Context: an optimization exercise on an open-source flow, tuned for small area. The choices shown serve that exercise and are no tape-out recipe.
At most, simulation tests tie the RTL to the original design; equivalence was not proved.
The series may have gaps, and a smaller design here may also do less where the tests do not look.
Only the layout flow was run in runs 5 to 8; the RTL was not checked for function there.
The flow treats the clock pin as an ideal source, which a real chip does not have.

**flow/config.mk**
```make
export PLATFORM = sky130hd
export DESIGN_NAME = PSX_DDR_Interface
export DESIGN_NICKNAME = PSX_DDR_Interface
export VERILOG_FILES = /design/flow/design.v
export SDC_FILE = /design/flow/constraint.sdc
export NUM_CORES = 4
export LEC_CHECK = 0
export CAP_MARGIN = 20
export CORE_AREA = 5 5 235 235
export DIE_AREA = 0 0 240 240
export PLACE_DENSITY = 0.6
export SLEW_MARGIN = 20
```
**flow/constraint.sdc**
```tcl
create_clock -name core_clock -period 4.0 [get_ports {i_clk}]
set_input_delay 0.8000 -clock core_clock [delete_from_list [all_inputs] [get_ports {i_clk}]]
set_output_delay 0.8000 -clock core_clock [all_outputs]
set_load 0.01 [all_outputs]
```
**flow/design.v**
```verilog
module PSX_DDR_Interface(
  input i_clk,
  input i_rst,
  input i_command,   
  input i_writeElseRead,   
  input [1:0] i_commandSize,
  input [14:0] i_targetAddr,
  input [2:0] i_subAddr,
  input [15:0] i_writeMask,
  input [255:0] i_dataClient,
  output wire o_busyClient,
  output reg o_dataValidClient,
  output reg [255:0] o_dataClient,
  input i_busyMem,
  input i_dataValidMem,
  input [31:0] i_dataMem,
  output wire o_writeEnableMem,
  output wire o_readEnableMem,
  output reg [7:0] o_burstLength,
  output reg [31:0] o_dataMem,
  output reg [25:0] o_targetAddr,
  output reg [3:0] o_byteEnableMem
);
wire s_targetAddrValid;
wire [7:0] s_burstLength;
wire s_readRequestPending;   
reg [1:0] rwState;
reg [7:0] burstCounter;
reg [1:0] commandSize;
reg [15:0] writeMask;
reg [7:0] readRequestCounter;
assign o_writeEnableMem = (rwState == 2'b01 && i_rst == 1'b1) ? 1'b1 : 1'b0;
assign o_readEnableMem = (rwState == 2'b10 && i_rst == 1'b1) ? 1'b1 : 1'b0;
assign o_busyClient = (rwState != 2'b00) ? 1'b1 : 1'b0;
assign s_readRequestPending = (readRequestCounter == 8'h00) ? 1'b0 : 
                              (readRequestCounter == 8'h01) ? 1'b0 :  
                              1'b1;
assign s_targetAddrValid = (i_targetAddr <= 26'h3ffffff-(o_burstLength-8'h01)) ? 1'b1 : 1'b0;
assign s_burstLength = (i_commandSize == 2'b10) ? 8'h08 :   
                       (i_commandSize == 2'b01) ? 8'h02 :   
                       (i_commandSize == 2'b00) ? 8'h01 :   
                       8'h08;   
always @ (posedge i_clk or negedge i_rst)
begin
  if(!i_rst)
  begin
    commandSize <= 2'b00;
    writeMask <= 16'hFFFF;
    o_targetAddr <= 26'h0;
    burstCounter <= 8'h00;
    o_burstLength <= 8'h00;
    rwState <= 2'b00;
  end
  else
  begin
    case(rwState)
      2'b00:begin
        if (i_command & s_targetAddrValid)
          begin
            commandSize <= i_commandSize;
            writeMask <= i_writeMask;
            o_targetAddr[17:0] <= {i_targetAddr, i_subAddr};   
            o_targetAddr[25:18] <= 8'h00;
            o_burstLength <= s_burstLength;
            if (i_writeElseRead)
              rwState <= 2'b01;
            else
              rwState <= 2'b10;
          end
        else
          rwState <= rwState;
      end  
      2'b01:begin
        if (!i_busyMem)
        begin
          if (burstCounter == o_burstLength-8'h01)
          begin
            burstCounter <= 8'h00;
            rwState <= 2'b00;
          end
          else
            burstCounter <= burstCounter + 8'h01;
        end
        else
          burstCounter <= burstCounter;
      end
      2'b10:begin
        if(!i_busyMem)
        begin
          rwState <= 2'b11;
        end
        else
        begin
          rwState <= rwState;
        end
      end
      2'b11:begin
        if (i_dataValidMem)
          if (burstCounter == o_burstLength-8'h01)
          begin
            burstCounter <= 8'h00;   
            if (s_readRequestPending)
              rwState <= 2'b11;
            else
              rwState <= 2'b00;
          end
          else
            burstCounter <= burstCounter + 8'h01;
        else
          rwState <= rwState;
      end
      default:begin
        rwState <= 2'b00;
      end
    endcase
  end
end
always @ (posedge i_clk or negedge i_rst)
begin
  if (!i_rst)
  begin
    readRequestCounter <= 8'h0;
  end
  else
  begin
    if (o_readEnableMem == 1'b1 && i_busyMem == 1'b0 && o_dataValidClient == 1'b0)
      readRequestCounter <= readRequestCounter + 8'h01;
    else if ( (o_readEnableMem == 1'b0 || i_busyMem == 1'b1) && o_dataValidClient == 1'b1)
      readRequestCounter <= readRequestCounter - 8'h01;
    else
      readRequestCounter <= readRequestCounter;
  end
end
always @ (posedge i_clk or negedge i_rst)
begin
  if (!i_rst)
  begin
    o_dataClient <= 256'h0;
    o_dataValidClient <= 1'b0;
  end
  else
  begin
    case (commandSize)
      2'b00:begin
        if (i_dataValidMem && rwState == 2'b11)
        begin
          o_dataClient[31:0] <= i_dataMem[31:0];
          o_dataValidClient <= 1'b1;
        end
        else
        begin
          o_dataClient[31:0] <= o_dataClient[31:0];
          o_dataValidClient <= 1'b0;
        end
        o_dataClient[255:32] <= 224'h0;
      end
      2'b01:begin
        if (i_dataValidMem)
        begin
          case (burstCounter)
            8'h00:begin
              o_dataClient[31:0] <= i_dataMem[31:0];
              o_dataClient[255:32] <= o_dataClient[255:32];
              o_dataValidClient <= 1'b0;
            end
            8'h01:begin
              o_dataClient[31:0] <= o_dataClient[31:0];
              o_dataClient[63:32] <= i_dataMem[31:0];
              o_dataClient[255:64] <= o_dataClient[255:64];
              o_dataValidClient <= 1'b1;
            end
            default:begin
              o_dataClient <= o_dataClient;
              o_dataValidClient <= 1'b0;
            end
          endcase
        end
        else
        begin
          o_dataClient <= o_dataClient;
          o_dataValidClient <= 1'b0;
        end
      end
      2'b10:begin
        if (i_dataValidMem)
        begin
          case (burstCounter)
            8'h00:begin
              o_dataClient[31:0] <= i_dataMem[31:0];
              o_dataClient[255:32] <= o_dataClient[255:32];
              o_dataValidClient <= 1'b0;
            end
            8'h01:begin
              o_dataClient[31:0] <= o_dataClient[31:0];
              o_dataClient[63:32] <= i_dataMem[31:0];
              o_dataClient[255:64] <= o_dataClient[255:64];
              o_dataValidClient <= 1'b0;
            end
            8'h02:begin
              o_dataClient[63:0] <= o_dataClient[63:0];
              o_dataClient[95:64] <= i_dataMem[31:0];
              o_dataClient[255:96] <= o_dataClient[255:96];
              o_dataValidClient <= 1'b0;
            end
            8'h03:begin
              o_dataClient[95:0] <= o_dataClient[95:0];
              o_dataClient[127:96] <= i_dataMem[31:0];
              o_dataClient[255:128] <= o_dataClient[255:128];
              o_dataValidClient <= 1'b0;
            end
            8'h04:begin
              o_dataClient[127:0] <= o_dataClient[127:0];
              o_dataClient[159:128] <= i_dataMem[31:0];
              o_dataClient[255:160] <= o_dataClient[255:160];
              o_dataValidClient <= 1'b0;
            end
            8'h05:begin
              o_dataClient[159:0] <= o_dataClient[159:0];
              o_dataClient[191:160] <= i_dataMem[31:0];
              o_dataClient[255:192] <= o_dataClient[255:192];
              o_dataValidClient <= 1'b0;
            end
            8'h06:begin
              o_dataClient[191:0] <= o_dataClient[191:0];
              o_dataClient[223:192] <= i_dataMem[31:0];
              o_dataClient[255:224] <= o_dataClient[255:224];
              o_dataValidClient <= 1'b0;
            end
            8'h07:begin
              o_dataClient[223:0] <= o_dataClient[223:0];
              o_dataClient[255:224] <= i_dataMem[31:0];
              o_dataValidClient <= 1'b1;   
            end
            default:begin
              o_dataClient <= o_dataClient;
              o_dataValidClient <= 1'b0;
            end
          endcase
        end
        else
        begin
          o_dataClient <= o_dataClient;
          o_dataValidClient <= 1'b0;
        end
      end
      default:begin
        if (i_dataValidMem)
        begin
          case (burstCounter)
            8'h00:begin
              o_dataClient[31:0] <= i_dataMem[31:0];
              o_dataClient[255:32] <= o_dataClient[255:32];
              o_dataValidClient <= 1'b0;
            end
            8'h01:begin
              o_dataClient[31:0] <= o_dataClient[31:0];
              o_dataClient[63:32] <= i_dataMem[31:0];
              o_dataClient[255:64] <= o_dataClient[255:64];
              o_dataValidClient <= 1'b0;
            end
            8'h02:begin
              o_dataClient[63:0] <= o_dataClient[63:0];
              o_dataClient[95:64] <= i_dataMem[31:0];
              o_dataClient[255:96] <= o_dataClient[255:96];
              o_dataValidClient <= 1'b0;
            end
            8'h03:begin
              o_dataClient[95:0] <= o_dataClient[95:0];
              o_dataClient[127:96] <= i_dataMem[31:0];
              o_dataClient[255:128] <= o_dataClient[255:128];
              o_dataValidClient <= 1'b0;
            end
            8'h04:begin
              o_dataClient[127:0] <= o_dataClient[127:0];
              o_dataClient[159:128] <= i_dataMem[31:0];
              o_dataClient[255:160] <= o_dataClient[255:160];
              o_dataValidClient <= 1'b0;
            end
            8'h05:begin
              o_dataClient[159:0] <= o_dataClient[159:0];
              o_dataClient[191:160] <= i_dataMem[31:0];
              o_dataClient[255:192] <= o_dataClient[255:192];
              o_dataValidClient <= 1'b0;
            end
            8'h06:begin
              o_dataClient[191:0] <= o_dataClient[191:0];
              o_dataClient[223:192] <= i_dataMem[31:0];
              o_dataClient[255:224] <= o_dataClient[255:224];
              o_dataValidClient <= 1'b0;
            end
            8'h07:begin
              o_dataClient[223:0] <= o_dataClient[223:0];
              o_dataClient[255:224] <= i_dataMem[31:0];
              o_dataValidClient <= 1'b1;   
            end
            default:begin
              o_dataClient <= o_dataClient;
              o_dataValidClient <= 1'b0;
            end
          endcase
        end
        else
        begin
          o_dataClient <= o_dataClient;
          o_dataValidClient <= 1'b0;
        end
      end
    endcase
  end
end
always @ (posedge i_clk or negedge i_rst)
begin
  if (!i_rst)
  begin
    o_byteEnableMem <= 4'hF;
    o_dataMem <= 32'h0;
  end
  else
  begin
    if (rwState == 2'b11 || o_readEnableMem)
    begin
      o_byteEnableMem <= 4'hF;   
    end
    else
    begin
      if (!i_busyMem || rwState == 2'b00)   
        begin
          case (commandSize)
            2'b00:begin
              o_byteEnableMem[0] <= i_writeMask[0];
              o_byteEnableMem[1] <= i_writeMask[0];
              o_byteEnableMem[2] <= i_writeMask[1];
              o_byteEnableMem[3] <= i_writeMask[1];
              o_dataMem[31:0] <= i_dataClient[31:0];
            end
            2'b01:begin
              case (burstCounter)
                8'h00:begin
                  if (o_writeEnableMem == 1'b0)
                  begin
                    o_byteEnableMem[0] <= i_writeMask[0];
                    o_byteEnableMem[1] <= i_writeMask[0];
                    o_byteEnableMem[2] <= i_writeMask[1];
                    o_byteEnableMem[3] <= i_writeMask[1];
                    o_dataMem[31:0] <= i_dataClient[31:0];
                  end
                  else
                  begin
                    o_byteEnableMem[0] <= writeMask[2];
                    o_byteEnableMem[1] <= writeMask[2];
                    o_byteEnableMem[2] <= writeMask[3];
                    o_byteEnableMem[3] <= writeMask[3];
                    o_dataMem[31:0] <= i_dataClient[63:32];
                  end
                end
                8'h01:begin
                    o_byteEnableMem[0] <= writeMask[0];
                    o_byteEnableMem[1] <= writeMask[0];
                    o_byteEnableMem[2] <= writeMask[1];
                    o_byteEnableMem[3] <= writeMask[1];
                    o_dataMem[31:0] <= i_dataClient[31:0];
                end
                default:begin
                  o_dataMem[31:0] <= 32'h0;
                end
              endcase
            end
            2'b10:begin
              case (burstCounter)
                4'h0:begin
                  if (o_writeEnableMem == 1'b0)
                  begin
                    o_byteEnableMem[0] <= i_writeMask[0];
                    o_byteEnableMem[1] <= i_writeMask[0];
                    o_byteEnableMem[2] <= i_writeMask[1];
                    o_byteEnableMem[3] <= i_writeMask[1];
                    o_dataMem[31:0] <= i_dataClient[31:0];
                  end
                  else
                  begin
                    o_byteEnableMem[0] <= writeMask[2];
                    o_byteEnableMem[1] <= writeMask[2];
                    o_byteEnableMem[2] <= writeMask[3];
                    o_byteEnableMem[3] <= writeMask[3];
                    o_dataMem[31:0] <= i_dataClient[63:32];
                  end
                end
                4'h1:begin
                  o_byteEnableMem[0] <= writeMask[4];
                  o_byteEnableMem[1] <= writeMask[4];
                  o_byteEnableMem[2] <= writeMask[5];
                  o_byteEnableMem[3] <= writeMask[5];
                  o_dataMem[31:0] <= i_dataClient[95:64];
                end
                4'h2:begin
                  o_byteEnableMem[0] <= writeMask[6];
                  o_byteEnableMem[1] <= writeMask[6];
                  o_byteEnableMem[2] <= writeMask[7];
                  o_byteEnableMem[3] <= writeMask[7];
                  o_dataMem[31:0] <= i_dataClient[127:96];
                end
                4'h3:begin
                  o_byteEnableMem[0] <= writeMask[8];
                  o_byteEnableMem[1] <= writeMask[8];
                  o_byteEnableMem[2] <= writeMask[9];
                  o_byteEnableMem[3] <= writeMask[9];
                  o_dataMem[31:0] <= i_dataClient[159:128];
                end
                4'h4:begin
                  o_byteEnableMem[0] <= writeMask[10];
                  o_byteEnableMem[1] <= writeMask[10];
                  o_byteEnableMem[2] <= writeMask[11];
                  o_byteEnableMem[3] <= writeMask[11];
                  o_dataMem[31:0] <= i_dataClient[191:160];
                end
                4'h5:begin
                  o_byteEnableMem[0] <= writeMask[12];
                  o_byteEnableMem[1] <= writeMask[12];
                  o_byteEnableMem[2] <= writeMask[13];
                  o_byteEnableMem[3] <= writeMask[13];
                  o_dataMem[31:0] <= i_dataClient[223:192];
                end
                4'h6:begin
                  o_byteEnableMem[0] <= writeMask[14];
                  o_byteEnableMem[1] <= writeMask[14];
                  o_byteEnableMem[2] <= writeMask[15];
                  o_byteEnableMem[3] <= writeMask[15];
                  o_dataMem[31:0] <= i_dataClient[255:224];
                end
                4'h7:begin
                  o_byteEnableMem[0] <= writeMask[0];
                  o_byteEnableMem[1] <= writeMask[0];
                  o_byteEnableMem[2] <= writeMask[1];
                  o_byteEnableMem[3] <= writeMask[1];
                  o_dataMem[31:0] <= i_dataClient[31:0];
                end
                default:begin
                  o_dataMem[31:0] <= 32'h0;
                end
              endcase
            end
            default:begin
              case (burstCounter)
                4'h0:begin
                  if (o_writeEnableMem == 1'b0 || i_busyMem)
                  begin
                    o_byteEnableMem[0] <= i_writeMask[0];
                    o_byteEnableMem[1] <= i_writeMask[0];
                    o_byteEnableMem[2] <= i_writeMask[1];
                    o_byteEnableMem[3] <= i_writeMask[1];
                    o_dataMem[31:0] <= i_dataClient[31:0];
                  end
                  else
                  begin
                    o_byteEnableMem[0] <= writeMask[2];
                    o_byteEnableMem[1] <= writeMask[2];
                    o_byteEnableMem[2] <= writeMask[3];
                    o_byteEnableMem[3] <= writeMask[3];
                    o_dataMem[31:0] <= i_dataClient[63:32];
                  end
                end
                4'h1:begin
                  o_byteEnableMem[0] <= writeMask[4];
                  o_byteEnableMem[1] <= writeMask[4];
                  o_byteEnableMem[2] <= writeMask[5];
                  o_byteEnableMem[3] <= writeMask[5];
                  o_dataMem[31:0] <= i_dataClient[95:64];
                end
                4'h2:begin
                  o_byteEnableMem[0] <= writeMask[6];
                  o_byteEnableMem[1] <= writeMask[6];
                  o_byteEnableMem[2] <= writeMask[7];
                  o_byteEnableMem[3] <= writeMask[7];
                  o_dataMem[31:0] <= i_dataClient[127:96];
                end
                4'h3:begin
                  o_byteEnableMem[0] <= writeMask[8];
                  o_byteEnableMem[1] <= writeMask[8];
                  o_byteEnableMem[2] <= writeMask[9];
                  o_byteEnableMem[3] <= writeMask[9];
                  o_dataMem[31:0] <= i_dataClient[159:128];
                end
                4'h4:begin
                  o_byteEnableMem[0] <= writeMask[10];
                  o_byteEnableMem[1] <= writeMask[10];
                  o_byteEnableMem[2] <= writeMask[11];
                  o_byteEnableMem[3] <= writeMask[11];
                  o_dataMem[31:0] <= i_dataClient[191:160];
                end
                4'h5:begin
                  o_byteEnableMem[0] <= writeMask[12];
                  o_byteEnableMem[1] <= writeMask[12];
                  o_byteEnableMem[2] <= writeMask[13];
                  o_byteEnableMem[3] <= writeMask[13];
                  o_dataMem[31:0] <= i_dataClient[223:192];
                end
                4'h6:begin
                  o_byteEnableMem[0] <= writeMask[14];
                  o_byteEnableMem[1] <= writeMask[14];
                  o_byteEnableMem[2] <= writeMask[15];
                  o_byteEnableMem[3] <= writeMask[15];
                  o_dataMem[31:0] <= i_dataClient[255:224];
                end
                4'h7:begin
                  o_byteEnableMem[0] <= writeMask[0];
                  o_byteEnableMem[1] <= writeMask[0];
                  o_byteEnableMem[2] <= writeMask[1];
                  o_byteEnableMem[3] <= writeMask[1];
                  o_dataMem[31:0] <= i_dataClient[31:0];
                end
                default:begin
                  o_dataMem[31:0] <= 32'h0;
                end
              endcase
            end
          endcase
        end
        else
        begin
          o_byteEnableMem[3:0] <= o_byteEnableMem[3:0];
          o_dataMem[31:0] <= o_dataMem[31:0];
        end
    end
  end
end
endmodule
```
**flow/run.sh**
```bash
#!/bin/bash
# synth_recipe.tcl (not shown) runs the flow's synth.tcl, then flattens the netlist and writes it again
# the make line also repeats each setting of config.mk as NAME=value (left out here)
make -C /OpenROAD-flow-scripts/flow DESIGN_CONFIG=/design/flow/config.mk WORK_HOME=/design/flow/orfs CLKGATE_MAP_FILE= SYNTH_SCRIPT=/design/flow/synth_recipe.tcl finish
```
run_1/layers.png
Bar = 50 um.
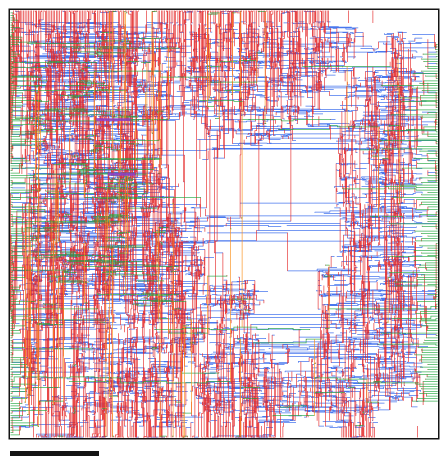
Purple marks M5, wire length 31.3 um. Red marks M2, wire length 39.6 mm. Blue marks M1, wire length 30.0 mm. Green marks M3, wire length 6100 um. Orange marks M4, wire length 3630 um.
vias after detailed routing: 16.9k
Post-Route WL: 79300 um
total routing resource utilization after global routing: 26.3%
post-detailed-route wirelength per cell: 25.3 um

run_1/clock_wires.png
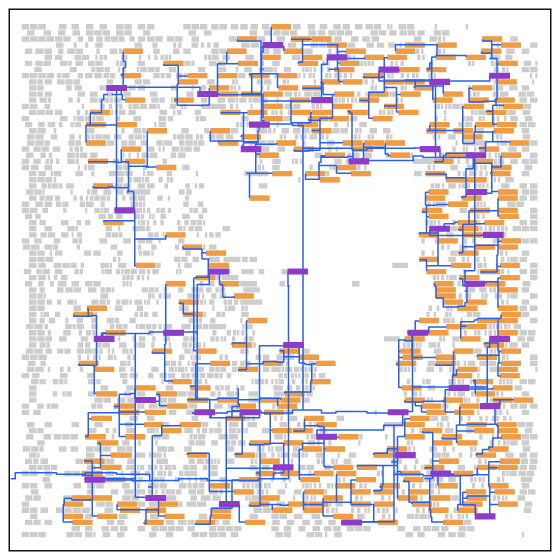
Orange marks flip-flops, count 348. Blue marks clock wires, length 4910 um. Purple marks clock-net drivers, count 40.
Position of the flops: spread over the die. There are 41 routed clock nets.

==> run notes, run 1 <==
Logic synthesis:
- Among all cell types in the netlist, the one instantiated most often is sky130_fd_sc_hd__nand2_1.
- In this run, synthesis inferred 0 flip-flops with an integrated enable.
- The share of the synthesized area in the top cell type is 48.2%.
- Summing the areas of all fa, ha and maj instances in the mapped netlist gives 1.82% of the synthesized area.
- The dominant combinational cell family by area after synthesis is compound AO/OA/AOI/OAI gates.
- The parity-gate share of the synthesized area counting xor and xnor cells is 0.766%.
- The post-synthesis area per instance is around 9.6 um^2.
- The yosys synthesis warning count is 1.
- Among all flip-flop cells after synthesis, the most frequent one is sky130_fd_sc_hd__dfrtp_1.
- Synthesis produced a netlist whose cell count is 1790.
- In this run, distinct cell masters in the synthesized netlist total between 80 and 90.
- The synthesized design contains ~350 register bits.
- In the synthesized netlist, mux cells make up 7.83% of the area.
- Ranked by total cell area, the synthesized netlist is headed by sky130_fd_sc_hd__dfrtp_1 (48%), sky130_fd_sc_hd__nand2_1 (8.0%), sky130_fd_sc_hd__o21ai_0 (7.4%).
- The sequential-to-total area share from yosys stat is 50.9%.
- The synthesized netlist occupies a cell area of between 15000 and 20000 um^2.
- The synthesized design spends more area on one cell type than any other, namely sky130_fd_sc_hd__dfrtp_1.
- In the synthesized netlist, the cells that appear most often are sky130_fd_sc_hd__nand2_1 (366), sky130_fd_sc_hd__dfrtp_1 (330), sky130_fd_sc_hd__o21ai_0 (252).
- The simple-gate area share of the yosys netlist is 14.0%.
- The complex-gate fraction of the synthesized area is 20.4%.

GRT:
- For this run the aggregate overflow at the end of global routing stands at 0.
- The first global-routing pass estimated 115000 um of wire.
- The met3 layer usage reported by global route is 5.69%.
- The met1 capacity usage during global routing is 31.9%.
- The initial antenna violation count is 9.
- The peak-usage layer in the global routing report is met2.
- The number of global-route vias before repair is about 17k.

Floorplanning:
- The horizontal die dimension is 240 um.
- The initialized floorplan defines 84 standard-cell rows.
- Measured along the y axis, the die boundary spans 240 um.
- The core region is around 52000 um^2.
- The count of boundary I/O pins is 660.

Outcome:
- The run finished with no timing, DRC or antenna violations.

Clock tree:
- TritonCTS built the clock tree.
- Post-CTS timing repair inserted 0 buffers for setup.
- The number of buffers added to fix hold violations after cts is 0.
- In this run, CTS created clock tree buffers numbering 40.
- The maximum count of clock buffers along a single path is 3.
- After clock tree synthesis, the clock-pin slew on the worst setup and hold paths is 0.06 ns.
- The H-tree was split into 2 levels.
- For the worst-skew pair, the clock arrives at the later sink with an insertion delay of ~0.56 ns.
- CTS saw 348 sinks.
- The post-cts repair resize count is 0.
- In this run the clock root is driven by a sky130_fd_sc_hd__clkbuf_16.

Worst setup path:
- The startpoint of the lowest-slack register-to-register path is o_burstLength[0]$_DFFE_PN0P_.
- The launching element type of the critical path is a register.
- Following the worst setup path forward leads to its endpoint at commandSize[0]$_DFFE_PN0P_.
- The depth of the most critical reg-to-reg path is 12.
- The destination of the worst register-to-register timing path is commandSize[0]$_DFFE_PN0P_.
- Together, buffers and inverters on the worst path number 3.
- On the critical path the largest part of the delay comes from simple AND/OR/NAND/NOR gates.
- STA puts the critical path data required time at 4.44 ns.
- STA classifies the critical path endpoint as a register.
- The stage delay of the slowest cell on the critical path is slightly above 0.5 ns.
- The slowest stage of the critical path belongs to the cell sky130_fd_sc_hd__dfrtp_1.
- The maximum fanout along the worst path is 22.
- The type of the worst setup path is reg2reg.
- The arrival time of the worst setup path is 3.79 ns.

Cells and area:
- The number of filler cells placed in the layout is 4889.
- The post-route netlist has 10.8% of its cells at a drive strength greater than 1.
- In the final design database the tool counted 2762 nets.
- Relative to the synthesized area, the layout overhead comes to 51.0%.
- The most common library cell in the layout ignoring fill and taps is sky130_fd_sc_hd__clkdlybuf4s50_1.

Place:
- After legalization and detailed placement, the total HPWL measured 60400 um.
- The placement-stage worst setup slack is 0.554 ns.
- The port buffer count is 646.
- The final weighted congestion of routability-driven global placement is 0.933.

STA:
- The number of slew-limit violations in the final report came to 0.
- The minimum clock period after layout is 3.35 ns.
- Once routing completed, OpenROAD measured the worst setup slack at 0.652 ns.
- The ratio of final minimum period to clock period is 83.7%.
- The count of final setup violators is 0.
- The total negative slack is 0 ns.
- Setup repair after global routing left no endpoint under its margin.
- For this run, the top clock speed supported by timing is 299 MHz.
- The number of endpoints with negative hold slack in the final report is 0.
- The relative slew slack is between 20% and 30%.
- Across all hold checks on the routed design, the worst slack comes to about 0.19 ns.

Route:
- After detailed routing, the number of vias per cell comes to 5.40.
- After detailed routing, the number of remaining DRC violations is 0.
- After the first detailed-routing iteration, the DRC count stood at 1542.
- The iteration count of the initial detailed-routing pass is 5.
- Once detail routing completed, the nets flagged for antenna violations numbered 0.

Min path:
- The type of the tightest min-delay check is in2async.
run_1/routed.png
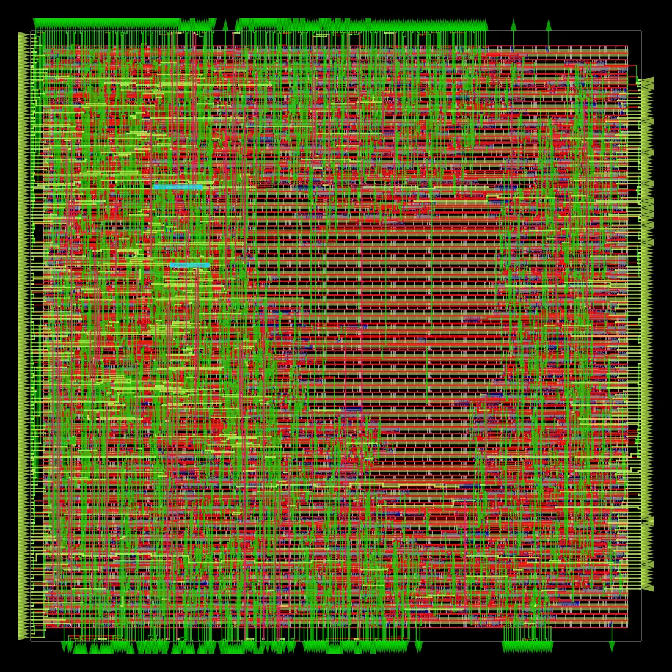
Metal-1 WL: 30000 um
routed length on met2: 39600 um
top routing layer in use: met5

run_1/class_map.png
Fill, decap, tap and diode cells in gray.
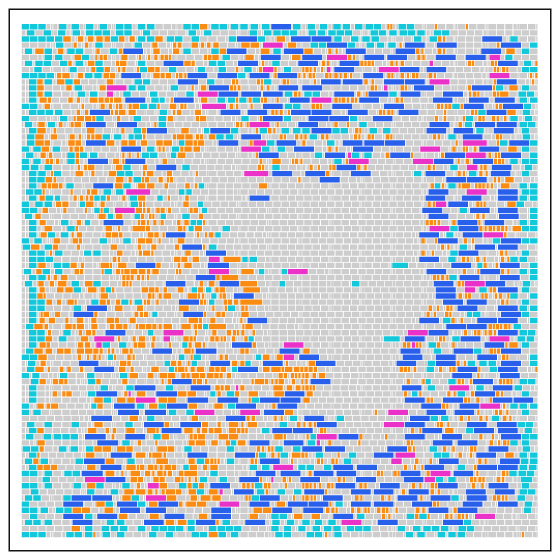
Blue marks registers, cells 348, share of their area 35%. Orange marks remaining logic cells, cells 1311, share of their area 32%. Magenta marks clock drivers and dummy loads, cells 70, share of their area 5.6%. Cyan marks remaining buffers and delay cells, cells 706, share of their area 28%.

-- run 1: cell type report --
| class | count | area, um^2 | share of cell area, % |
|---|---|---|---|
| Clock buffer | 55 | 1200 | 4.63 |
| Timing Repair Buffer | 706 | 6950 | 26.8 |
| Sequential cell | 348 | 8730 | 33.7 |
| Antenna cell | 7 | 17.5 | 0.0676 |
| Multi-Input combinational cell | 1290 | 7870 | 30.4 |
| Inverter | 21 | 78.8 | 0.304 |
| Tap cell | 688 | 861 | 3.32 |
| Clock inverter | 15 | 196 | 0.759 |
-- run 1: routing by layer --
layer | vias to the layer above | wire length (um)
li1 | 7664 | -
met4 | 4 | 3630
met3 | 167 | 6100
met5 | - | 31
met2 | 845 | 39600
met1 | 8222 | 30000
-- run 1: per-stage QoR --
stage	cell area, um^2	util, %	cells
after global placement	24500	46.7	3053
final	25900	49.4	3130
after floorplan	17200	-	1802
after CTS	25900	49.3	3123
after detailed placement	24500	46.7	3053
after global routing	25900	49.4	3126
-- run 1: flip-flops by register name, summed over array words and instances, names as in the netlist --
name	flops
o_byteEnableMem	2
writeMask	16
commandSize	2
o_dataMem	32
burstCounter	8
o_burstLength	3
readRequestCounter	8
o_dataValidClient	1
rwState	2
o_targetAddr	18
o_dataClient	256
run_1/ir_map.png
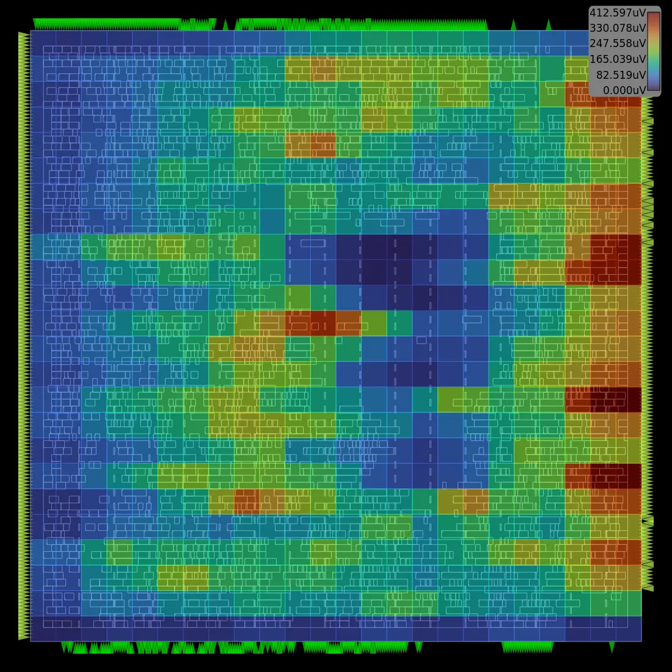

--- run 2 (diff from run 1) ---
==> flow/design.v (replaced) <==
module PSX_DDR_Interface(
  input i_clk,
  input i_rst,
  input i_command,
  input i_writeElseRead,
  input [1:0] i_commandSize,
  input [14:0] i_targetAddr,
  input [2:0] i_subAddr,
  input [15:0] i_writeMask,
  input [255:0] i_dataClient,
  output wire o_busyClient,
  output reg o_dataValidClient,
  output reg [255:0] o_dataClient,
  input i_busyMem,
  input i_dataValidMem,
  input [31:0] i_dataMem,
  output wire o_writeEnableMem,
  output wire o_readEnableMem,
  output wire [7:0] o_burstLength,
  output wire [31:0] o_dataMem,
  output wire [25:0] o_targetAddr,
  output wire [3:0] o_byteEnableMem
);
localparam WAIT_STATE         = 2'b00;
localparam WRITE_STATE        = 2'b01;
localparam READ_REQUEST_STATE = 2'b10;
localparam READ_STATE         = 2'b11;
reg [1:0]  rwState;
reg [2:0]  burstCounter;
reg        sizeBig;
reg        sizeLong;
reg [17:0] targetAddr;
wire started = ~sizeBig | sizeLong;
wire [2:0] beatMask = {sizeBig, sizeBig, sizeLong};
wire lastBeat = &(burstCounter | ~beatMask);
wire inWait  = (rwState == WAIT_STATE);
wire inWrite = (rwState == WRITE_STATE);
wire inRead  = (rwState == READ_STATE);
wire take = inWait & i_command & (started | (i_targetAddr == 15'h0));
wire advance = (inWrite & ~i_busyMem) | (inRead & i_dataValidMem);
assign o_writeEnableMem = inWrite & i_rst;
assign o_readEnableMem = (rwState == READ_REQUEST_STATE) & i_rst;
assign o_busyClient = ~inWait;
assign o_burstLength = {4'h0, sizeBig, 1'b0, sizeLong & ~sizeBig, ~sizeLong};
assign o_targetAddr = {8'h00, targetAddr};
assign o_dataMem = i_dataClient[32*burstCounter +: 32];
assign o_byteEnableMem = {{2{i_writeMask[2*burstCounter+1]}}, {2{i_writeMask[2*burstCounter]}}};
always @(posedge i_clk or negedge i_rst)
begin
  if (!i_rst)
  begin
    rwState <= WAIT_STATE;
    burstCounter <= 3'h0;
    sizeBig <= 1'b1;
    sizeLong <= 1'b0;
    o_dataValidClient <= 1'b0;
  end
  else
  begin
    o_dataValidClient <= inRead & i_dataValidMem & lastBeat;
    if (take)
    begin
      sizeBig <= i_commandSize[1];
      sizeLong <= i_commandSize[1] | i_commandSize[0];
      rwState <= i_writeElseRead ? WRITE_STATE : READ_REQUEST_STATE;
    end
    else if (advance)
    begin
      burstCounter <= (burstCounter + 3'h1) & beatMask;
      if (lastBeat)
        rwState <= WAIT_STATE;
    end
    else if ((rwState == READ_REQUEST_STATE) & ~i_busyMem)
      rwState <= READ_STATE;
  end
end
always @(posedge i_clk)
begin
  if (take)
    targetAddr <= {i_targetAddr, i_subAddr};
end
genvar k;
generate
  for (k = 0; k < 8; k = k + 1)
  begin : g_slot
    always @(posedge i_clk)
    begin
      if (i_dataValidMem && burstCounter == k)
        o_dataClient[32*k +: 32] <= i_dataMem;
    end
  end
endgenerate
endmodule
==> flow/flow/run.sh (new file) <==
#!/bin/bash
# Standard layout, but port buffers use the smallest buffer cell.
set -euo pipefail
export BUFFER_PORTS_ARGS="-buffer_cell sky130_fd_sc_hd__buf_1"
bash standard.sh > standard.log 2>&1
==> flow/standard.sh (new file) <==
#!/bin/bash
# synth_recipe.tcl (not shown) runs the flow's synth.tcl, then flattens the netlist and writes it again
# the make line also repeats each setting of config.mk as NAME=value (left out here)
make -C /OpenROAD-flow-scripts/flow DESIGN_CONFIG=/design/flow/config.mk WORK_HOME=/design/flow/orfs CLKGATE_MAP_FILE= SYNTH_SCRIPT=/design/flow/synth_recipe.tcl "${@:-finish}"
removed: flow/run.sh
run_2/ir_map.png
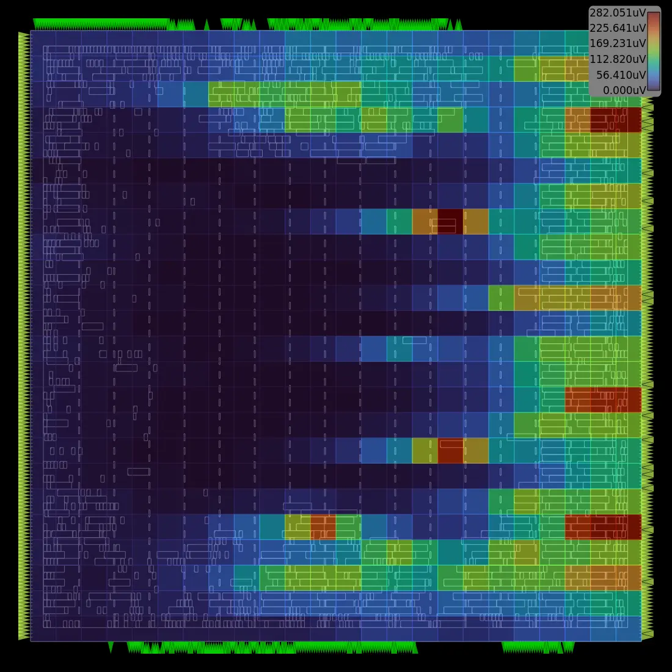

==> run 2 against run 1 <==
  * Still clean
  * Via count shrank 53%
  * Cell area down 42%
  * Non-clock buffer count is 52 lower
  * Utilization is 21 points lower
  * Setup slack lost 0.18 ns
  * Critical endpoint is now o_dataMem[28]
  * Highest routed layer unchanged
==> run notes, run 2 <==
Cells and area:
- The most common library cell in the layout ignoring fill and taps is sky130_fd_sc_hd__buf_1.
- The final core utilization is 28.7% (-21 points).
- The number of filler cells placed in the layout is 5410 (+11%).
- The area used by multi-input combinational logic came to 2340 um^2 (-70%).
- The number of flip-flops in the largest register came to 256 (unchanged).
- The layout net count is 1540 (-44%).
- The growth of design area from synthesis to finish is 36.7%.
- The count of placed standard cells in the final layout, fillers left out is 1915 (-39%).
- The register name with the most flops is o_dataClient.

Route:
- The mean routed wirelength per cell is 23.0 um (-9.0%).
- The iteration count of the initial detailed-routing pass is 5 (unchanged).
- The number of vias per cell was 4.14 (-23%).
- The remaining antenna violation count was 0 (unchanged).
- The total length of routed wires came to 44100 um (-44%).
- The number of design rule violations left after detail routing was 0 (unchanged).

STA:
- The relative slew slack is 24.5% (-5.3 points).
- Setup repair after global routing left no endpoint under its margin.
- The smallest setup slack after layout is 0.477 ns (-0.175 ns).
- The minimum clock period after layout is 3.52 ns (+0.175 ns).
- The top achievable clock speed is 284 MHz (-5.0%).
- The worst hold margin is 0.246 ns (+0.0570 ns).
- The total negative slack is 0 ns (unchanged).
- The number of endpoints with negative hold slack in the final report is 0 (unchanged).

Clock tree:
- The number of buffers added to fix hold violations after cts is 0 (unchanged).
- The sink count of the clock tree is 282 (-19%).
- The clock tree from TritonCTS is yes.
- The root buffer cell is sky130_fd_sc_hd__clkbuf_16.

Place:
- The port buffer count is 646 (unchanged).
- The sum of net half-perimeters after detailed placement came to 36100 um (-40%).
- The number of cells in the design after placement is 1864 (-39%).
- The post-place instance area is 14200 um^2 (-42%).
- The placement-stage worst setup slack is 0.935 ns (+0.381 ns).

GRT:
- The initial antenna violation count is 19 (+10).
- The overall routing resource usage is 13.8% (-13 points).
- The number of global-route vias before repair was 7890 (-54%).
- The remaining global-route overflow is 0 (unchanged).
- The global-route wire length before repair is 57000 um (-50%).

Worst setup path:
- The arrival time of the worst setup path is 2.72 ns (-1.07 ns).
- The family of cells with the greatest summed delay on the critical path is flip-flops.
- The maximum fanout along the worst path is 42 (+91%).
- The worst register-to-register path begins at burstCounter[0]$_DFFE_PN0P_.
- The total buffers and inverters traversed by the critical path is 2 (-1).
- The worst setup path is captured at a primary output.
- The destination of the worst register-to-register timing path is o_dataClient[188]$_DFFE_PP_.
- The stage delay of the slowest cell on the critical path is 0.96 ns (+0.45 ns).

Logic synthesis:
- The commonest cells after synthesis are sky130_fd_sc_hd__edfxtp_1 (274), sky130_fd_sc_hd__nand2_1 (110), sky130_fd_sc_hd__mux4_2 (68).
- The synthesized cell area came to 11000 um^2 (-36%).
- The simple-gate area share of the yosys netlist was 5.38% (-8.7 points).
- The complex-gate fraction of the synthesized area is 0.626% (-20 points).
- The parity-gate share of the synthesized area counting xor and xnor cells is 0% (-0.77 points).
- The number of instances in the synthesized netlist was 549 (-69%).
- The number of synthesized register bits is 282 (-19%).
- The sequential-to-total area share from yosys stat came to 76.6% (+26 points).
- The library cell with the highest instance count after synthesis is sky130_fd_sc_hd__edfxtp_1.
- Of all cell types, the one taking the most synthesized area is sky130_fd_sc_hd__edfxtp_1.
- The share of the synthesized area in the top cell type is 74.8% (+27 points).
- The distinct cell type count of the synthesized netlist is 33 (-60%).

Floorplanning:
- The horizontal die dimension is 240 um (unchanged).
- The core area came to 52400 um^2 (unchanged).

Outcome:
- The flow ran to the end and the layout has no timing, DRC or antenna violations.
run_2/class_map.png
Fill, decap, tap and diode cells in gray.
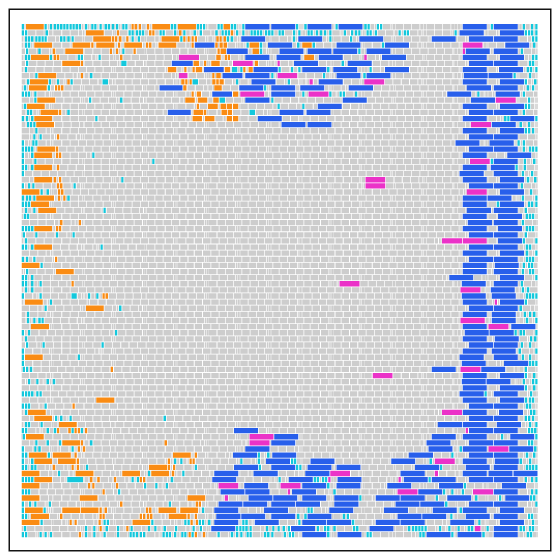
Blue marks registers, cells 282, share of their area 60%. Cyan marks remaining buffers and delay cells, cells 654, share of their area 18%. Orange marks remaining logic cells, cells 240, share of their area 17%. Magenta marks clock drivers and dummy loads, cells 44, share of their area 6.1%.
fraction of area in registers: 56.1%
number of placement rows: 84
post-route design area: 15000 um^2

[run 2: worst max-delay path by stage]
stage	startpoint	to	slack, ns	cells past startpoint
6_report	burstCounter[0]$_DFFE_PN0P_	o_dataMem[28]	0.48	5
5_1_grt	burstCounter[0]$_DFFE_PN0P_	o_byteEnableMem[2]	0.23	5
4_1_cts	burstCounter[0]$_DFFE_PN0P_	o_dataMem[27]	0.37	5
3_5_place_dp	burstCounter[0]$_DFFE_PN0P_	o_dataMem[27]	0.93	5
3_3_place_gp	burstCounter[0]$_DFFE_PN0P_	o_byteEnableMem[2]	0.94	5
2_1_floorplan	i_targetAddr[6]	targetAddr[0]$_DFFE_PP_	1.54	3
[run 2: layer usage]
layer / track usage, % / part of all wire (%)
met5: 0 / 0.25
met3: 2.84 / 8.0
met4: 5.52 / 3.8
met2: 26.8 / 55
met1: 14.4 / 33
[run 2: area by class of cell]
cell class / instances / share of cell area, %
Tap cell: 688 / 5.73
Timing Repair Buffer: 654 / 16.6
Antenna cell: 7 / 0.117
Inverter: 5 / 0.125
Multi-Input combinational cell: 235 / 15.6
Clock buffer: 31 / 4.60
Clock inverter: 13 / 1.12
Sequential cell: 282 / 56.1
run_2/routed.png
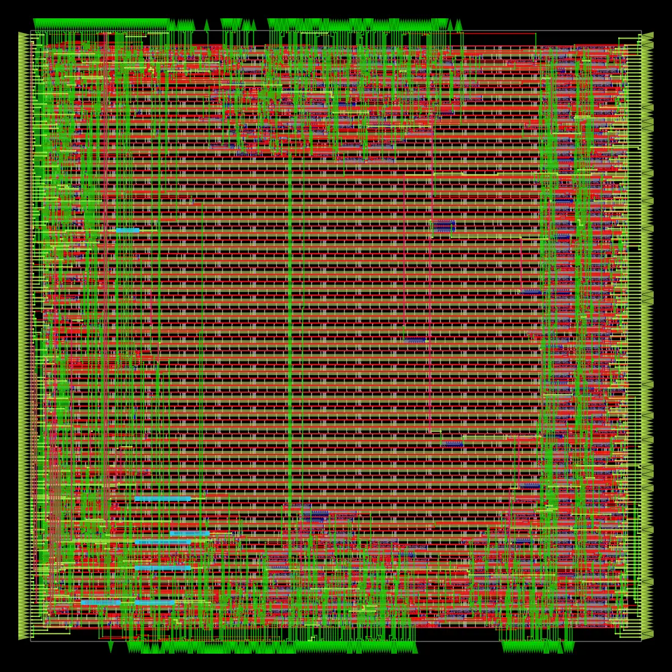

--- run 3 (diff from run 2) ---
--- a/flow/config.mk
+++ b/flow/config.mk
@@ -6,6 +6,8 @@
 export NUM_CORES = 4
 export LEC_CHECK = 0
+export ABC_AREA = 1
 export CAP_MARGIN = 20
 export CORE_AREA = 5 5 235 235
+export CTS_BUF_LIST = sky130_fd_sc_hd__clkbuf_4 sky130_fd_sc_hd__clkbuf_8
 export DIE_AREA = 0 0 240 240
 export PLACE_DENSITY = 0.6
run_3/routed.png
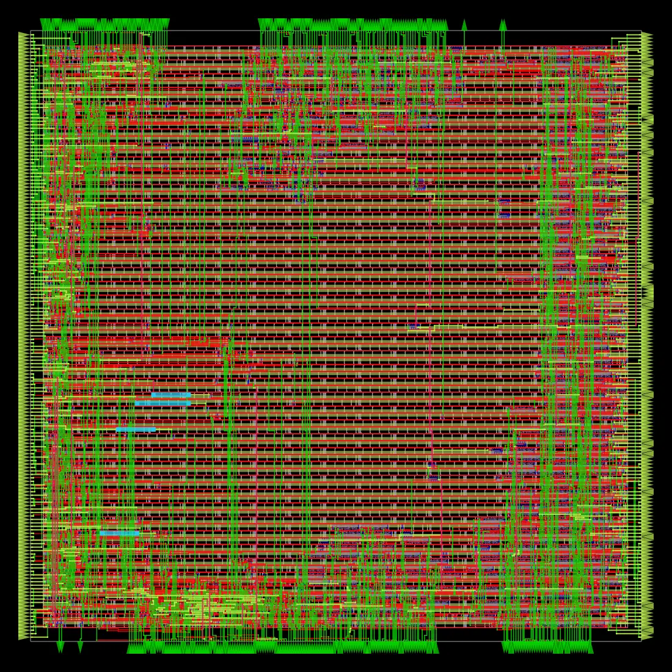
post-detailed-route wirelength per cell: 20.8 um
Post-Route WL: 47000 um
routed length on met2: 24300 um
vias after detailed routing: 9810
Metal-1 WL: 17000 um

run_3/port_trees.png
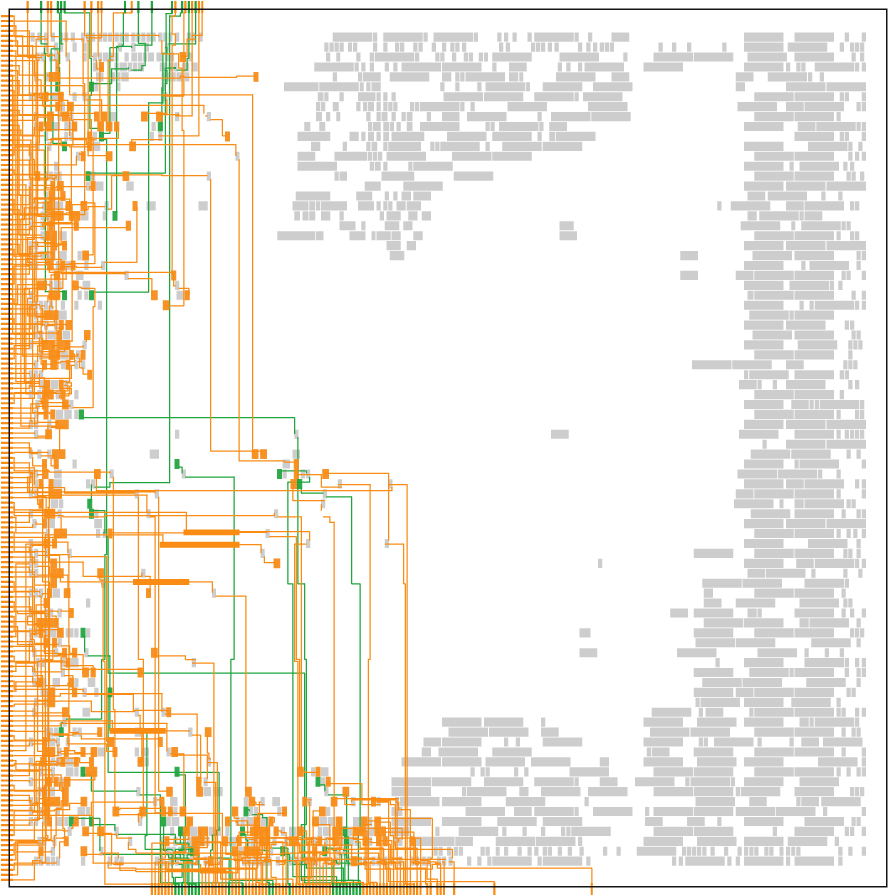
Green marks `o_dataMem`, direction output, edge 21 south, 11 north, end cells 32, buffers 32, wire 2240 um. Orange marks `i_dataClient`, direction input, edge 175 west, 68 south, 13 north, end cells 256, buffers 256, wire 10300 um.

==> run 3 against run 2 <==
  * Still clean
  * Fmax grew 0.40%
  * Cell area grew 1.7%
  * Sequential share of layout area shrank 0.99 points
  * Utilization grew 0.50 points
  * Via count grew 24%
==> run notes, run 3 <==
STA:
- The smallest setup slack after layout is 0.491 ns (+0.0140 ns).
- The number of endpoints with negative hold slack in the final report came to 0 (unchanged).
- The minimum clock period after layout came to 3.51 ns (-0.0140 ns).
- The relative slew slack is 46.3% (+22 points).

Worst setup path:
- The logic depth of the worst path, buffers included is 7 (+2).
- The startpoint of the lowest-slack register-to-register path is burstCounter[2]$_DFFE_PN0P_.
- The critical path capture point is o_dataMem[14].
- Grouping stages by cell kind, the critical path spends the most delay in buffers and inverters.
- The maximum fanout along the worst path is 79 (+88%).
- The total buffers and inverters traversed by the critical path is 3 (+1).
- The arrival time of the worst setup path is 2.71 ns (about the same).
- Tracing the worst setup path back leads to its startpoint at burstCounter[0]$_DFFE_PN0P_.
- The stage delay of the slowest cell on the critical path is 0.52 ns (-0.44 ns).
- STA classifies the critical path endpoint as a primary output.

GRT:
- The fraction of met2 tracks used by global routing came to 27.5% (+0.72 points).
- The number of global-route vias before repair is 9503 (+20%).
- The overall routing resource usage is 14.7% (+0.92 points).
- The met3 layer usage reported by global route came to 3.45% (+0.61 points).
- met2 is the most crowded layer.
- The initial antenna violation count is 8 (-11).
- The met1 capacity usage during global routing is 16.7% (+2.3 points).
- The global-route wire length before repair is 62800 um (+10%).

Floorplanning:
- The count of standard-cell rows came to 84 (unchanged).
- The horizontal die dimension is 240 um (unchanged).
- The core area is 52400 um^2 (unchanged).

Logic synthesis:
- The number of synthesized register bits was 282 (unchanged).
- The share of the synthesized area in the top cell type is 73.1% (-1.7 points).
- The distinct cell type count of the synthesized netlist is 22 (-33%).
- The sequential-to-total area share from yosys stat is 74.9% (-1.7 points).
- Among all cell types in the netlist, the one instantiated most often is sky130_fd_sc_hd__edfxtp_1.
- Sorting the synthesized cells by how often they occur yields sky130_fd_sc_hd__edfxtp_1 (274), sky130_fd_sc_hd__nor2_1 (155), sky130_fd_sc_hd__nand2_1 (124).
- The cell taking the most area after synthesis is sky130_fd_sc_hd__edfxtp_1.
- The synthesized cell area is 11300 um^2 (+2.3%).

Clock tree:
- TritonCTS built the clock tree.
- The sink count of the clock tree is 282 (unchanged).
- The root buffer cell is sky130_fd_sc_hd__clkbuf_8.

Cells and area:
- The area used by multi-input combinational logic is 2420 um^2 (+3.7%).
- The number of flip-flops in the largest register came to 256 (unchanged).
- The register name with the most flops is o_dataClient.
- The growth of design area from synthesis to finish is 35.9%.
- The most common library cell in the layout ignoring fill and taps is sky130_fd_sc_hd__buf_1.
- The number of filler cells placed in the layout is 5541 (+2.4%).

Route:
- The number of design rule violations left after detail routing is 0 (unchanged).
- The number of vias per cell is 4.35 (+5.3%).
- The amount of wire on met3 after detailed routing came to 4300 um (+22%).
- The highest layer touched by signal routing is met5.

Place:
- The placement-stage worst setup slack is 1.09 ns (+0.156 ns).
- The post-place instance area is 14400 um^2 (+1.5%).

Outcome:
- The run finished with no timing, DRC or antenna violations.
[run 3: cell types whose count changed in the layout (fill, tap and decap cells not counted), sizes merged, moves of 8 or more]
cell / change
buf: +10
clkbuf: +23
inv: +15
mux4: -68
nand2: +15
nand3: +8
nor2: +149
o21ai: +140
o22ai: +69
[run 3: layout make-up]
class	count	share of cell area, %
sequential	282	55.2
timing repair buffer	664	16.8
multi-input combinational	522	15.9
antenna	3	0.0491
clock buffer	54	4.45
tap	688	5.63
inverter	19	0.483
clock inverter	21	1.55
[run 3: metrics by stage]
stage	hold WS [ns]	util [%]	std cells
6_report	0.160	29.2	2253
5_1_grt	0.121	29.1	2251
2_1_floorplan	0.502	-	891
4_1_cts	0.115	29.1	2250
3_5_place_dp	0.560	27.4	2175
3_3_place_gp	0.540	27.4	2175
[run 3: kinds of logic (layout without fill, tap and decap cells)]
logic type	Yosys count	after routing	share of synthesized area, %
buffers and inverters	87	758	4.35
AOI/OAI and AO/OA	212	212	10.2
other	1	16	0.0333
and+or+nand+nor	291	291	9.85
DFF	282	282	74.9
adders and majority gates	6	6	0.667
run_3/clock_wires.png
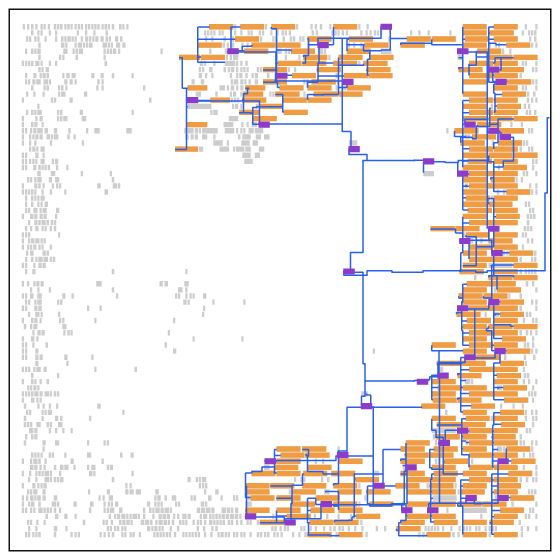

--- run 4 (diff from run 3) ---
==> flow/run.sh (new file) <==
#!/bin/bash
# synth_recipe.tcl (not shown) runs the flow's synth.tcl, then flattens the netlist and writes it again
# the make line also repeats each setting of config.mk as NAME=value (left out here)
make -C /OpenROAD-flow-scripts/flow DESIGN_CONFIG=/design/flow/config.mk WORK_HOME=/design/flow/orfs CLKGATE_MAP_FILE= SYNTH_SCRIPT=/design/flow/synth_recipe.tcl finish
--- a/flow/config.mk
+++ b/flow/config.mk
@@ -6,8 +6,6 @@
 export NUM_CORES = 4
 export LEC_CHECK = 0
-export ABC_AREA = 1
 export CAP_MARGIN = 20
 export CORE_AREA = 5 5 235 235
-export CTS_BUF_LIST = sky130_fd_sc_hd__clkbuf_4 sky130_fd_sc_hd__clkbuf_8
 export DIE_AREA = 0 0 240 240
 export PLACE_DENSITY = 0.6
removed: flow/flow/run.sh
removed: flow/standard.sh
run_4/clock_wires.png
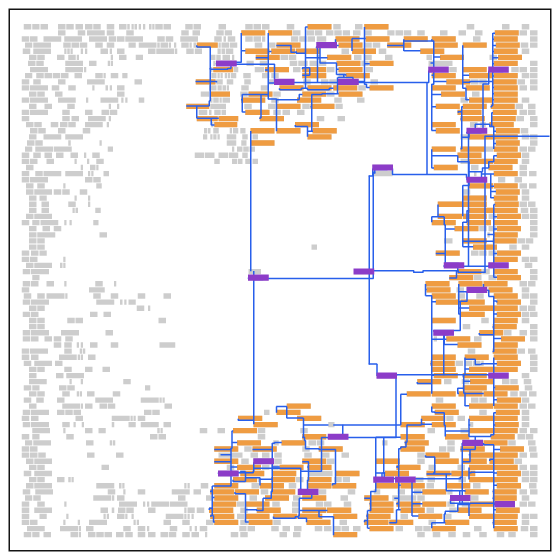
Orange marks flip-flops, count 282. Blue marks clock wires, length 3160 um. Purple marks clock-net drivers, count 26.
There are 27 routed clock nets.

run_4/ir_map.png
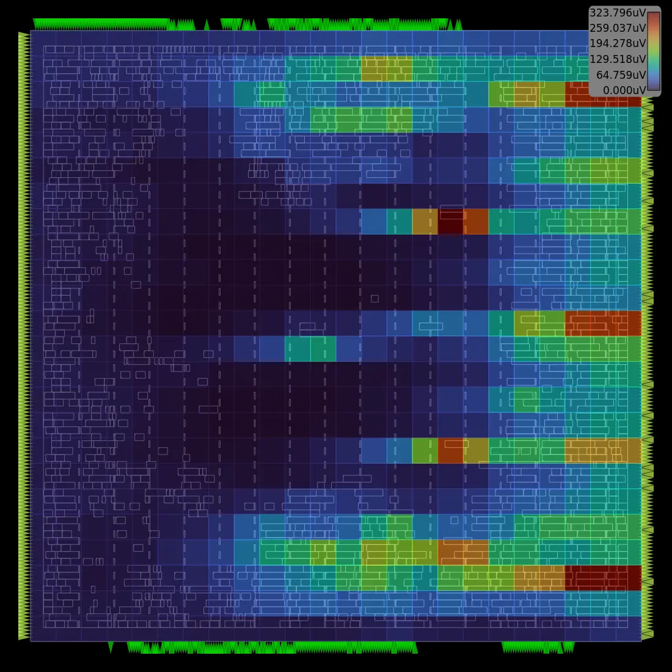

==> run 4 against run 3 <==
  * Register-to-register slack got worse by 0.10 ns
  * Area after synthesis down 2.3%
  * Hold slack improved by 0.40 ns
  * Die area did not move
  * Still clean on timing, DRC and antenna
  * Non-clock buffer count did not move
  * Flip-flop and latch count is the same
  * Critical endpoint is now o_dataMem[1]
  * Highest routed layer unchanged
  * Sequential share of layout area down 11 points
==> run notes, run 4 <==
Logic synthesis:
- The proportion of synthesized area in mux cells is 14.0% (+14 points).
- After synthesis, the most frequently instantiated cells are sky130_fd_sc_hd__edfxtp_1 (274), sky130_fd_sc_hd__nand2_1 (110), sky130_fd_sc_hd__mux4_2 (68).
- The parity-gate share of the synthesized area counting xor and xnor cells is 0% (unchanged).
- The distinct cell type count of the synthesized netlist is 33 (+50%).
- The dominant combinational cell family by area after synthesis is multiplexers.
- The complex-gate fraction of the synthesized area is 0.626% (-9.6 points).
- The largest total area in the synthesized netlist belongs to sky130_fd_sc_hd__edfxtp_1.
- The simple-gate area share of the yosys netlist is 5.38% (-4.5 points).
- The sequential-to-total area share from yosys stat is 76.6% (+1.7 points).
- The most common cell in the synthesized netlist is sky130_fd_sc_hd__edfxtp_1.
- The share of synthesized cell area in full adder, half adder and majority cells was 0.683% (+0.015 points).
- The synthesized cell area is 11000 um^2 (-2.3%).
- The share of the synthesized area in the top cell type is 74.8% (+1.7 points).
- The number of synthesized register bits is 282 (unchanged).

GRT:
- The initial antenna violation count was 20 (+12).
- The met3 layer usage reported by global route is 4.09% (+0.64 points).
- The number of global-route vias before repair is 8108 (-15%).
- The global-route wire length before repair was 61200 um (-2.5%).
- The fraction of met2 tracks used by global routing is 28.6% (+1.1 points).
- After global routing, the most crowded layer is met2.
- The met1 capacity usage during global routing is 14.9% (-1.8 points).
- The overall routing resource usage is 14.8% (+0.12 points).

Floorplanning:
- The horizontal die dimension was 240 um (unchanged).
- The count of boundary I/O pins is 660.
- Measured along the y axis, the die boundary spans 240 um.
- The core area is 52400 um^2 (unchanged).
- The die covers 57600 um^2.
- The count of standard-cell rows is 84 (unchanged).

Worst setup path:
- The maximum fanout along the worst path came to 28 (-65%).
- The kind of end point of the critical path is a primary output.
- Across all register-to-register paths, the minimum setup slack is 1.42 ns.
- The stage delay of the slowest cell on the critical path was 0.68 ns (+0.16 ns).
- Walking the worst path, the cells encountered are buf_12 -> mux4_2 -> nand2_1 -> nand2_1 -> clkdlybuf4s50_1.
- The total buffers and inverters traversed by the critical path is 2 (-1).
- The critical path starts at burstCounter[0]$_DFFE_PN0P_.
- The logic depth of the worst path, buffers included is 5 (-2).
- The startpoint identified for the worst register-to-register timing path is burstCounter[0]$_DFFE_PN0P_.
- The family of cells with the greatest summed delay on the critical path is buffers and inverters.
- The critical path capture point is o_dataMem[1].
- The arrival time of the worst setup path was 2.88 ns (+0.17 ns).

Clock tree:
- Buffers added to address setup during post-CTS repair amount to 0.
- The root buffer cell is sky130_fd_sc_hd__clkbuf_16.
- The clock latency at the later pin of the worst-skew pair is 0.54 ns.
- The sink count of the clock tree is 282 (unchanged).
- TritonCTS built the clock tree.

Place:
- The port buffer count is between 600 and 700.

Route:
- The amount of wire on met3 after detailed routing came to 4210 um (-2.2%).
- The wire length the detailed router placed on met1 came to 15000 um (-12%).
- The mean routed wirelength per cell is 24.3 um (+16%).
- The total met2 wirelength after detailed routing is 25800 um (+6.3%).
- The number of design rule violations left after detail routing is 0 (unchanged).
- The number of vias per cell is 4.09 (-6.0%).
- The iteration count of the initial detailed-routing pass is 5.
- The total number of vias was 7896 (-20%).
- The highest metal layer with signal wires is met5.
- The total length of routed wires is 46800 um (-0.28%).

STA:
- The number of endpoints with negative hold slack in the final report is 0 (unchanged).
- The relative slew slack was 46.5% (+0.19 points).
- The minimum clock period after layout was 3.68 ns (+0.171 ns).

Cells and area:
- The number of filler cells placed in the layout is 4924 (-11%).
- The register name with the most flops is o_dataClient.
- The growth of design area from synthesis to finish is 74.7%.
- The most common library cell in the layout ignoring fill and taps is sky130_fd_sc_hd__clkdlybuf4s50_1.
- The fraction of final layout cells with drive strength greater than 1 is 12.3%.
- The number of flip-flops in the largest register is 256 (unchanged).

Outcome:
- The flow ran to the end and the layout has no timing, DRC or antenna violations.
==> run 4: cell count changes in the layout (fill, tap and decap cells not counted), sizes merged, moves of 68 or more <==
cell           delta
buf             -640
clkdlybuf4s50   +640
mux4             +68
nor2            -149
o21ai           -140
o22ai            -69
==> run 4: cell type report <==
cell class                      count  area, um^2  area share [%]
Tap cell                          688         861            4.48
Timing Repair Buffer              664        6620            34.5
Multi-Input combinational cell    235        2340            12.2
Clock buffer                       28         679            3.54
Inverter                            5        18.8          0.0977
Antenna cell                        9        22.5           0.117
Sequential cell                   282        8440            43.9
Clock inverter                     19         231            1.20
==> run 4: logic make-up (layout without fill, tap and decap cells) <==
kind of cell    count (synthesis)  in the layout
flops                         282            282
fa+ha+maj                       6              6
buf+inv                        44            716
mux                            69             69
simple gates                  138            138
compound gates                  9              9
other cells                     1             22
==> run 4: per-stage QoR <==
stage,hold slack (ns),instances,worst slack (ns),util (%),cell area (um^2)
2_1_floorplan,0.504,561,1.54,-,11000
3_3_place_gp,0.551,1873,0.537,34.8,18300
3_5_place_dp,0.556,1873,0.541,34.8,18300
4_1_cts,0.535,1920,0.0330,36.6,19200
5_1_grt,0.576,1930,0.176,36.6,19200
6_report,0.560,1930,0.320,36.6,19200
run_4/routed.png
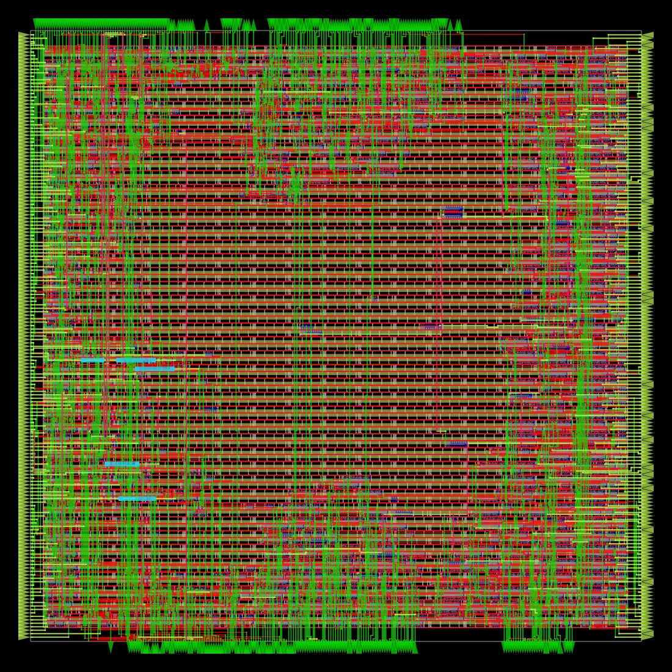

--- run 5 (diff from run 4) ---
--- a/flow/design.v
+++ b/flow/design.v
@@ -44,6 +44,20 @@
 assign o_burstLength = {4'h0, sizeBig, 1'b0, sizeLong & ~sizeBig, ~sizeLong};
 assign o_targetAddr = {8'h00, targetAddr};
-assign o_dataMem = i_dataClient[32*burstCounter +: 32];
-assign o_byteEnableMem = {{2{i_writeMask[2*burstCounter+1]}}, {2{i_writeMask[2*burstCounter]}}};
+wire [7:0] beatSel = 8'h01 << burstCounter;
+reg [31:0] beatData;
+reg [1:0]  beatMask2;
+integer j;
+always @(*)
+begin
+  beatData = 32'h0;
+  beatMask2 = 2'h0;
+  for (j = 0; j < 8; j = j + 1)
+  begin
+    beatData = beatData | ({32{beatSel[j]}} & i_dataClient[32*j +: 32]);
+    beatMask2 = beatMask2 | ({2{beatSel[j]}} & i_writeMask[2*j +: 2]);
+  end
+end
+assign o_dataMem = beatData;
+assign o_byteEnableMem = {{2{beatMask2[1]}}, {2{beatMask2[0]}}};
 always @(posedge i_clk or negedge i_rst)
 begin
@@ -82,12 +96,14 @@
 genvar k;
 generate
-  for (k = 0; k < 8; k = k + 1)
+  for (k = 0; k < 7; k = k + 1)
   begin : g_slot
     always @(posedge i_clk)
     begin
-      if (i_dataValidMem && burstCounter == k)
+      if (i_dataValidMem && beatSel[k])
         o_dataClient[32*k +: 32] <= i_dataMem;
     end
   end
 endgenerate
+always @(posedge i_clk)
+  o_dataClient[255:224] <= i_dataMem;
 endmodule
==> flow/flow/run.sh (new file) <==
#!/bin/bash
# Standard layout, but port buffers use the smallest buffer cell and CTS adds
# no dummy loads.
set -euo pipefail
export BUFFER_PORTS_ARGS="-buffer_cell sky130_fd_sc_hd__buf_1"
export CTS_ARGS="-sink_clustering_enable -repair_clock_nets -dont_use_dummy_load"
bash standard.sh > standard.log 2>&1
==> flow/standard.sh (new file) <==
#!/bin/bash
# synth_recipe.tcl (not shown) runs the flow's synth.tcl, then flattens the netlist and writes it again
# the make line also repeats each setting of config.mk as NAME=value (left out here)
make -C /OpenROAD-flow-scripts/flow DESIGN_CONFIG=/design/flow/config.mk WORK_HOME=/design/flow/orfs CLKGATE_MAP_FILE= SYNTH_SCRIPT=/design/flow/synth_recipe.tcl "${@:-finish}"
removed: flow/run.sh
run_5/routed.png
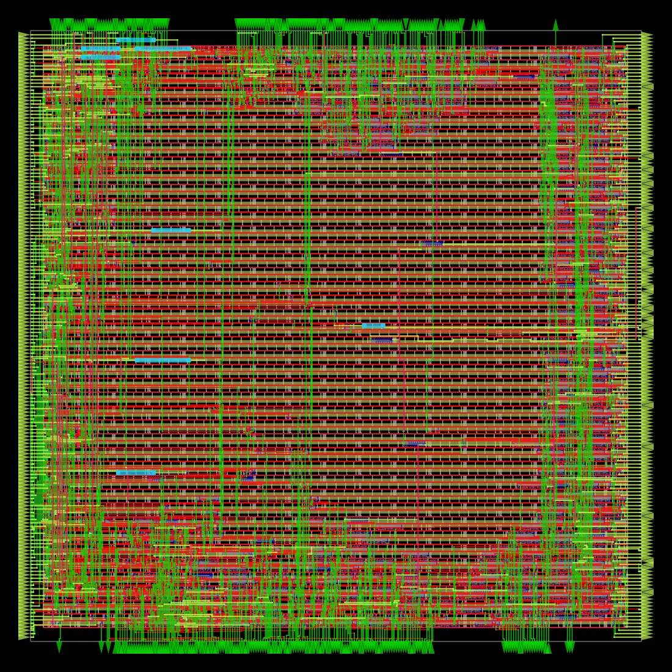
Post-Route WL: 46600 um
routed length on met2: 23600 um
routed wl met3: 4870 um

run_5/port_trees.png
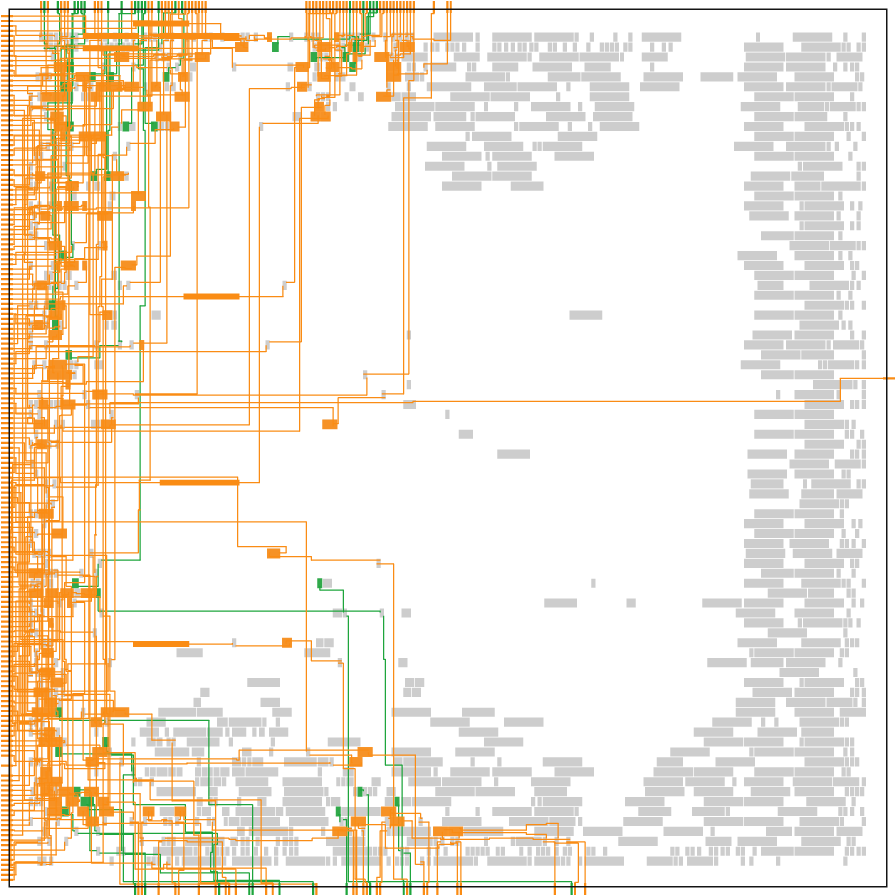
Orange marks `i_dataClient`, direction input, edge 173 west, 54 north, 28 south, 1 east, end cells 128, buffers 256, wire 13400 um. Green marks `o_dataMem`, direction output, edge 20 north, 12 south, end cells 32, buffers 32, wire 1850 um.

==> run 5 against run 4 <==
  * Still clean on timing, DRC and antenna
  * Wire length fell by 0.54%
  * Flip-flop and latch count did not move
  * Critical endpoint is now o_dataMem[23]
  * Critical path type unchanged
  * Non-clock buffer count fell by 5
  * Via count rose by 8.3%
  * Largest cell class unchanged
==> run notes, run 5 <==
Route:
- The number of design rule violations left after detail routing is 0 (unchanged).
- The mean routed wirelength per cell came to 23.9 um (-1.5%).
- The total number of vias is 8548 (+8.3%).
- The wire length the detailed router placed on met1 came to 16100 um (+7.3%).
- The iteration count of the initial detailed-routing pass is 8 (+3).
- The highest metal layer with signal wires is met5.

Worst setup path:
- The kind of end point of the critical path is a primary output.
- The startpoint of the lowest-slack register-to-register path is burstCounter[0]$_DFFE_PN0P_.
- Traced cell by cell, the critical path runs through clkinv_1 -> ha_2 -> buf_4 -> a222oi_1 -> nand3_1 -> buf_1.
- The maximum fanout along the worst path was 19 (-32%).
- The stage delay of the slowest cell on the critical path is 0.57 ns (-0.11 ns).
- The arrival time of the worst setup path is 2.92 ns (+0.04 ns).
- The setup slack on the worst flop-to-flop path is 1.22 ns (-0.20 ns).
- The critical path ends at o_dataMem[23].

Logic synthesis:
- Sorting the synthesized cells by how often they occur yields sky130_fd_sc_hd__edfxtp_1 (242), sky130_fd_sc_hd__mux2_2 (47), sky130_fd_sc_hd__a222oi_1 (34).
- The library cell with the highest instance count after synthesis is sky130_fd_sc_hd__edfxtp_1.
- The sequential-to-total area share from yosys stat is 78.1% (+1.5 points).
- The synthesized cell area is 10400 um^2 (-5.6%).
- The cell taking the most area after synthesis is sky130_fd_sc_hd__edfxtp_1.
- The number of synthesized register bits was 282 (unchanged).
- The share of the synthesized area in the top cell type is 70.0% (-4.8 points).

STA:
- The smallest setup slack after layout is 0.282 ns (-0.0376 ns).
- The relative slew slack is 30.0% (-16 points).
- The number of endpoints with negative hold slack in the final report is 0 (unchanged).
- The worst hold margin is 0.216 ns (-0.344 ns).
- The minimum clock period after layout is 3.72 ns (+0.0376 ns).

Floorplanning:
- The count of boundary I/O pins came to 660 (unchanged).
- The die span in y is 240 um (unchanged).
- The core area is 52400 um^2 (unchanged).
- The count of standard-cell rows came to 84 (unchanged).
- The horizontal die dimension is 240 um (unchanged).

Cells and area:
- The final core utilization was 27.2% (-9.4 points).
- The summed area of non-filler cells in the final layout is 14300 um^2 (-26%).
- The number of filler cells placed in the layout is 5485 (+11%).
- The most common library cell in the layout ignoring fill and taps is sky130_fd_sc_hd__buf_1.
- The count of placed standard cells in the final layout, fillers left out is 1948 (+0.93%).
- o_dataClient holds more flip-flops than any other register.

Clock tree:
- CTS placed an instance of sky130_fd_sc_hd__clkbuf_16 at the clock tree root.
- The clock tree from TritonCTS is yes.
- The count of buffers added by post-CTS timing repair for setup is 0 (unchanged).
- The clock latency at the later pin of the worst-skew pair is 0.53 ns (about the same).

Outcome:
- The flow ran to the end and the layout has no timing, DRC or antenna violations.

GRT:
- The initial antenna violation count is 15 (-25%).
- The number of global-route vias before repair is 8355 (+3.0%).
- The global-route wire length before repair came to 61000 um (-0.42%).
- The overall routing resource usage is 14.6% (-0.18 points).

Place:
- The placement-stage worst setup slack was 0.888 ns (+0.347 ns).
- The post-place instance area was 13600 um^2 (-26%).
- The number of cells in the design after placement came to 1918 (+2.4%).
==> run 5: cell type report <==
| cell class | instances | area (um^2) | share of cell area, % |
|---|---|---|---|
| antenna | 3 | 7.51 | 0.0526 |
| clock buffer | 27 | 676 | 4.73 |
| inverter | 4 | 15.0 | 0.105 |
| multi-input combinational | 285 | 2050 | 14.4 |
| sequential | 282 | 8110 | 56.8 |
| tap | 688 | 861 | 6.03 |
| timing repair buffer | 659 | 2560 | 17.9 |
==> run 5: per-layer routing <==
layer,track usage (%),vias up
li1,-,3686
met1,16.6,4141
met2,26.6,617
met3,3.91,88
met4,5.30,16
met5,0,-
==> run 5: kinds of logic after synthesis <==
family,share of synthesized area (%)
AO/OA/AOI/OAI,8.58
adder cells (fa/ha/maj),0.723
buffers and inverters,2.78
flip-flops,78.1
multiplexers,5.10
other,0.0361
AND/OR/NAND/NOR,4.68
--- run 6 (diff from run 5) ---
==> flow/flow/run.sh (replaced) <==
#!/bin/bash
# Standard layout, but port buffers use the smallest buffer cell and CTS uses
# small clock buffers, larger sink clusters and no dummy loads.
set -euo pipefail
export BUFFER_PORTS_ARGS="-buffer_cell sky130_fd_sc_hd__buf_1"
export CTS_ARGS="-sink_clustering_enable -repair_clock_nets -dont_use_dummy_load -buf_list sky130_fd_sc_hd__clkbuf_4 -root_buf sky130_fd_sc_hd__clkbuf_8 -sink_clustering_size 30 -sink_clustering_max_diameter 80"
bash standard.sh > standard.log 2>&1
--- a/flow/config.mk
+++ b/flow/config.mk
@@ -7,6 +7,6 @@
 export LEC_CHECK = 0
 export CAP_MARGIN = 20
-export CORE_AREA = 5 5 235 235
-export DIE_AREA = 0 0 240 240
+export CORE_AREA = 5 5 165 165
+export DIE_AREA = 0 0 170 170
 export PLACE_DENSITY = 0.6
 export SLEW_MARGIN = 20
==> run 6 against run 5 <==
  * The run now fails in 3_2_place_iop
  * Synthesized cell count did not move
  * Area after synthesis is the same
==> run notes, run 6 <==
Logic synthesis:
- The number of synthesized register bits came to 282 (unchanged).
- The synthesized cell area was 10400 um^2 (unchanged).
- Ranked by instance count, the synthesized netlist is headed by sky130_fd_sc_hd__edfxtp_1 (242), sky130_fd_sc_hd__mux2_2 (47), sky130_fd_sc_hd__a222oi_1 (34).
- For this run, the number of Yosys warnings is 1.
- The synthesized design contains around 240 enable-type register cells.
- The sequential-to-total area share from yosys stat came to 78.1% (unchanged).
- The average instance in the mapped netlist occupies 17.0 um^2.
- The share of the synthesized area in the top cell type was 70.0% (unchanged).
- Yosys attributes the largest share of cell area to sky130_fd_sc_hd__edfxtp_1 (70%), sky130_fd_sc_hd__dfxtp_1 (6.2%), sky130_fd_sc_hd__mux2_2 (5.1%).
- Counting distinct cell types in the post-synthesis netlist gives 39.
- The library cell with the highest instance count after synthesis is sky130_fd_sc_hd__edfxtp_1.
- The number of instances in the synthesized netlist is 610.
- sky130_fd_sc_hd__edfxtp_1 takes more of the synthesized area than any other cell.
- In the synthesized netlist the async set-or-reset flop fraction comes to 2.84%.
- For this run, the leading register cell type out of synthesis is sky130_fd_sc_hd__edfxtp_1.

Outcome:
- The flow did not finish.
- The tool reported: "[ERROR PPL-0024] Number of IO pins (660) exceeds maximum number of available positions (608). Increase the die perimeter from 680.00um to 897.60um".
- The stage where the flow stopped is 3_2_place_iop.

Floorplanning:
- The die span in y came to 170 um (-29%).
- The count of standard-cell rows is 58 (-31%).
- The starting density of the core is between 40% and 50%.
- The horizontal die dimension is 170 um (-29%).
run 6: cell counts after synthesis:
Identical to the previous run, type by type.
run 6: cells by family after synthesis:
logic type / Yosys count / share of synthesized area (%)
AOI/OAI and AO/OA: 115 / 8.58
adders and majority gates: 6 / 0.723
buffers and inverters: 55 / 2.78
DFF: 282 / 78.1
muxes: 47 / 5.10
other: 1 / 0.0361
and+or+nand+nor: 104 / 4.68
--- run 7 (diff from run 6) ---
--- a/flow/design.v
+++ b/flow/design.v
@@ -44,18 +44,25 @@
 assign o_burstLength = {4'h0, sizeBig, 1'b0, sizeLong & ~sizeBig, ~sizeLong};
 assign o_targetAddr = {8'h00, targetAddr};
-wire [7:0] beatSel = 8'h01 << burstCounter;
-reg [31:0] beatData;
-reg [1:0]  beatMask2;
-integer j;
-always @(*)
-begin
-  beatData = 32'h0;
-  beatMask2 = 2'h0;
-  for (j = 0; j < 8; j = j + 1)
-  begin
-    beatData = beatData | ({32{beatSel[j]}} & i_dataClient[32*j +: 32]);
-    beatMask2 = beatMask2 | ({2{beatSel[j]}} & i_writeMask[2*j +: 2]);
+wire [7:0] beatSel;
+PSX_DDR_Interface_dec8 u_dec (.a(burstCounter), .y(beatSel));
+wire [31:0] beatData;
+wire [1:0]  beatMask2;
+genvar b;
+generate
+  for (b = 0; b < 32; b = b + 1)
+  begin : g_wbit
+    PSX_DDR_Interface_sel8 u_sel (
+      .d({i_dataClient[224+b], i_dataClient[192+b], i_dataClient[160+b], i_dataClient[128+b],
+          i_dataClient[96+b], i_dataClient[64+b], i_dataClient[32+b], i_dataClient[b]}),
+      .s(beatSel), .y(beatData[b]));
   end
-end
+  for (b = 0; b < 2; b = b + 1)
+  begin : g_mbit
+    PSX_DDR_Interface_sel8 u_sel (
+      .d({i_writeMask[14+b], i_writeMask[12+b], i_writeMask[10+b], i_writeMask[8+b],
+          i_writeMask[6+b], i_writeMask[4+b], i_writeMask[2+b], i_writeMask[b]}),
+      .s(beatSel), .y(beatMask2[b]));
+  end
+endgenerate
 assign o_dataMem = beatData;
 assign o_byteEnableMem = {{2{beatMask2[1]}}, {2{beatMask2[0]}}};
@@ -81,5 +88,7 @@
     else if (advance)
     begin
-      burstCounter <= (burstCounter + 3'h1) & beatMask;
+      burstCounter <= {burstCounter[2] ^ (burstCounter[1] & burstCounter[0]),
+                       burstCounter[1] ^ burstCounter[0],
+                       ~burstCounter[0]} & beatMask;
       if (lastBeat)
         rwState <= WAIT_STATE;
@@ -100,5 +109,5 @@
     always @(posedge i_clk)
     begin
-      if (i_dataValidMem && beatSel[k])
+      if (beatSel[k])
         o_dataClient[32*k +: 32] <= i_dataMem;
     end
@@ -108,2 +117,33 @@
   o_dataClient[255:224] <= i_dataMem;
 endmodule
+module PSX_DDR_Interface_sel8(
+  input [7:0] d,
+  input [7:0] s,
+  output y
+);
+wire n0, n1, n2;
+PSX_DDR_Interface_aoi222 u0 (.a(d[2:0]), .b(s[2:0]), .y(n0));
+PSX_DDR_Interface_aoi222 u1 (.a(d[5:3]), .b(s[5:3]), .y(n1));
+assign n2 = ~((d[6] & s[6]) | (d[7] & s[7]));
+assign y = ~(n0 & n1 & n2);
+endmodule
+module PSX_DDR_Interface_aoi222(
+  input [2:0] a,
+  input [2:0] b,
+  output y
+);
+assign y = ~|(a & b);
+endmodule
+module PSX_DDR_Interface_aoi22(
+  input [1:0] a,
+  input [1:0] b,
+  output y
+);
+assign y = ~|(a & b);
+endmodule
+module PSX_DDR_Interface_dec8(
+  input [2:0] a,
+  output [7:0] y
+);
+assign y = 8'h01 << a;
+endmodule
==> flow/flow/run.sh (replaced) <==
#!/bin/bash
# Standard layout, but port buffers use the smallest buffer cell and CTS uses
# small leaf clusters of clkbuf_4 and no dummy loads.
set -euo pipefail
export BUFFER_PORTS_ARGS="-buffer_cell sky130_fd_sc_hd__buf_1"
export CTS_ARGS="-sink_clustering_enable -repair_clock_nets -dont_use_dummy_load -buf_list sky130_fd_sc_hd__clkbuf_4 -sink_clustering_size 10 -sink_clustering_max_diameter 30"
bash standard.sh > standard.log 2>&1
--- a/flow/config.mk
+++ b/flow/config.mk
@@ -6,7 +6,9 @@
 export NUM_CORES = 4
 export LEC_CHECK = 0
-export CAP_MARGIN = 20
-export CORE_AREA = 5 5 165 165
-export DIE_AREA = 0 0 170 170
+export CAP_MARGIN = 0
+export CORE_AREA = 5 5 235 235
+export DIE_AREA = 0 0 240 240
 export PLACE_DENSITY = 0.6
-export SLEW_MARGIN = 20
+export SLEW_MARGIN = 0
+export SYNTH_HIERARCHICAL = 1
+export SYNTH_MINIMUM_KEEP_SIZE = 0
run_7/port_trees.png
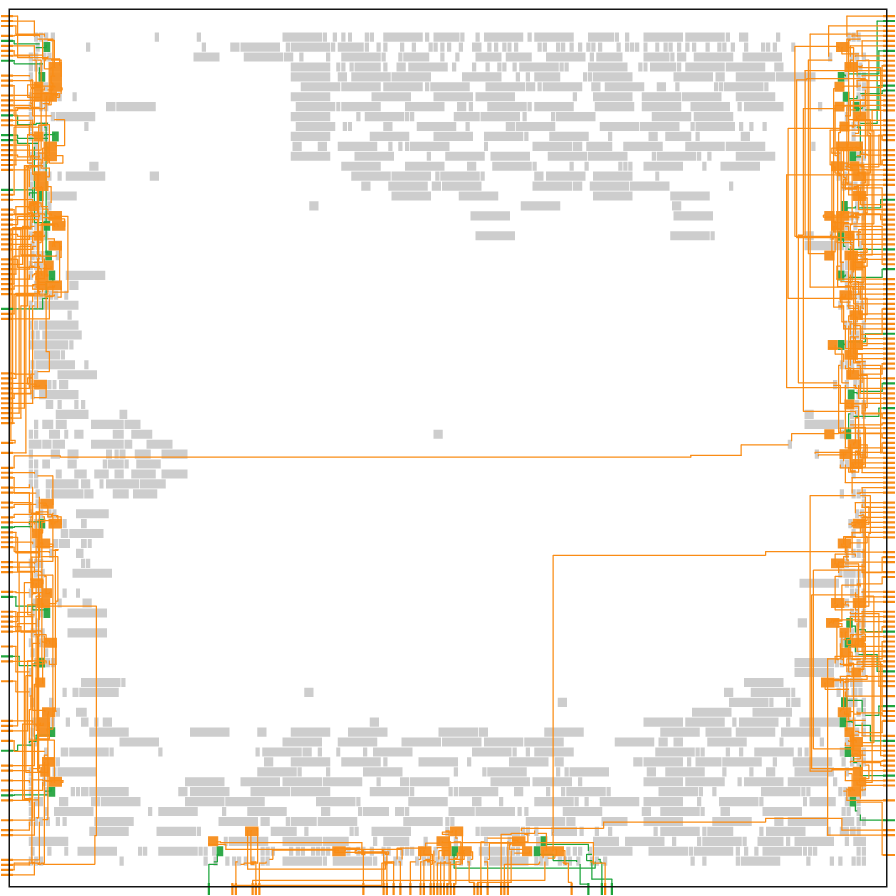
Orange marks `i_dataClient`, direction input, edge 129 east, 97 west, 30 south, end cells 96, buffers 256, wire 8640 um. Green marks `o_dataMem`, direction output, edge 16 east, 12 west, 4 south, end cells 32, buffers 32, wire 571 um.
Top-Level Pins: 660
port buffer count: 646

run_7/routed.png
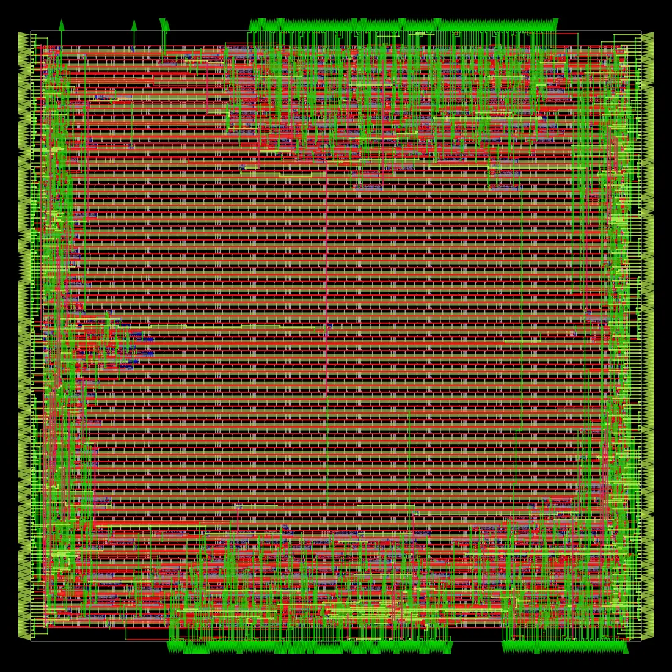
total routing resource utilization after global routing: 12.6%
post-detailed-route wirelength per cell: 21.3 um
vias after detailed routing: 8301
top routing layer in use: met4

==> run 7 against run 6 <==
  * Synthesized cell count fell by 20%
  * Now clean on timing, DRC and antenna
  * Area after synthesis fell by 6.8%
==> run notes, run 7 <==
Outcome:
- The flow ran to the end and the layout has no timing, DRC or antenna violations.

Floorplanning:
- The starting density of the core is 18.4% (-23 points).
- The horizontal die dimension is 240 um (+41%).
- The die span in y is 240 um (+41%).
- The count of standard-cell rows is 84 (+45%).
- The die area is ~58000 um^2.

Worst setup path:
- In this design, the stage delay of the slowest critical-path cell is 0.95 ns.
- The startpoint identified for the worst register-to-register timing path is burstCounter[0]$_DFFE_PN0P_.
- The total buffers and inverters traversed by the critical path is 1.
- The origin of the worst setup path is burstCounter[1]$_DFFE_PN0P_.
- The maximum fanout along the worst path is 34.

STA:
- The number of slew-limit violations in the final report is 0.
- The worst path needs between 3 and 4 ns of the cycle, external delays included.
- The ratio of final minimum period to clock period is 92.0%.
- For the final routed database, the setup TNS stands at 0 ns.

Logic synthesis:
- The share of the synthesized area in the top cell type was 75.1% (+5.1 points).
- The number of synthesized register bits is 282 (unchanged).
- The sequential-to-total area share from yosys stat is 83.8% (+5.7 points).
- The distinct cell type count of the synthesized netlist came to 35 (-10%).
- The async set-reset flop share out of synthesis was 2.84% (unchanged).
- The biggest area contributor in the post-synthesis netlist is sky130_fd_sc_hd__edfxtp_1.
- The library cell with the highest instance count after synthesis is sky130_fd_sc_hd__edfxtp_1.
- The yosys synthesis warning count is 7 (+6).
- The post-synthesis area per instance is 19.9 um^2 (+17%).
- The synthesized cell area is 9680 um^2 (-6.8%).
- The number of synthesized flops with an enable pin was 242 (unchanged).
- The dominant synthesized flop cell is sky130_fd_sc_hd__edfxtp_1.
- Yosys attributes the largest share of cell area to sky130_fd_sc_hd__edfxtp_1 (75%), sky130_fd_sc_hd__a222oi_1 (7.0%), sky130_fd_sc_hd__dfxtp_1 (6.6%).
- The number of instances in the synthesized netlist is 485 (-20%).
- In the synthesized netlist, the cells that appear most often are sky130_fd_sc_hd__edfxtp_1 (242), sky130_fd_sc_hd__a222oi_1 (68), sky130_fd_sc_hd__a22oi_1 (34), sky130_fd_sc_hd__nand3_1 (34), sky130_fd_sc_hd__dfxtp_1 (32).

Clock tree:
- The clock tree from TritonCTS is yes.

Route:
- For this block, the initial DRC count from the detailed router was 643.
- The wire length the detailed router placed on met1 is around 13000 um.

GRT:
- The fraction of met2 tracks used by global routing is approximately 24%.
- The global-route wire length before repair is 53300 um.
- The met1 capacity usage during global routing is between 10% and 20%.

Cells and area:
- The register with the most flip-flops in the layout has 256 of them.
- At the end of the flow the core is filled with cells to 25.8%.
- The clock distribution area overhead in the final layout is under 10%.
- Non-clock buffering takes up 19.1% of total cell area after layout.
- The non-clock inverter instance count of the final layout is 1.

Min path:
- The path with the worst hold slack has its endpoint at o_dataClient[228]$_DFF_P_.
==> run 7: cell types whose count changed after synthesis, moves of 5 or more <==
cell	before	now
sky130_fd_sc_hd__a222oi_1	34	68
sky130_fd_sc_hd__nand2_1	33	5
sky130_fd_sc_hd__nand3_1	21	34
sky130_fd_sc_hd__and2_1	6	0
sky130_fd_sc_hd__o21ai_0	11	4
sky130_fd_sc_hd__buf_2	6	0
sky130_fd_sc_hd__ha_1	6	1
sky130_fd_sc_hd__a221oi_1	14	0
sky130_fd_sc_hd__clkbuf_1	26	0
sky130_fd_sc_hd__a21oi_1	22	1
sky130_fd_sc_hd__nor2_1	26	5
sky130_fd_sc_hd__mux2_2	47	1
sky130_fd_sc_hd__a22oi_1	27	34
==> run 7: logic make-up (layout without fill, tap and decap cells) <==
| logic type | Yosys count | count (layout) | synth area share [%] |
|---|---|---|---|
| multiplexers | 1 | 1 | 0.116 |
| other | 1 | 15 | 0.0388 |
| flip-flops | 282 | 282 | 83.8 |
| AND/OR/NAND/NOR | 67 | 67 | 3.87 |
| adder cells (fa/ha/maj) | 1 | 1 | 0.129 |
| AO/OA/AOI/OAI | 115 | 115 | 10.6 |
| buffers and inverters | 18 | 721 | 1.40 |
--- run 8 (diff from run 7) ---
--- a/flow/config.mk
+++ b/flow/config.mk
@@ -6,9 +6,9 @@
 export NUM_CORES = 4
 export LEC_CHECK = 0
-export CAP_MARGIN = 0
+export CAP_MARGIN = 20
 export CORE_AREA = 5 5 235 235
 export DIE_AREA = 0 0 240 240
 export PLACE_DENSITY = 0.6
-export SLEW_MARGIN = 0
+export SLEW_MARGIN = 20
 export SYNTH_HIERARCHICAL = 1
 export SYNTH_MINIMUM_KEEP_SIZE = 0
run_8/class_map.png
Fill, decap, tap and diode cells in gray.
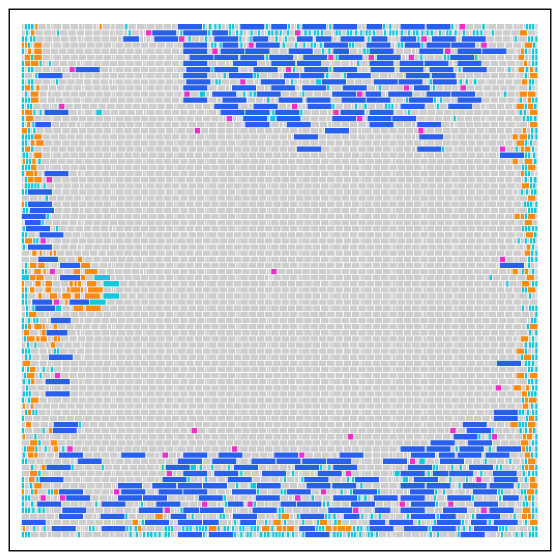
Blue marks registers, cells 282, share of their area 64%. Cyan marks remaining buffers and delay cells, cells 661, share of their area 20%. Magenta marks clock-net drivers, cells 59, share of their area 3.5%. Orange marks remaining logic cells, cells 198, share of their area 12%.

==> run 8 against run 7 <==
  * Still clean on timing, DRC and antenna
  * Setup slack did not move
  * Non-clock buffer count did not move
  * Fmax did not move
  * Die area did not move
  * Critical path depth did not move
  * Via count did not move
  * Global-route usage did not move
  * Hold slack did not move
  * Highest routed layer unchanged
==> run notes, run 8 <==
Logic synthesis:
- In the post-synthesis netlist, the biggest area contributors are sky130_fd_sc_hd__edfxtp_1 (75%), sky130_fd_sc_hd__a222oi_1 (7.0%), sky130_fd_sc_hd__dfxtp_1 (6.6%).
- The synthesized cell area is 9680 um^2 (unchanged).
- The yosys synthesis warning count was 7 (unchanged).
- The async set-reset flop share out of synthesis came to 2.84% (unchanged).
- The sequential-to-total area share from yosys stat is 83.8% (unchanged).
- The number of instances in the synthesized netlist came to 485 (unchanged).
- The share of the synthesized area in the top cell type came to 75.1% (unchanged).
- By instance count, the leading cell after synthesis is sky130_fd_sc_hd__edfxtp_1.
- The share of synthesized cell area in full adder, half adder and majority cells is 0.129% (unchanged).
- By area, the combinational part of the netlist is dominated by compound AO/OA/AOI/OAI gates.
- The parity-gate share of the synthesized area counting xor and xnor cells is 0% (unchanged).
- The post-synthesis area per instance is 19.9 um^2 (unchanged).
- The most used flip-flop cell after synthesis is sky130_fd_sc_hd__edfxtp_1.
- The number of synthesized flops with an enable pin is 242 (unchanged).
- The complex-gate fraction of the synthesized area was 10.6% (unchanged).
- The biggest area contributor in the post-synthesis netlist is sky130_fd_sc_hd__edfxtp_1.
- The simple-gate area share of the yosys netlist was 3.87% (unchanged).
- The proportion of synthesized area in mux cells is 0.116% (unchanged).
- The distinct cell type count of the synthesized netlist is 35 (unchanged).
- The number of synthesized register bits is 282 (unchanged).
- By count the netlist is led by sky130_fd_sc_hd__edfxtp_1 (242), sky130_fd_sc_hd__a222oi_1 (68), sky130_fd_sc_hd__a22oi_1 (34), sky130_fd_sc_hd__nand3_1 (34), sky130_fd_sc_hd__dfxtp_1 (32).

STA:
- The minimum clock period after layout came to 3.68 ns (unchanged).
- The smallest setup slack after layout is 0.320 ns.
- The number of slew-limit violations in the final report is 0 (unchanged).
- The final setup skew is 0.109 ns.
- The actual transition at the worst max-transition pin is around 1.0 ns.
- The count of final setup violators is 0.
- The ratio of final minimum period to clock period is 92.0% (unchanged).
- The number of endpoints with negative hold slack in the final report is 0.
- The total negative slack is 0 ns (unchanged).

Clock tree:
- The post-cts repair resize count is 0.
- TritonCTS built the clock tree.
- The sink count of the clock tree is around 280.
- The maximum level of the CTS H-tree is 2.
- After clock tree synthesis, the clock-pin slew on the worst setup and hold paths is 0.08 ns.
- In this run, CTS created clock tree buffers numbering 59.
- The root buffer cell is sky130_fd_sc_hd__clkbuf_4.
- Once the clock tree was built, the setup fixing pass inserted 0 buffers.
- The maximum count of clock buffers along a single path is 3.

Worst setup path:
- The endpoint required time on the critical path is 3.20 ns.
- The most critical setup path has its startpoint at burstCounter[1]$_DFFE_PN0P_.
- The setup slack on the worst flop-to-flop path is 1.78 ns.
- The startpoint of the lowest-slack register-to-register path is burstCounter[0]$_DFFE_PN0P_.
- The maximum fanout along the worst path is 34 (unchanged).

Cells and area:
- The final core utilization is 25.8% (unchanged).
- The largest registers in the layout are o_dataClient (256), targetAddr (18), burstCounter (3).
- The number of flip-flops in the largest register came to 256 (unchanged).
- Counting flops per register, the top entry is o_dataClient.
- The top cell types in the final layout, fill and taps aside, are sky130_fd_sc_hd__buf_1 (646), sky130_fd_sc_hd__edfxtp_1 (242), sky130_fd_sc_hd__a222oi_1 (68).
- The growth of design area from synthesis to finish is 39.9%.

Route:
- The total number of vias came to 8301 (unchanged).
- The wire length the detailed router placed on met1 is 13300 um (unchanged).
- The number of vias per cell is 4.39.
- The number of DRC markers in iteration 0 is 643 (unchanged).
- The highest metal layer with signal wires is met4.
- The number of design rule violations left after detail routing is 0.
- The mean routed wirelength per cell came to 21.3 um (unchanged).
- The routed design has 40200 um of wire.

Outcome:
- The run finished with no timing, DRC or antenna violations.

Place:
- The port buffer count came to 646 (unchanged).
- Once detailed placement completed, the half-perimeter wirelength came to roughly 29000 um.
- In this run, placement finished with an instance count of 1828.
- The final weighted congestion of routability-driven global placement is approximately 0.94.

Floorplanning:
- The horizontal die dimension is 240 um (unchanged).
- The die span in y came to 240 um (unchanged).
- The count of standard-cell rows is 84 (unchanged).
- The die area is 57600 um^2 (unchanged).
- The starting density of the core is 18.4% (unchanged).
- The count of boundary I/O pins is 660 (unchanged).

GRT:
- The overall routing resource usage came to 12.6% (unchanged).
- The initial antenna violation count is 3.
- The global-route wire length before repair is 53300 um (unchanged).
- The number of global-route vias before repair is between 8k and 9k.
- The remaining global-route overflow is 0.
- In the global route stage, met3 resource usage came out at around 3.6%.
- The fraction of met2 tracks used by global routing is 24.0% (unchanged).
- The met1 capacity usage during global routing is 12.5% (unchanged).

Min path:
- The cell depth of the worst hold path is 1.
- The startpoint identified for the worst hold timing path is i_dataMem[4].
- The worst hold path terminates at o_dataClient[228]$_DFF_P_.

Job:
- The number of max-capacitance violations reported is 0.
run_8/ir_map.png
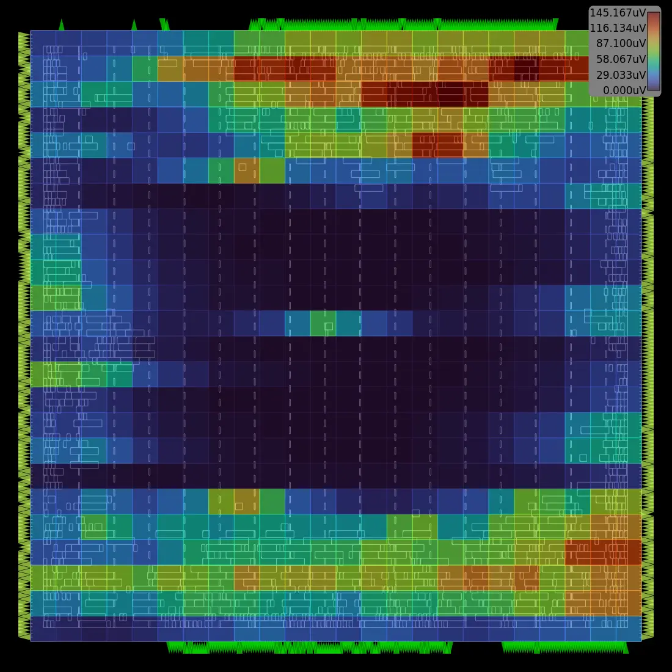

-- run 8: logic make-up (layout without fill, tap and decap cells) --
kind of cell,Yosys count,in the layout
compound gates,115,115
mux,1,1
buf+inv,18,721
flops,282,282
fa+ha+maj,1,1
other cells,1,15
simple gates,67,67
-- run 8: metrics by stage --
step	instance area [um^2]
after global placement	13100
after detailed placement	13100
after global routing	13500
final	13500
after floorplan	9770
after CTS	13500
-- run 8: critical path, stage by stage (launching register included) --
cell and delay, ns:
sky130_fd_sc_hd__dfrtp_1 0.63, sky130_fd_sc_hd__and3_2 0.95, sky130_fd_sc_hd__a22oi_1 0.21, sky130_fd_sc_hd__nand3_1 0.16, sky130_fd_sc_hd__buf_1 0.18
-- run 8: layout make-up --
cell class / instances / area [um^2] / area share (%)
flip-flops and latches: 282 / 8110 / 59.9
multi-input cells: 197 / 1530 / 11.3
diodes: 2 / 5.00 / 0.0370
well taps: 688 / 861 / 6.36
clock buffers: 59 / 443 / 3.27
repair buffers: 661 / 2590 / 19.1
inverters: 1 / 3.75 / 0.0277
run_8/clock_wires.png
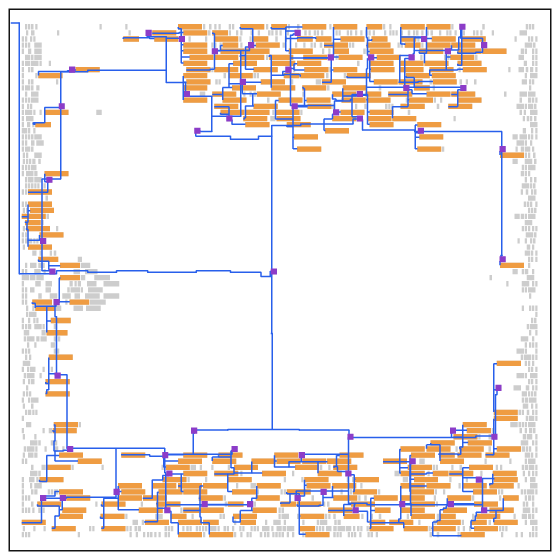

--- run 9 (diff from run 8) ---
--- a/flow/design.v
+++ b/flow/design.v
@@ -44,6 +44,5 @@
 assign o_burstLength = {4'h0, sizeBig, 1'b0, sizeLong & ~sizeBig, ~sizeLong};
 assign o_targetAddr = {8'h00, targetAddr};
-wire [7:0] beatSel;
-PSX_DDR_Interface_dec8 u_dec (.a(burstCounter), .y(beatSel));
+wire [7:0] beatSel = 8'h01 << burstCounter;
 wire [31:0] beatData;
 wire [1:0]  beatMask2;
@@ -88,7 +87,5 @@
     else if (advance)
     begin
-      burstCounter <= {burstCounter[2] ^ (burstCounter[1] & burstCounter[0]),
-                       burstCounter[1] ^ burstCounter[0],
-                       ~burstCounter[0]} & beatMask;
+      burstCounter <= (burstCounter + 3'h1) & beatMask;
       if (lastBeat)
         rwState <= WAIT_STATE;
@@ -109,5 +106,5 @@
     always @(posedge i_clk)
     begin
-      if (beatSel[k])
+      if (i_dataValidMem && beatSel[k])
         o_dataClient[32*k +: 32] <= i_dataMem;
     end
@@ -142,8 +139,2 @@
 assign y = ~|(a & b);
 endmodule
-module PSX_DDR_Interface_dec8(
-  input [2:0] a,
-  output [7:0] y
-);
-assign y = 8'h01 << a;
-endmodule
run_9/clock_wires.png
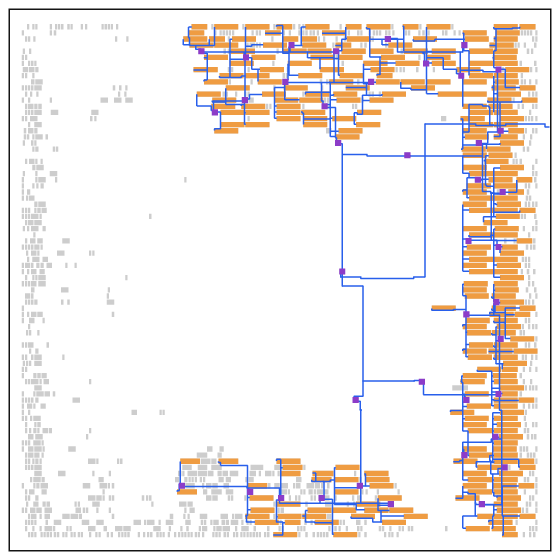
Blue marks clock wires, length 2930 um. Purple marks clock-net drivers, count 40. Orange marks flip-flops, count 282.
There are 41 routed clock nets.

run_9/class_map.png
Fill, decap, tap and diode cells in gray.
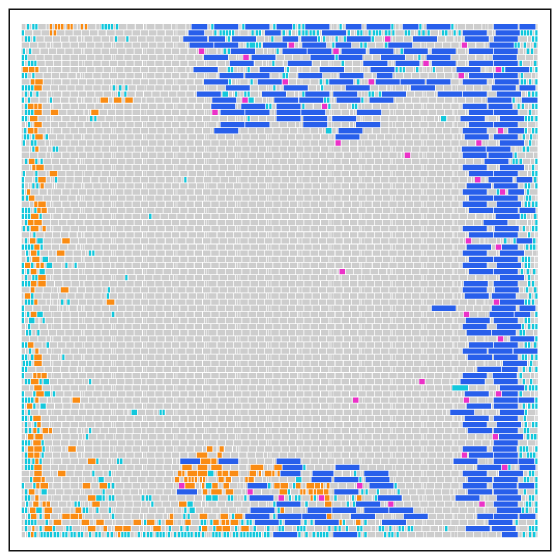
Magenta marks clock-net drivers, cells 40, share of their area 2.4%. Blue marks registers, cells 282, share of their area 64%. Cyan marks remaining buffers and delay cells, cells 672, share of their area 21%. Orange marks remaining logic cells, cells 211, share of their area 13%.
fraction of area in registers: 60.0%
post-route design area: 13500 um^2
post-layout utilization of the core: 25.8%
core region area: 52400 um^2

==> run 9 against run 8 <==
  * Still clean on timing, DRC and antenna
  * Clock skew is 0.0095 ns higher
  * Critical path depth is 3 higher
  * Fmax is 0.36% lower
  * Hold slack worse by 0.098 ns
  * Cell area is 0.11% lower
  * Count of clock-buffer cells in the layout is 19 lower
  * Setup slack worse by 0.013 ns
  * Die area stayed put
  * Critical path type unchanged
==> run notes, run 9 <==
GRT:
- The remaining global-route overflow is 0 (unchanged).
- The number of global-route vias before repair is 8173 (-5.3%).
- The global-route wire length before repair was 56500 um (+6.2%).

Route:
- The total number of vias is 8310 (+0.11%).
- In this run the top signal layer used is met4.
- The total length of routed wires came to 43400 um (+7.8%).
- The mean routed wirelength per cell is 22.8 um (+7.3%).
- The wire length the detailed router placed on met1 is 15000 um (+13%).

Floorplanning:
- The horizontal die dimension is 240 um (unchanged).
- The die span in y is 240 um (unchanged).
- The count of standard-cell rows was 84 (unchanged).

Clock tree:
- The maximum count of clock buffers along a single path came to 3 (unchanged).
- The root buffer cell is sky130_fd_sc_hd__clkbuf_4.
- The sink count of the clock tree came to 282 (unchanged).
- The clock transition at the registers of the reported paths is 0.09 ns (about the same).
- The count of buffers added by post-CTS timing repair for setup was 0 (unchanged).

Logic synthesis:
- The parity-gate share of the synthesized area counting xor and xnor cells is 0% (unchanged).
- The complex-gate fraction of the synthesized area came to 10.5% (-0.16 points).
- The distinct cell type count of the synthesized netlist is 34 (-2.9%).
- The post-synthesis area per instance came to 19.6 um^2 (-1.7%).
- The async set-reset flop share out of synthesis is 2.84% (unchanged).
- The number of instances in the synthesized netlist came to 498 (+2.7%).
- The number of synthesized flops with an enable pin is 242 (unchanged).
- The simple-gate area share of the yosys netlist is 4.04% (+0.17 points).
- The largest total area in the synthesized netlist belongs to sky130_fd_sc_hd__edfxtp_1.

Place:
- The sum of net half-perimeters after detailed placement is 34900 um (+21%).

Cells and area:
- The number of flip-flops in the largest register came to 256 (unchanged).
- More flip-flops sit in one register than any other, and that register is o_dataClient.
- The largest registers in the layout are o_dataClient (256), targetAddr (18), burstCounter (3).
- The growth of design area from synthesis to finish is 38.5%.

Outcome:
- The run finished with no timing, DRC or antenna violations.

Worst setup path:
- The signal on the critical path passes through inv_1 -> ha_1 -> nor2b_4 -> a222oi_1 -> buf_4 -> nand3_1 -> buf_1.
- The stage delay of the slowest cell on the critical path is 0.78 ns (-0.17 ns).
- The endpoint required time on the critical path came to 3.20 ns (about the same).

STA:
- The minimum clock period after layout is 3.69 ns (+0.0132 ns).
- The smallest setup slack after layout was 0.306 ns (-0.0132 ns).
- The final setup skew came to 0.119 ns (+0.00946 ns).
run 9: routing by layer:
metal  vias up  global-route usage (%)
li1       3559                       -
met5         -                       0
met1      4006                    14.7
met2       648                    26.1
met3        97                    2.28
met4         0                    4.93
run 9: final timing paths:
kind	depth (start not counted)	to	start	slack [ns]
max in group asynchronous	1	burstCounter[1]$_DFFE_PN0P_	i_rst	3.38
worst max-delay path	7	o_dataMem[5]	burstCounter[0]$_DFFE_PN0P_	0.31
min in group core_clock	1	targetAddr[1]$_DFFE_PP_	i_subAddr[1]	0.40
worst max register to register	4	o_dataClient[113]$_DFFE_PP_	burstCounter[2]$_DFFE_PN0P_	1.60
worst min register to register	2	burstCounter[1]$_DFFE_PN0P_	burstCounter[1]$_DFFE_PN0P_	0.57
worst min-delay path	1	sizeLong$_DFFE_PN0P_	i_rst	0.19
run 9: layout make-up:
class / instances / area (um^2) / area share (%)
multi-input cells: 205 / 1580 / 11.7
inverters: 6 / 22.5 / 0.167
diodes: 5 / 12.5 / 0.0925
flip-flops and latches: 282 / 8110 / 60.0
well taps: 688 / 861 / 6.36
repair buffers: 672 / 2640 / 19.5
clock buffers: 40 / 300 / 2.22
run_9/layers.png
Bar = 50 um.
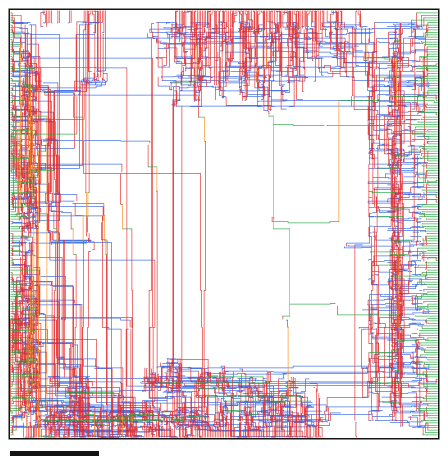

--- run 10 (diff from run 9) ---
--- a/flow/design.v
+++ b/flow/design.v
@@ -30,5 +30,4 @@
 reg        sizeBig;
 reg        sizeLong;
-reg [17:0] targetAddr;
 wire started = ~sizeBig | sizeLong;
 wire [2:0] beatMask = {sizeBig, sizeBig, sizeLong};
@@ -39,10 +38,11 @@
 wire take = inWait & i_command & (started | (i_targetAddr == 15'h0));
 wire advance = (inWrite & ~i_busyMem) | (inRead & i_dataValidMem);
+wire [7:0] beatSel;
+PSX_DDR_Interface_dec8 u_dec (.a(burstCounter), .y(beatSel));
 assign o_writeEnableMem = inWrite & i_rst;
 assign o_readEnableMem = (rwState == READ_REQUEST_STATE) & i_rst;
 assign o_busyClient = ~inWait;
 assign o_burstLength = {4'h0, sizeBig, 1'b0, sizeLong & ~sizeBig, ~sizeLong};
-assign o_targetAddr = {8'h00, targetAddr};
-wire [7:0] beatSel = 8'h01 << burstCounter;
+assign o_targetAddr = {8'h00, o_dataClient[17:0]};
 wire [31:0] beatData;
 wire [1:0]  beatMask2;
@@ -87,5 +87,7 @@
     else if (advance)
     begin
-      burstCounter <= (burstCounter + 3'h1) & beatMask;
+      burstCounter <= {burstCounter[2] ^ (burstCounter[1] & burstCounter[0]),
+                       burstCounter[1] ^ burstCounter[0],
+                       ~burstCounter[0]} & beatMask;
       if (lastBeat)
         rwState <= WAIT_STATE;
@@ -97,14 +99,21 @@
 always @(posedge i_clk)
 begin
-  if (take)
-    targetAddr <= {i_targetAddr, i_subAddr};
+  if (inWait)
+    o_dataClient[17:0] <= {i_targetAddr, i_subAddr};
+  else if (inRead & beatSel[0])
+    o_dataClient[17:0] <= i_dataMem[17:0];
+end
+always @(posedge i_clk)
+begin
+  if (beatSel[0])
+    o_dataClient[31:18] <= i_dataMem[31:18];
 end
 genvar k;
 generate
-  for (k = 0; k < 7; k = k + 1)
+  for (k = 1; k < 7; k = k + 1)
   begin : g_slot
     always @(posedge i_clk)
     begin
-      if (i_dataValidMem && beatSel[k])
+      if (beatSel[k])
         o_dataClient[32*k +: 32] <= i_dataMem;
     end
@@ -113,4 +122,10 @@
 always @(posedge i_clk)
   o_dataClient[255:224] <= i_dataMem;
+endmodule
+module PSX_DDR_Interface_dec8(
+  input [2:0] a,
+  output [7:0] y
+);
+assign y = 8'h01 << a;
 endmodule
 module PSX_DDR_Interface_sel8(
@@ -132,9 +147,2 @@
 assign y = ~|(a & b);
 endmodule
-module PSX_DDR_Interface_aoi22(
-  input [1:0] a,
-  input [1:0] b,
-  output y
-);
-assign y = ~|(a & b);
-endmodule
run_10/layers.png
Bar = 50 um.
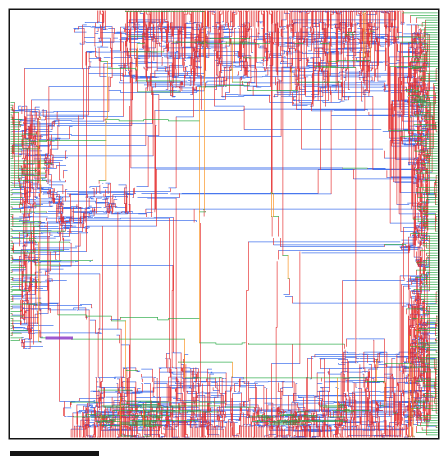
Red marks M2, wire length 22.3 mm. Green marks M3, wire length 4020 um. Blue marks M1, wire length 15900 um. Purple marks M5, wire length 13.8 um. Orange marks M4, wire length 892 um.

run_10/clock_wires.png
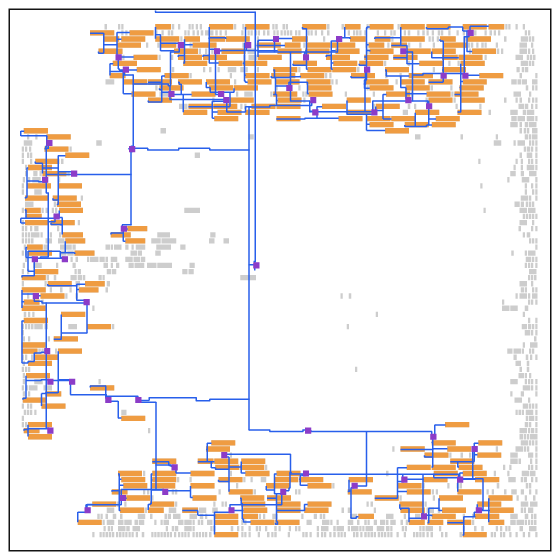
Purple marks clock-net drivers, count 55. Orange marks flip-flops, count 264. Blue marks clock wires, length 3390 um.
There are 56 routed clock nets.
Clk Latency, worst-skew pair: 0.75 ns

==> run 10 against run 9 <==
  * Highest routed layer is now met5
  * Fmax shrank 0.57%
  * Still clean on timing, DRC and antenna
  * Clock skew shrank 0.034 ns
  * Largest cell class unchanged
==> run notes, run 10 <==
Outcome:
- The run finished with no timing, DRC or antenna violations.

Logic synthesis:
- The number of instances in the synthesized netlist is 513 (+3.0%).
- The simple-gate area share of the yosys netlist is 3.98% (-0.059 points).
- The distinct cell type count of the synthesized netlist is 42 (+24%).
- The complex-gate fraction of the synthesized area is 11.1% (+0.61 points).
- The post-synthesis area per instance is 18.6 um^2 (-5.2%).
- Of all cell types, the one taking the most synthesized area is sky130_fd_sc_hd__edfxtp_1.
- The number of synthesized flops with an enable pin is 224 (-7.4%).

Cells and area:
- The summed area of non-filler cells in the final layout came to 13200 um^2 (-2.1%).
- The fraction of area in multi-input gates is 13.3% (+1.6 points).
- The area used by multi-input combinational logic is 1760 um^2 (+11%).
- The sequential cell area in the final layout came to 7570 um^2 (-6.7%).
- The clock distribution area overhead in the final layout was 3.12% (+0.90 points).
- The final core utilization was 25.3% (-0.53 points).
- Among all cell classes, the greatest summed area belongs to registers.
- The non-clock inverter instance count of the final layout is 5 (-1).
- The area share of buffers outside the clock network came to 19.7% (+0.21 points).
- The number of antenna diodes was 5 (unchanged).
- The number of flip-flops in the largest register is 256 (unchanged).
- The sequential cell count of the final layout is 264 (-6.4%).
- The share of cell area taken by flip-flops and latches is 57.1% (-2.8 points).
- After filler insertion, the fill cell instance count of the layout stands at 5561.
- The layout multi-input combinational cell count is 219 (+6.8%).
- The largest registers in the layout are o_dataClient (256), burstCounter (3), rwState (2).

Place:
- The sum of net half-perimeters after detailed placement was 32800 um (-6.1%).

Route:
- The highest metal layer with signal wires is met5.
- The total length of routed wires came to 43100 um (-0.48%).
- The total number of vias is 8309 (-0.012%).

STA:
- The final setup skew is 0.0849 ns (-0.0338 ns).
- The smallest setup slack after layout is 0.285 ns (-0.0212 ns).
- The count of final setup violators is 0.
- The number of slew-limit violations in the final report is 0.

Floorplanning:
- The count of standard-cell rows is 84 (unchanged).
- The core area is 52400 um^2 (unchanged).
- The tap cell count is 688 (unchanged).
- The die span in y is 240 um (unchanged).

Clock tree:
- The maximum count of clock buffers along a single path came to 3 (unchanged).
- The clock transition at the registers of the reported paths is 0.07 ns (-0.02 ns).
- The cell sitting at the root of the clock tree is a sky130_fd_sc_hd__clkbuf_4.
- The count of buffers added by post-CTS timing repair for setup is 0 (unchanged).
- The sink count of the clock tree is 264 (-6.4%).

GRT:
- The fraction of met2 tracks used by global routing was 24.3% (-1.8 points).
- The peak-usage layer in the global routing report is met2.
- The remaining global-route overflow was 0 (unchanged).
- The met3 layer usage reported by global route is 3.40% (+1.1 points).
- The global-route wire length before repair is 56600 um (+0.18%).
- The met1 capacity usage during global routing is 16.0% (+1.3 points).

Worst setup path:
- The endpoint required time on the critical path was 3.20 ns (about the same).
[run 10: path summary, 6_finish.rpt]
path | from | endpoint | slack (ns) | cells after the start
setup reg to reg | burstCounter[0]$_DFFE_PN0P_ | o_dataClient[1]$_DFFE_PP_ | 1.31 | 4
hold reg to reg | sizeBig$_DFFE_PN1P_ | burstCounter[1]$_DFFE_PN0P_ | 0.59 | 2
hold / removal | i_dataMem[19] | o_dataClient[243]$_DFF_P_ | 0.32 | 1
min in group asynchronous | i_rst | sizeLong$_DFFE_PN0P_ | 0.62 | 2
max in group asynchronous | i_rst | burstCounter[2]$_DFFE_PN0P_ | 3.02 | 2
setup / recovery | burstCounter[0]$_DFFE_PN0P_ | o_dataMem[11] | 0.29 | 4
[run 10: critical path: stages (launching register included)]
cell                      delay [ns]
sky130_fd_sc_hd__dfrtp_1        0.63
sky130_fd_sc_hd__and3_2         0.85
sky130_fd_sc_hd__a22oi_1        0.36
sky130_fd_sc_hd__nand3_1        0.19
sky130_fd_sc_hd__buf_1          0.18
run_10/ir_map.png
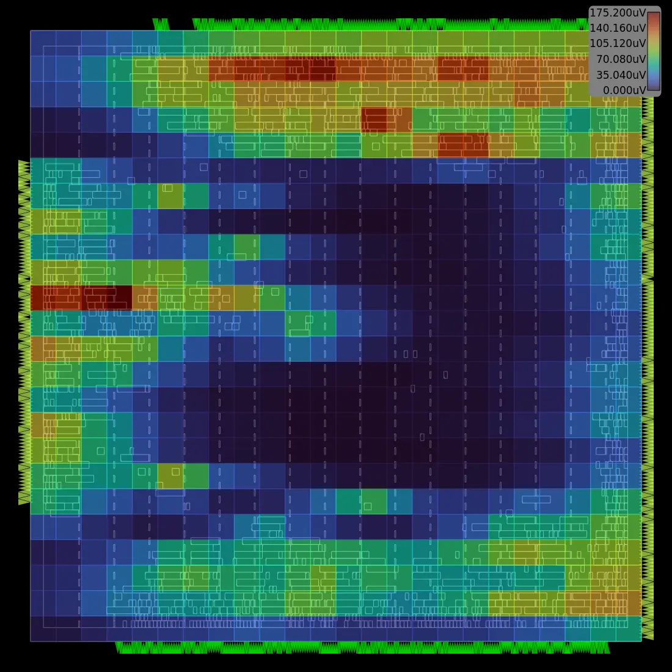

--- run 11 (diff from run 10) ---
==> flow/flow/run.sh (replaced) <==
#!/bin/bash
set -euo pipefail
export BUFFER_PORTS_ARGS="-buffer_cell sky130_fd_sc_hd__buf_1"
bash standard.sh place > standard_place.log 2>&1

RES=orfs/results/sky130hd/PSX_DDR_Interface/base
export TRY_ODB=$RES/3_place.odb TRY_SDC=$RES/3_place.sdc
BASE="-sink_clustering_enable -repair_clock_nets -dont_use_dummy_load"
CFGS=("clkbuf_4 10 30" "clkbuf_4 10 40" "clkbuf_4 11 40" "clkbuf_4 12 50"
      "clkbuf_8 16 60" "clkbuf_8 20 80" "clkbuf_16 30 80" "clkbuf_16 16 60")
mkdir -p cts_try
i=0
for c in "${CFGS[@]}"; do
  set -- $c
  TRY_ARGS="$BASE -buf_list sky130_fd_sc_hd__$1 -sink_clustering_size $2 -sink_clustering_max_diameter $3" \
    openroad -no_init -exit flow/cts_try.tcl > cts_try/try_$i.log 2>&1 &
  i=$((i+1))
  if (( i % 4 == 0 )); then wait; fi
done
wait

best=""; besta=1e9
i=0
for c in "${CFGS[@]}"; do
  r=$(grep "^TRY_RESULT" cts_try/try_$i.log | tail -1 || true)
  if [[ -n "$r" ]]; then
    set -- $r
    if awk -v a="$2" -v s="$3" -v b="$besta" 'BEGIN{exit !(s <= 0.110 && a < b)}'; then
      best="$c"; besta="$2"
    fi
  fi
  echo "$c: $r" >> cts_try/summary.txt
  i=$((i+1))
done
echo "chosen: ${best:-default}" >> cts_try/summary.txt

if [[ -n "$best" ]]; then
  set -- $best
  export CTS_ARGS="$BASE -buf_list sky130_fd_sc_hd__$1 -sink_clustering_size $2 -sink_clustering_max_diameter $3"
else
  export CTS_ARGS="$BASE"
fi
bash standard.sh > standard.log 2>&1
==> flow/flow/cts_try.tcl (new file) <==
# Try one clock tree setting on the placed design and report the clock buffer
# area and the worst flip-flop clock-pin slew (placement parasitics).
set P $::env(FLOW_HOME)/platforms/sky130hd
read_liberty $P/lib/sky130_fd_sc_hd__tt_025C_1v80.lib
read_db $::env(TRY_ODB)
read_sdc $::env(TRY_SDC)
source $P/setRC.tcl
eval clock_tree_synthesis $::env(TRY_ARGS)
set_propagated_clock [all_clocks]
estimate_parasitics -placement
set a 0
foreach inst [get_cells *] {
  set m [get_property $inst ref_name]
  if {[string match "*clkbuf*" $m] || [string match "*clkinv*" $m]} {
    set a [expr {$a + [get_property [get_lib_cells */$m] area]}]
  }
}
set worst 0
foreach pin [get_pins -hierarchical */CLK] {
  set s [get_property $pin slew_max]
  if {$s > $worst} { set worst $s }
}
puts "TRY_RESULT $a $worst"
run_11/ir_map.png
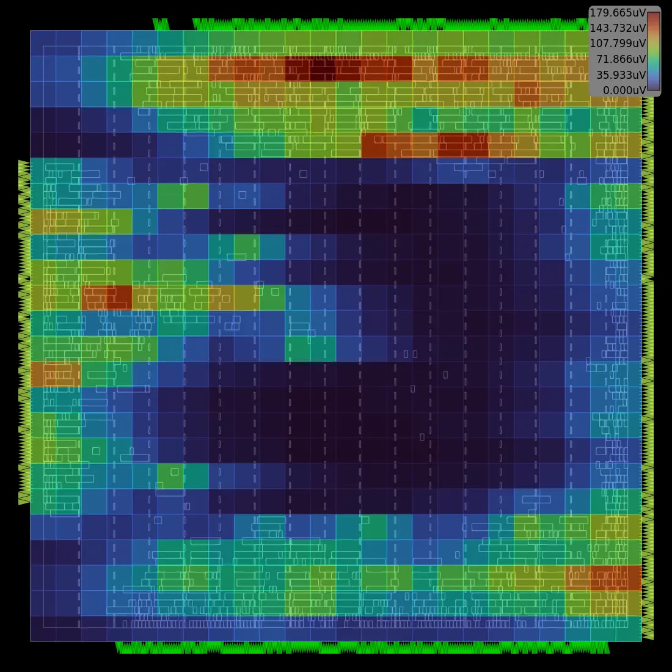

==> run 11 against run 10 <==
  * Setup slack better by 0.020 ns
  * Fmax up 0.54%
  * Register-to-register slack worse by 0.03 ns
  * First-iteration DRC count up 9.3%
  * Clock skew down 0.0056 ns
==> run notes, run 11 <==
STA:
- The smallest setup slack after layout is 0.305 ns (+0.0200 ns).
- The relative slew slack is 29.3%.
- The number of slew-limit violations in the final report came to 0 (unchanged).
- The count of final setup violators was 0 (unchanged).
- The final setup skew is 0.0793 ns (-0.00557 ns).

Cells and area:
- The final core utilization was 25.1% (-0.21 points).
- The final layout contains between 1.5k and 2k nets.
- The number of flip-flops in the largest register is 256 (unchanged).
- The largest registers in the layout are o_dataClient (256), burstCounter (3), rwState (2).
- The summed area of non-filler cells in the final layout is 13100 um^2 (-0.81%).

Place:
- The sum of net half-perimeters after detailed placement is 32800 um (unchanged).
- The final weighted congestion of routability-driven global placement is 0.924.

Logic synthesis:
- The distinct cell type count of the synthesized netlist came to 42 (unchanged).
- After synthesis, the share of flip-flops with an asynchronous set or reset is 3.03%.
- By count the netlist is led by sky130_fd_sc_hd__edfxtp_1 (224), sky130_fd_sc_hd__a222oi_1 (68), sky130_fd_sc_hd__nand3_1 (37).
- The cell taking the most area after synthesis is sky130_fd_sc_hd__edfxtp_1.
- In the post-synthesis netlist, the cell with the most instances is sky130_fd_sc_hd__edfxtp_1.
- The dominant synthesized flop cell is sky130_fd_sc_hd__edfxtp_1.
- The number of instances in the synthesized netlist came to 513 (unchanged).
- The number of synthesized flops with an enable pin was 224 (unchanged).
- The post-synthesis area per instance is 18.6 um^2 (unchanged).

Floorplanning:
- The core area is 52400 um^2 (unchanged).
- The count of standard-cell rows came to 84 (unchanged).
- The starting density of the core is a little under a fifth.
- The die span in y is 240 um (unchanged).

Route:
- The highest metal layer with signal wires is met5.
- In the detailed route, the total length drawn on met2 is between 20000 and 25000 um.

GRT:
- The met3 layer usage reported by global route is 3.19% (-0.21 points).
- The fraction of met2 tracks used by global routing is 24.4% (+0.10 points).
- The number of global-route vias before repair was ~8.3k.
- The remaining global-route overflow came to 0 (unchanged).
- The met1 capacity usage during global routing is 16.1% (+0.094 points).
- The peak-usage layer in the global routing report is met2.
- The global-route wire length before repair is 56600 um (about the same).

Worst setup path:
- The destination of the worst register-to-register timing path is o_dataClient[17]$_DFFE_PP_.
- The depth of the most critical reg-to-reg path came to 4 (unchanged).
- Walking the worst path, the cells encountered are and3_2 -> a22oi_1 -> nand3_1 -> buf_1.
- In this run the worst setup path begins at burstCounter[0]$_DFFE_PN0P_.
- Of all nets on the critical path, the largest fanout is 34.
- The worst setup path is captured at a primary output.
- The setup slack on the worst flop-to-flop path was 1.28 ns (-0.03 ns).
- The endpoint required time on the critical path is 3.20 ns (about the same).
- The startpoint of the lowest-slack register-to-register path is burstCounter[0]$_DFFE_PN0P_.
- Following the worst setup path forward leads to its endpoint at o_dataMem[11].
- The cell with the largest stage delay on the worst path is sky130_fd_sc_hd__and3_2.
- The stage delay of the slowest cell on the critical path was 0.84 ns (about the same).

Clock tree:
- The sink count of the clock tree came to 264 (unchanged).
- The clock latency at the later pin of the worst-skew pair is 0.70 ns (-0.05 ns).
- The clock transition at the registers of the reported paths was 0.10 ns (+0.03 ns).
- The count of buffers added by post-CTS timing repair for setup came to 0 (unchanged).

Outcome:
- The flow ran to the end and the layout has no timing, DRC or antenna violations.

Min path:
- The path with the worst hold slack has its endpoint at o_dataClient[243]$_DFF_P_.
- The origin of the worst min-delay path is i_dataMem[19].
- The cell depth of the worst hold path is 1 (unchanged).
run_11/routed.png
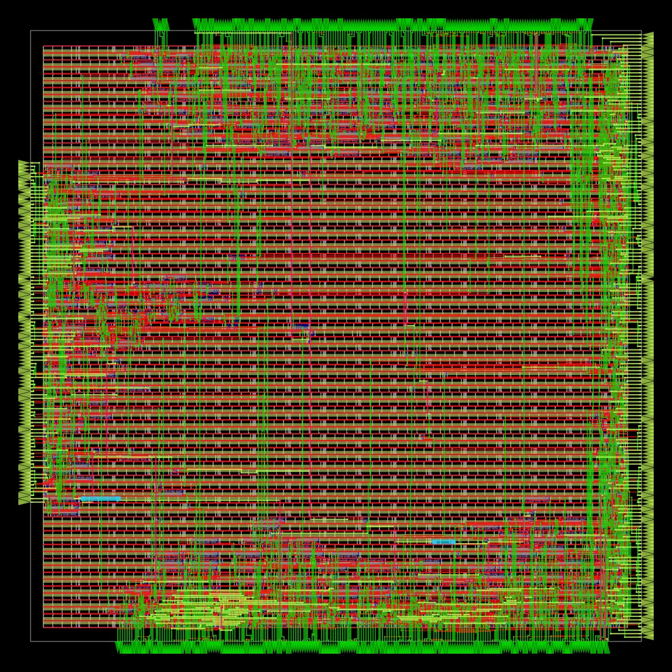
vias after detailed routing: 8261
Post-Route WL: 43200 um
Metal-1 WL: 15900 um

-- run 11: cell families after synthesis --
kind of cell | count (synthesis) | share of synthesized area (%)
AND/OR/NAND/NOR | 69 | 3.98
flip-flops | 264 | 79.4
AO/OA/AOI/OAI | 117 | 11.1
multiplexers | 19 | 2.23
other | 1 | 0.0393
buffers and inverters | 42 | 3.12
adder cells (fa/ha/maj) | 1 | 0.131
-- run 11: layout make-up --
cell class	instances	area [um^2]
diodes	4	10.0
clock buffers	41	308
fillers	5565	39300
inverters	5	18.8
multi-input cells	219	1760
flip-flops and latches	264	7570
well taps	688	861
repair buffers	667	2610
-- run 11: critical path, delay by kind of cell (launching register included) --
| family | cells | cell delay (ns) |
|---|---|---|
| AOI/OAI and AO/OA | 1 | 0.36 |
| DFF | 1 | 0.64 |
| and+or+nand+nor | 2 | 1.03 |
| buffers and inverters | 1 | 0.18 |

separate check: timing with driven ports:
The flow's constraints put no driver on any port. The routed layouts listed below were extracted and timed again, unchanged, in two steps.
Step 1: set_driving_cell puts a clkbuf_16 on i_clk and a buf_2 on each other input, an assumption about the parent block.
Step 2 times the ports against the registers' clock, not the clock port: input delays grow and output delays shrink by t, the midpoint of the rising clock arrivals with the driver on.
a / b / c = no drivers / after step 1 / after step 2; a / b = the first two.
run | shift t [ns] | slack for setup (ns) | worst data-port slew with drivers (ns)
run 1 | 0.611 | 0.652 / 0.652 / 0.548 | 0.12
run 2 | 0.558 | 0.477 / 0.431 / 0.989 | 0.19
run 3 | 0.572 | 0.491 / 0.449 / 1.021 | 0.10
run 4 | 0.573 | 0.320 / 0.275 / 0.582 | 0.18
run 5 | 0.562 | 0.282 / 0.236 / 0.799 | 0.17
run 7 | 0.759 | 0.320 / 0.267 / 0.894 | 0.18
run 8 | 0.759 | 0.320 / 0.267 / 0.894 | 0.18
run 9 | 0.625 | 0.306 / 0.266 / 0.891 | 0.16
run 10 | 0.736 | 0.285 / 0.244 / 0.980 | 0.17
run 11 | 0.695 | 0.305 / 0.260 / 0.955 | 0.18
After both steps every run listed still meets setup and hold. For run 1, which loses most, drivers alone change the setup slack by 0.000 ns; drivers and shift together by -0.104 ns.
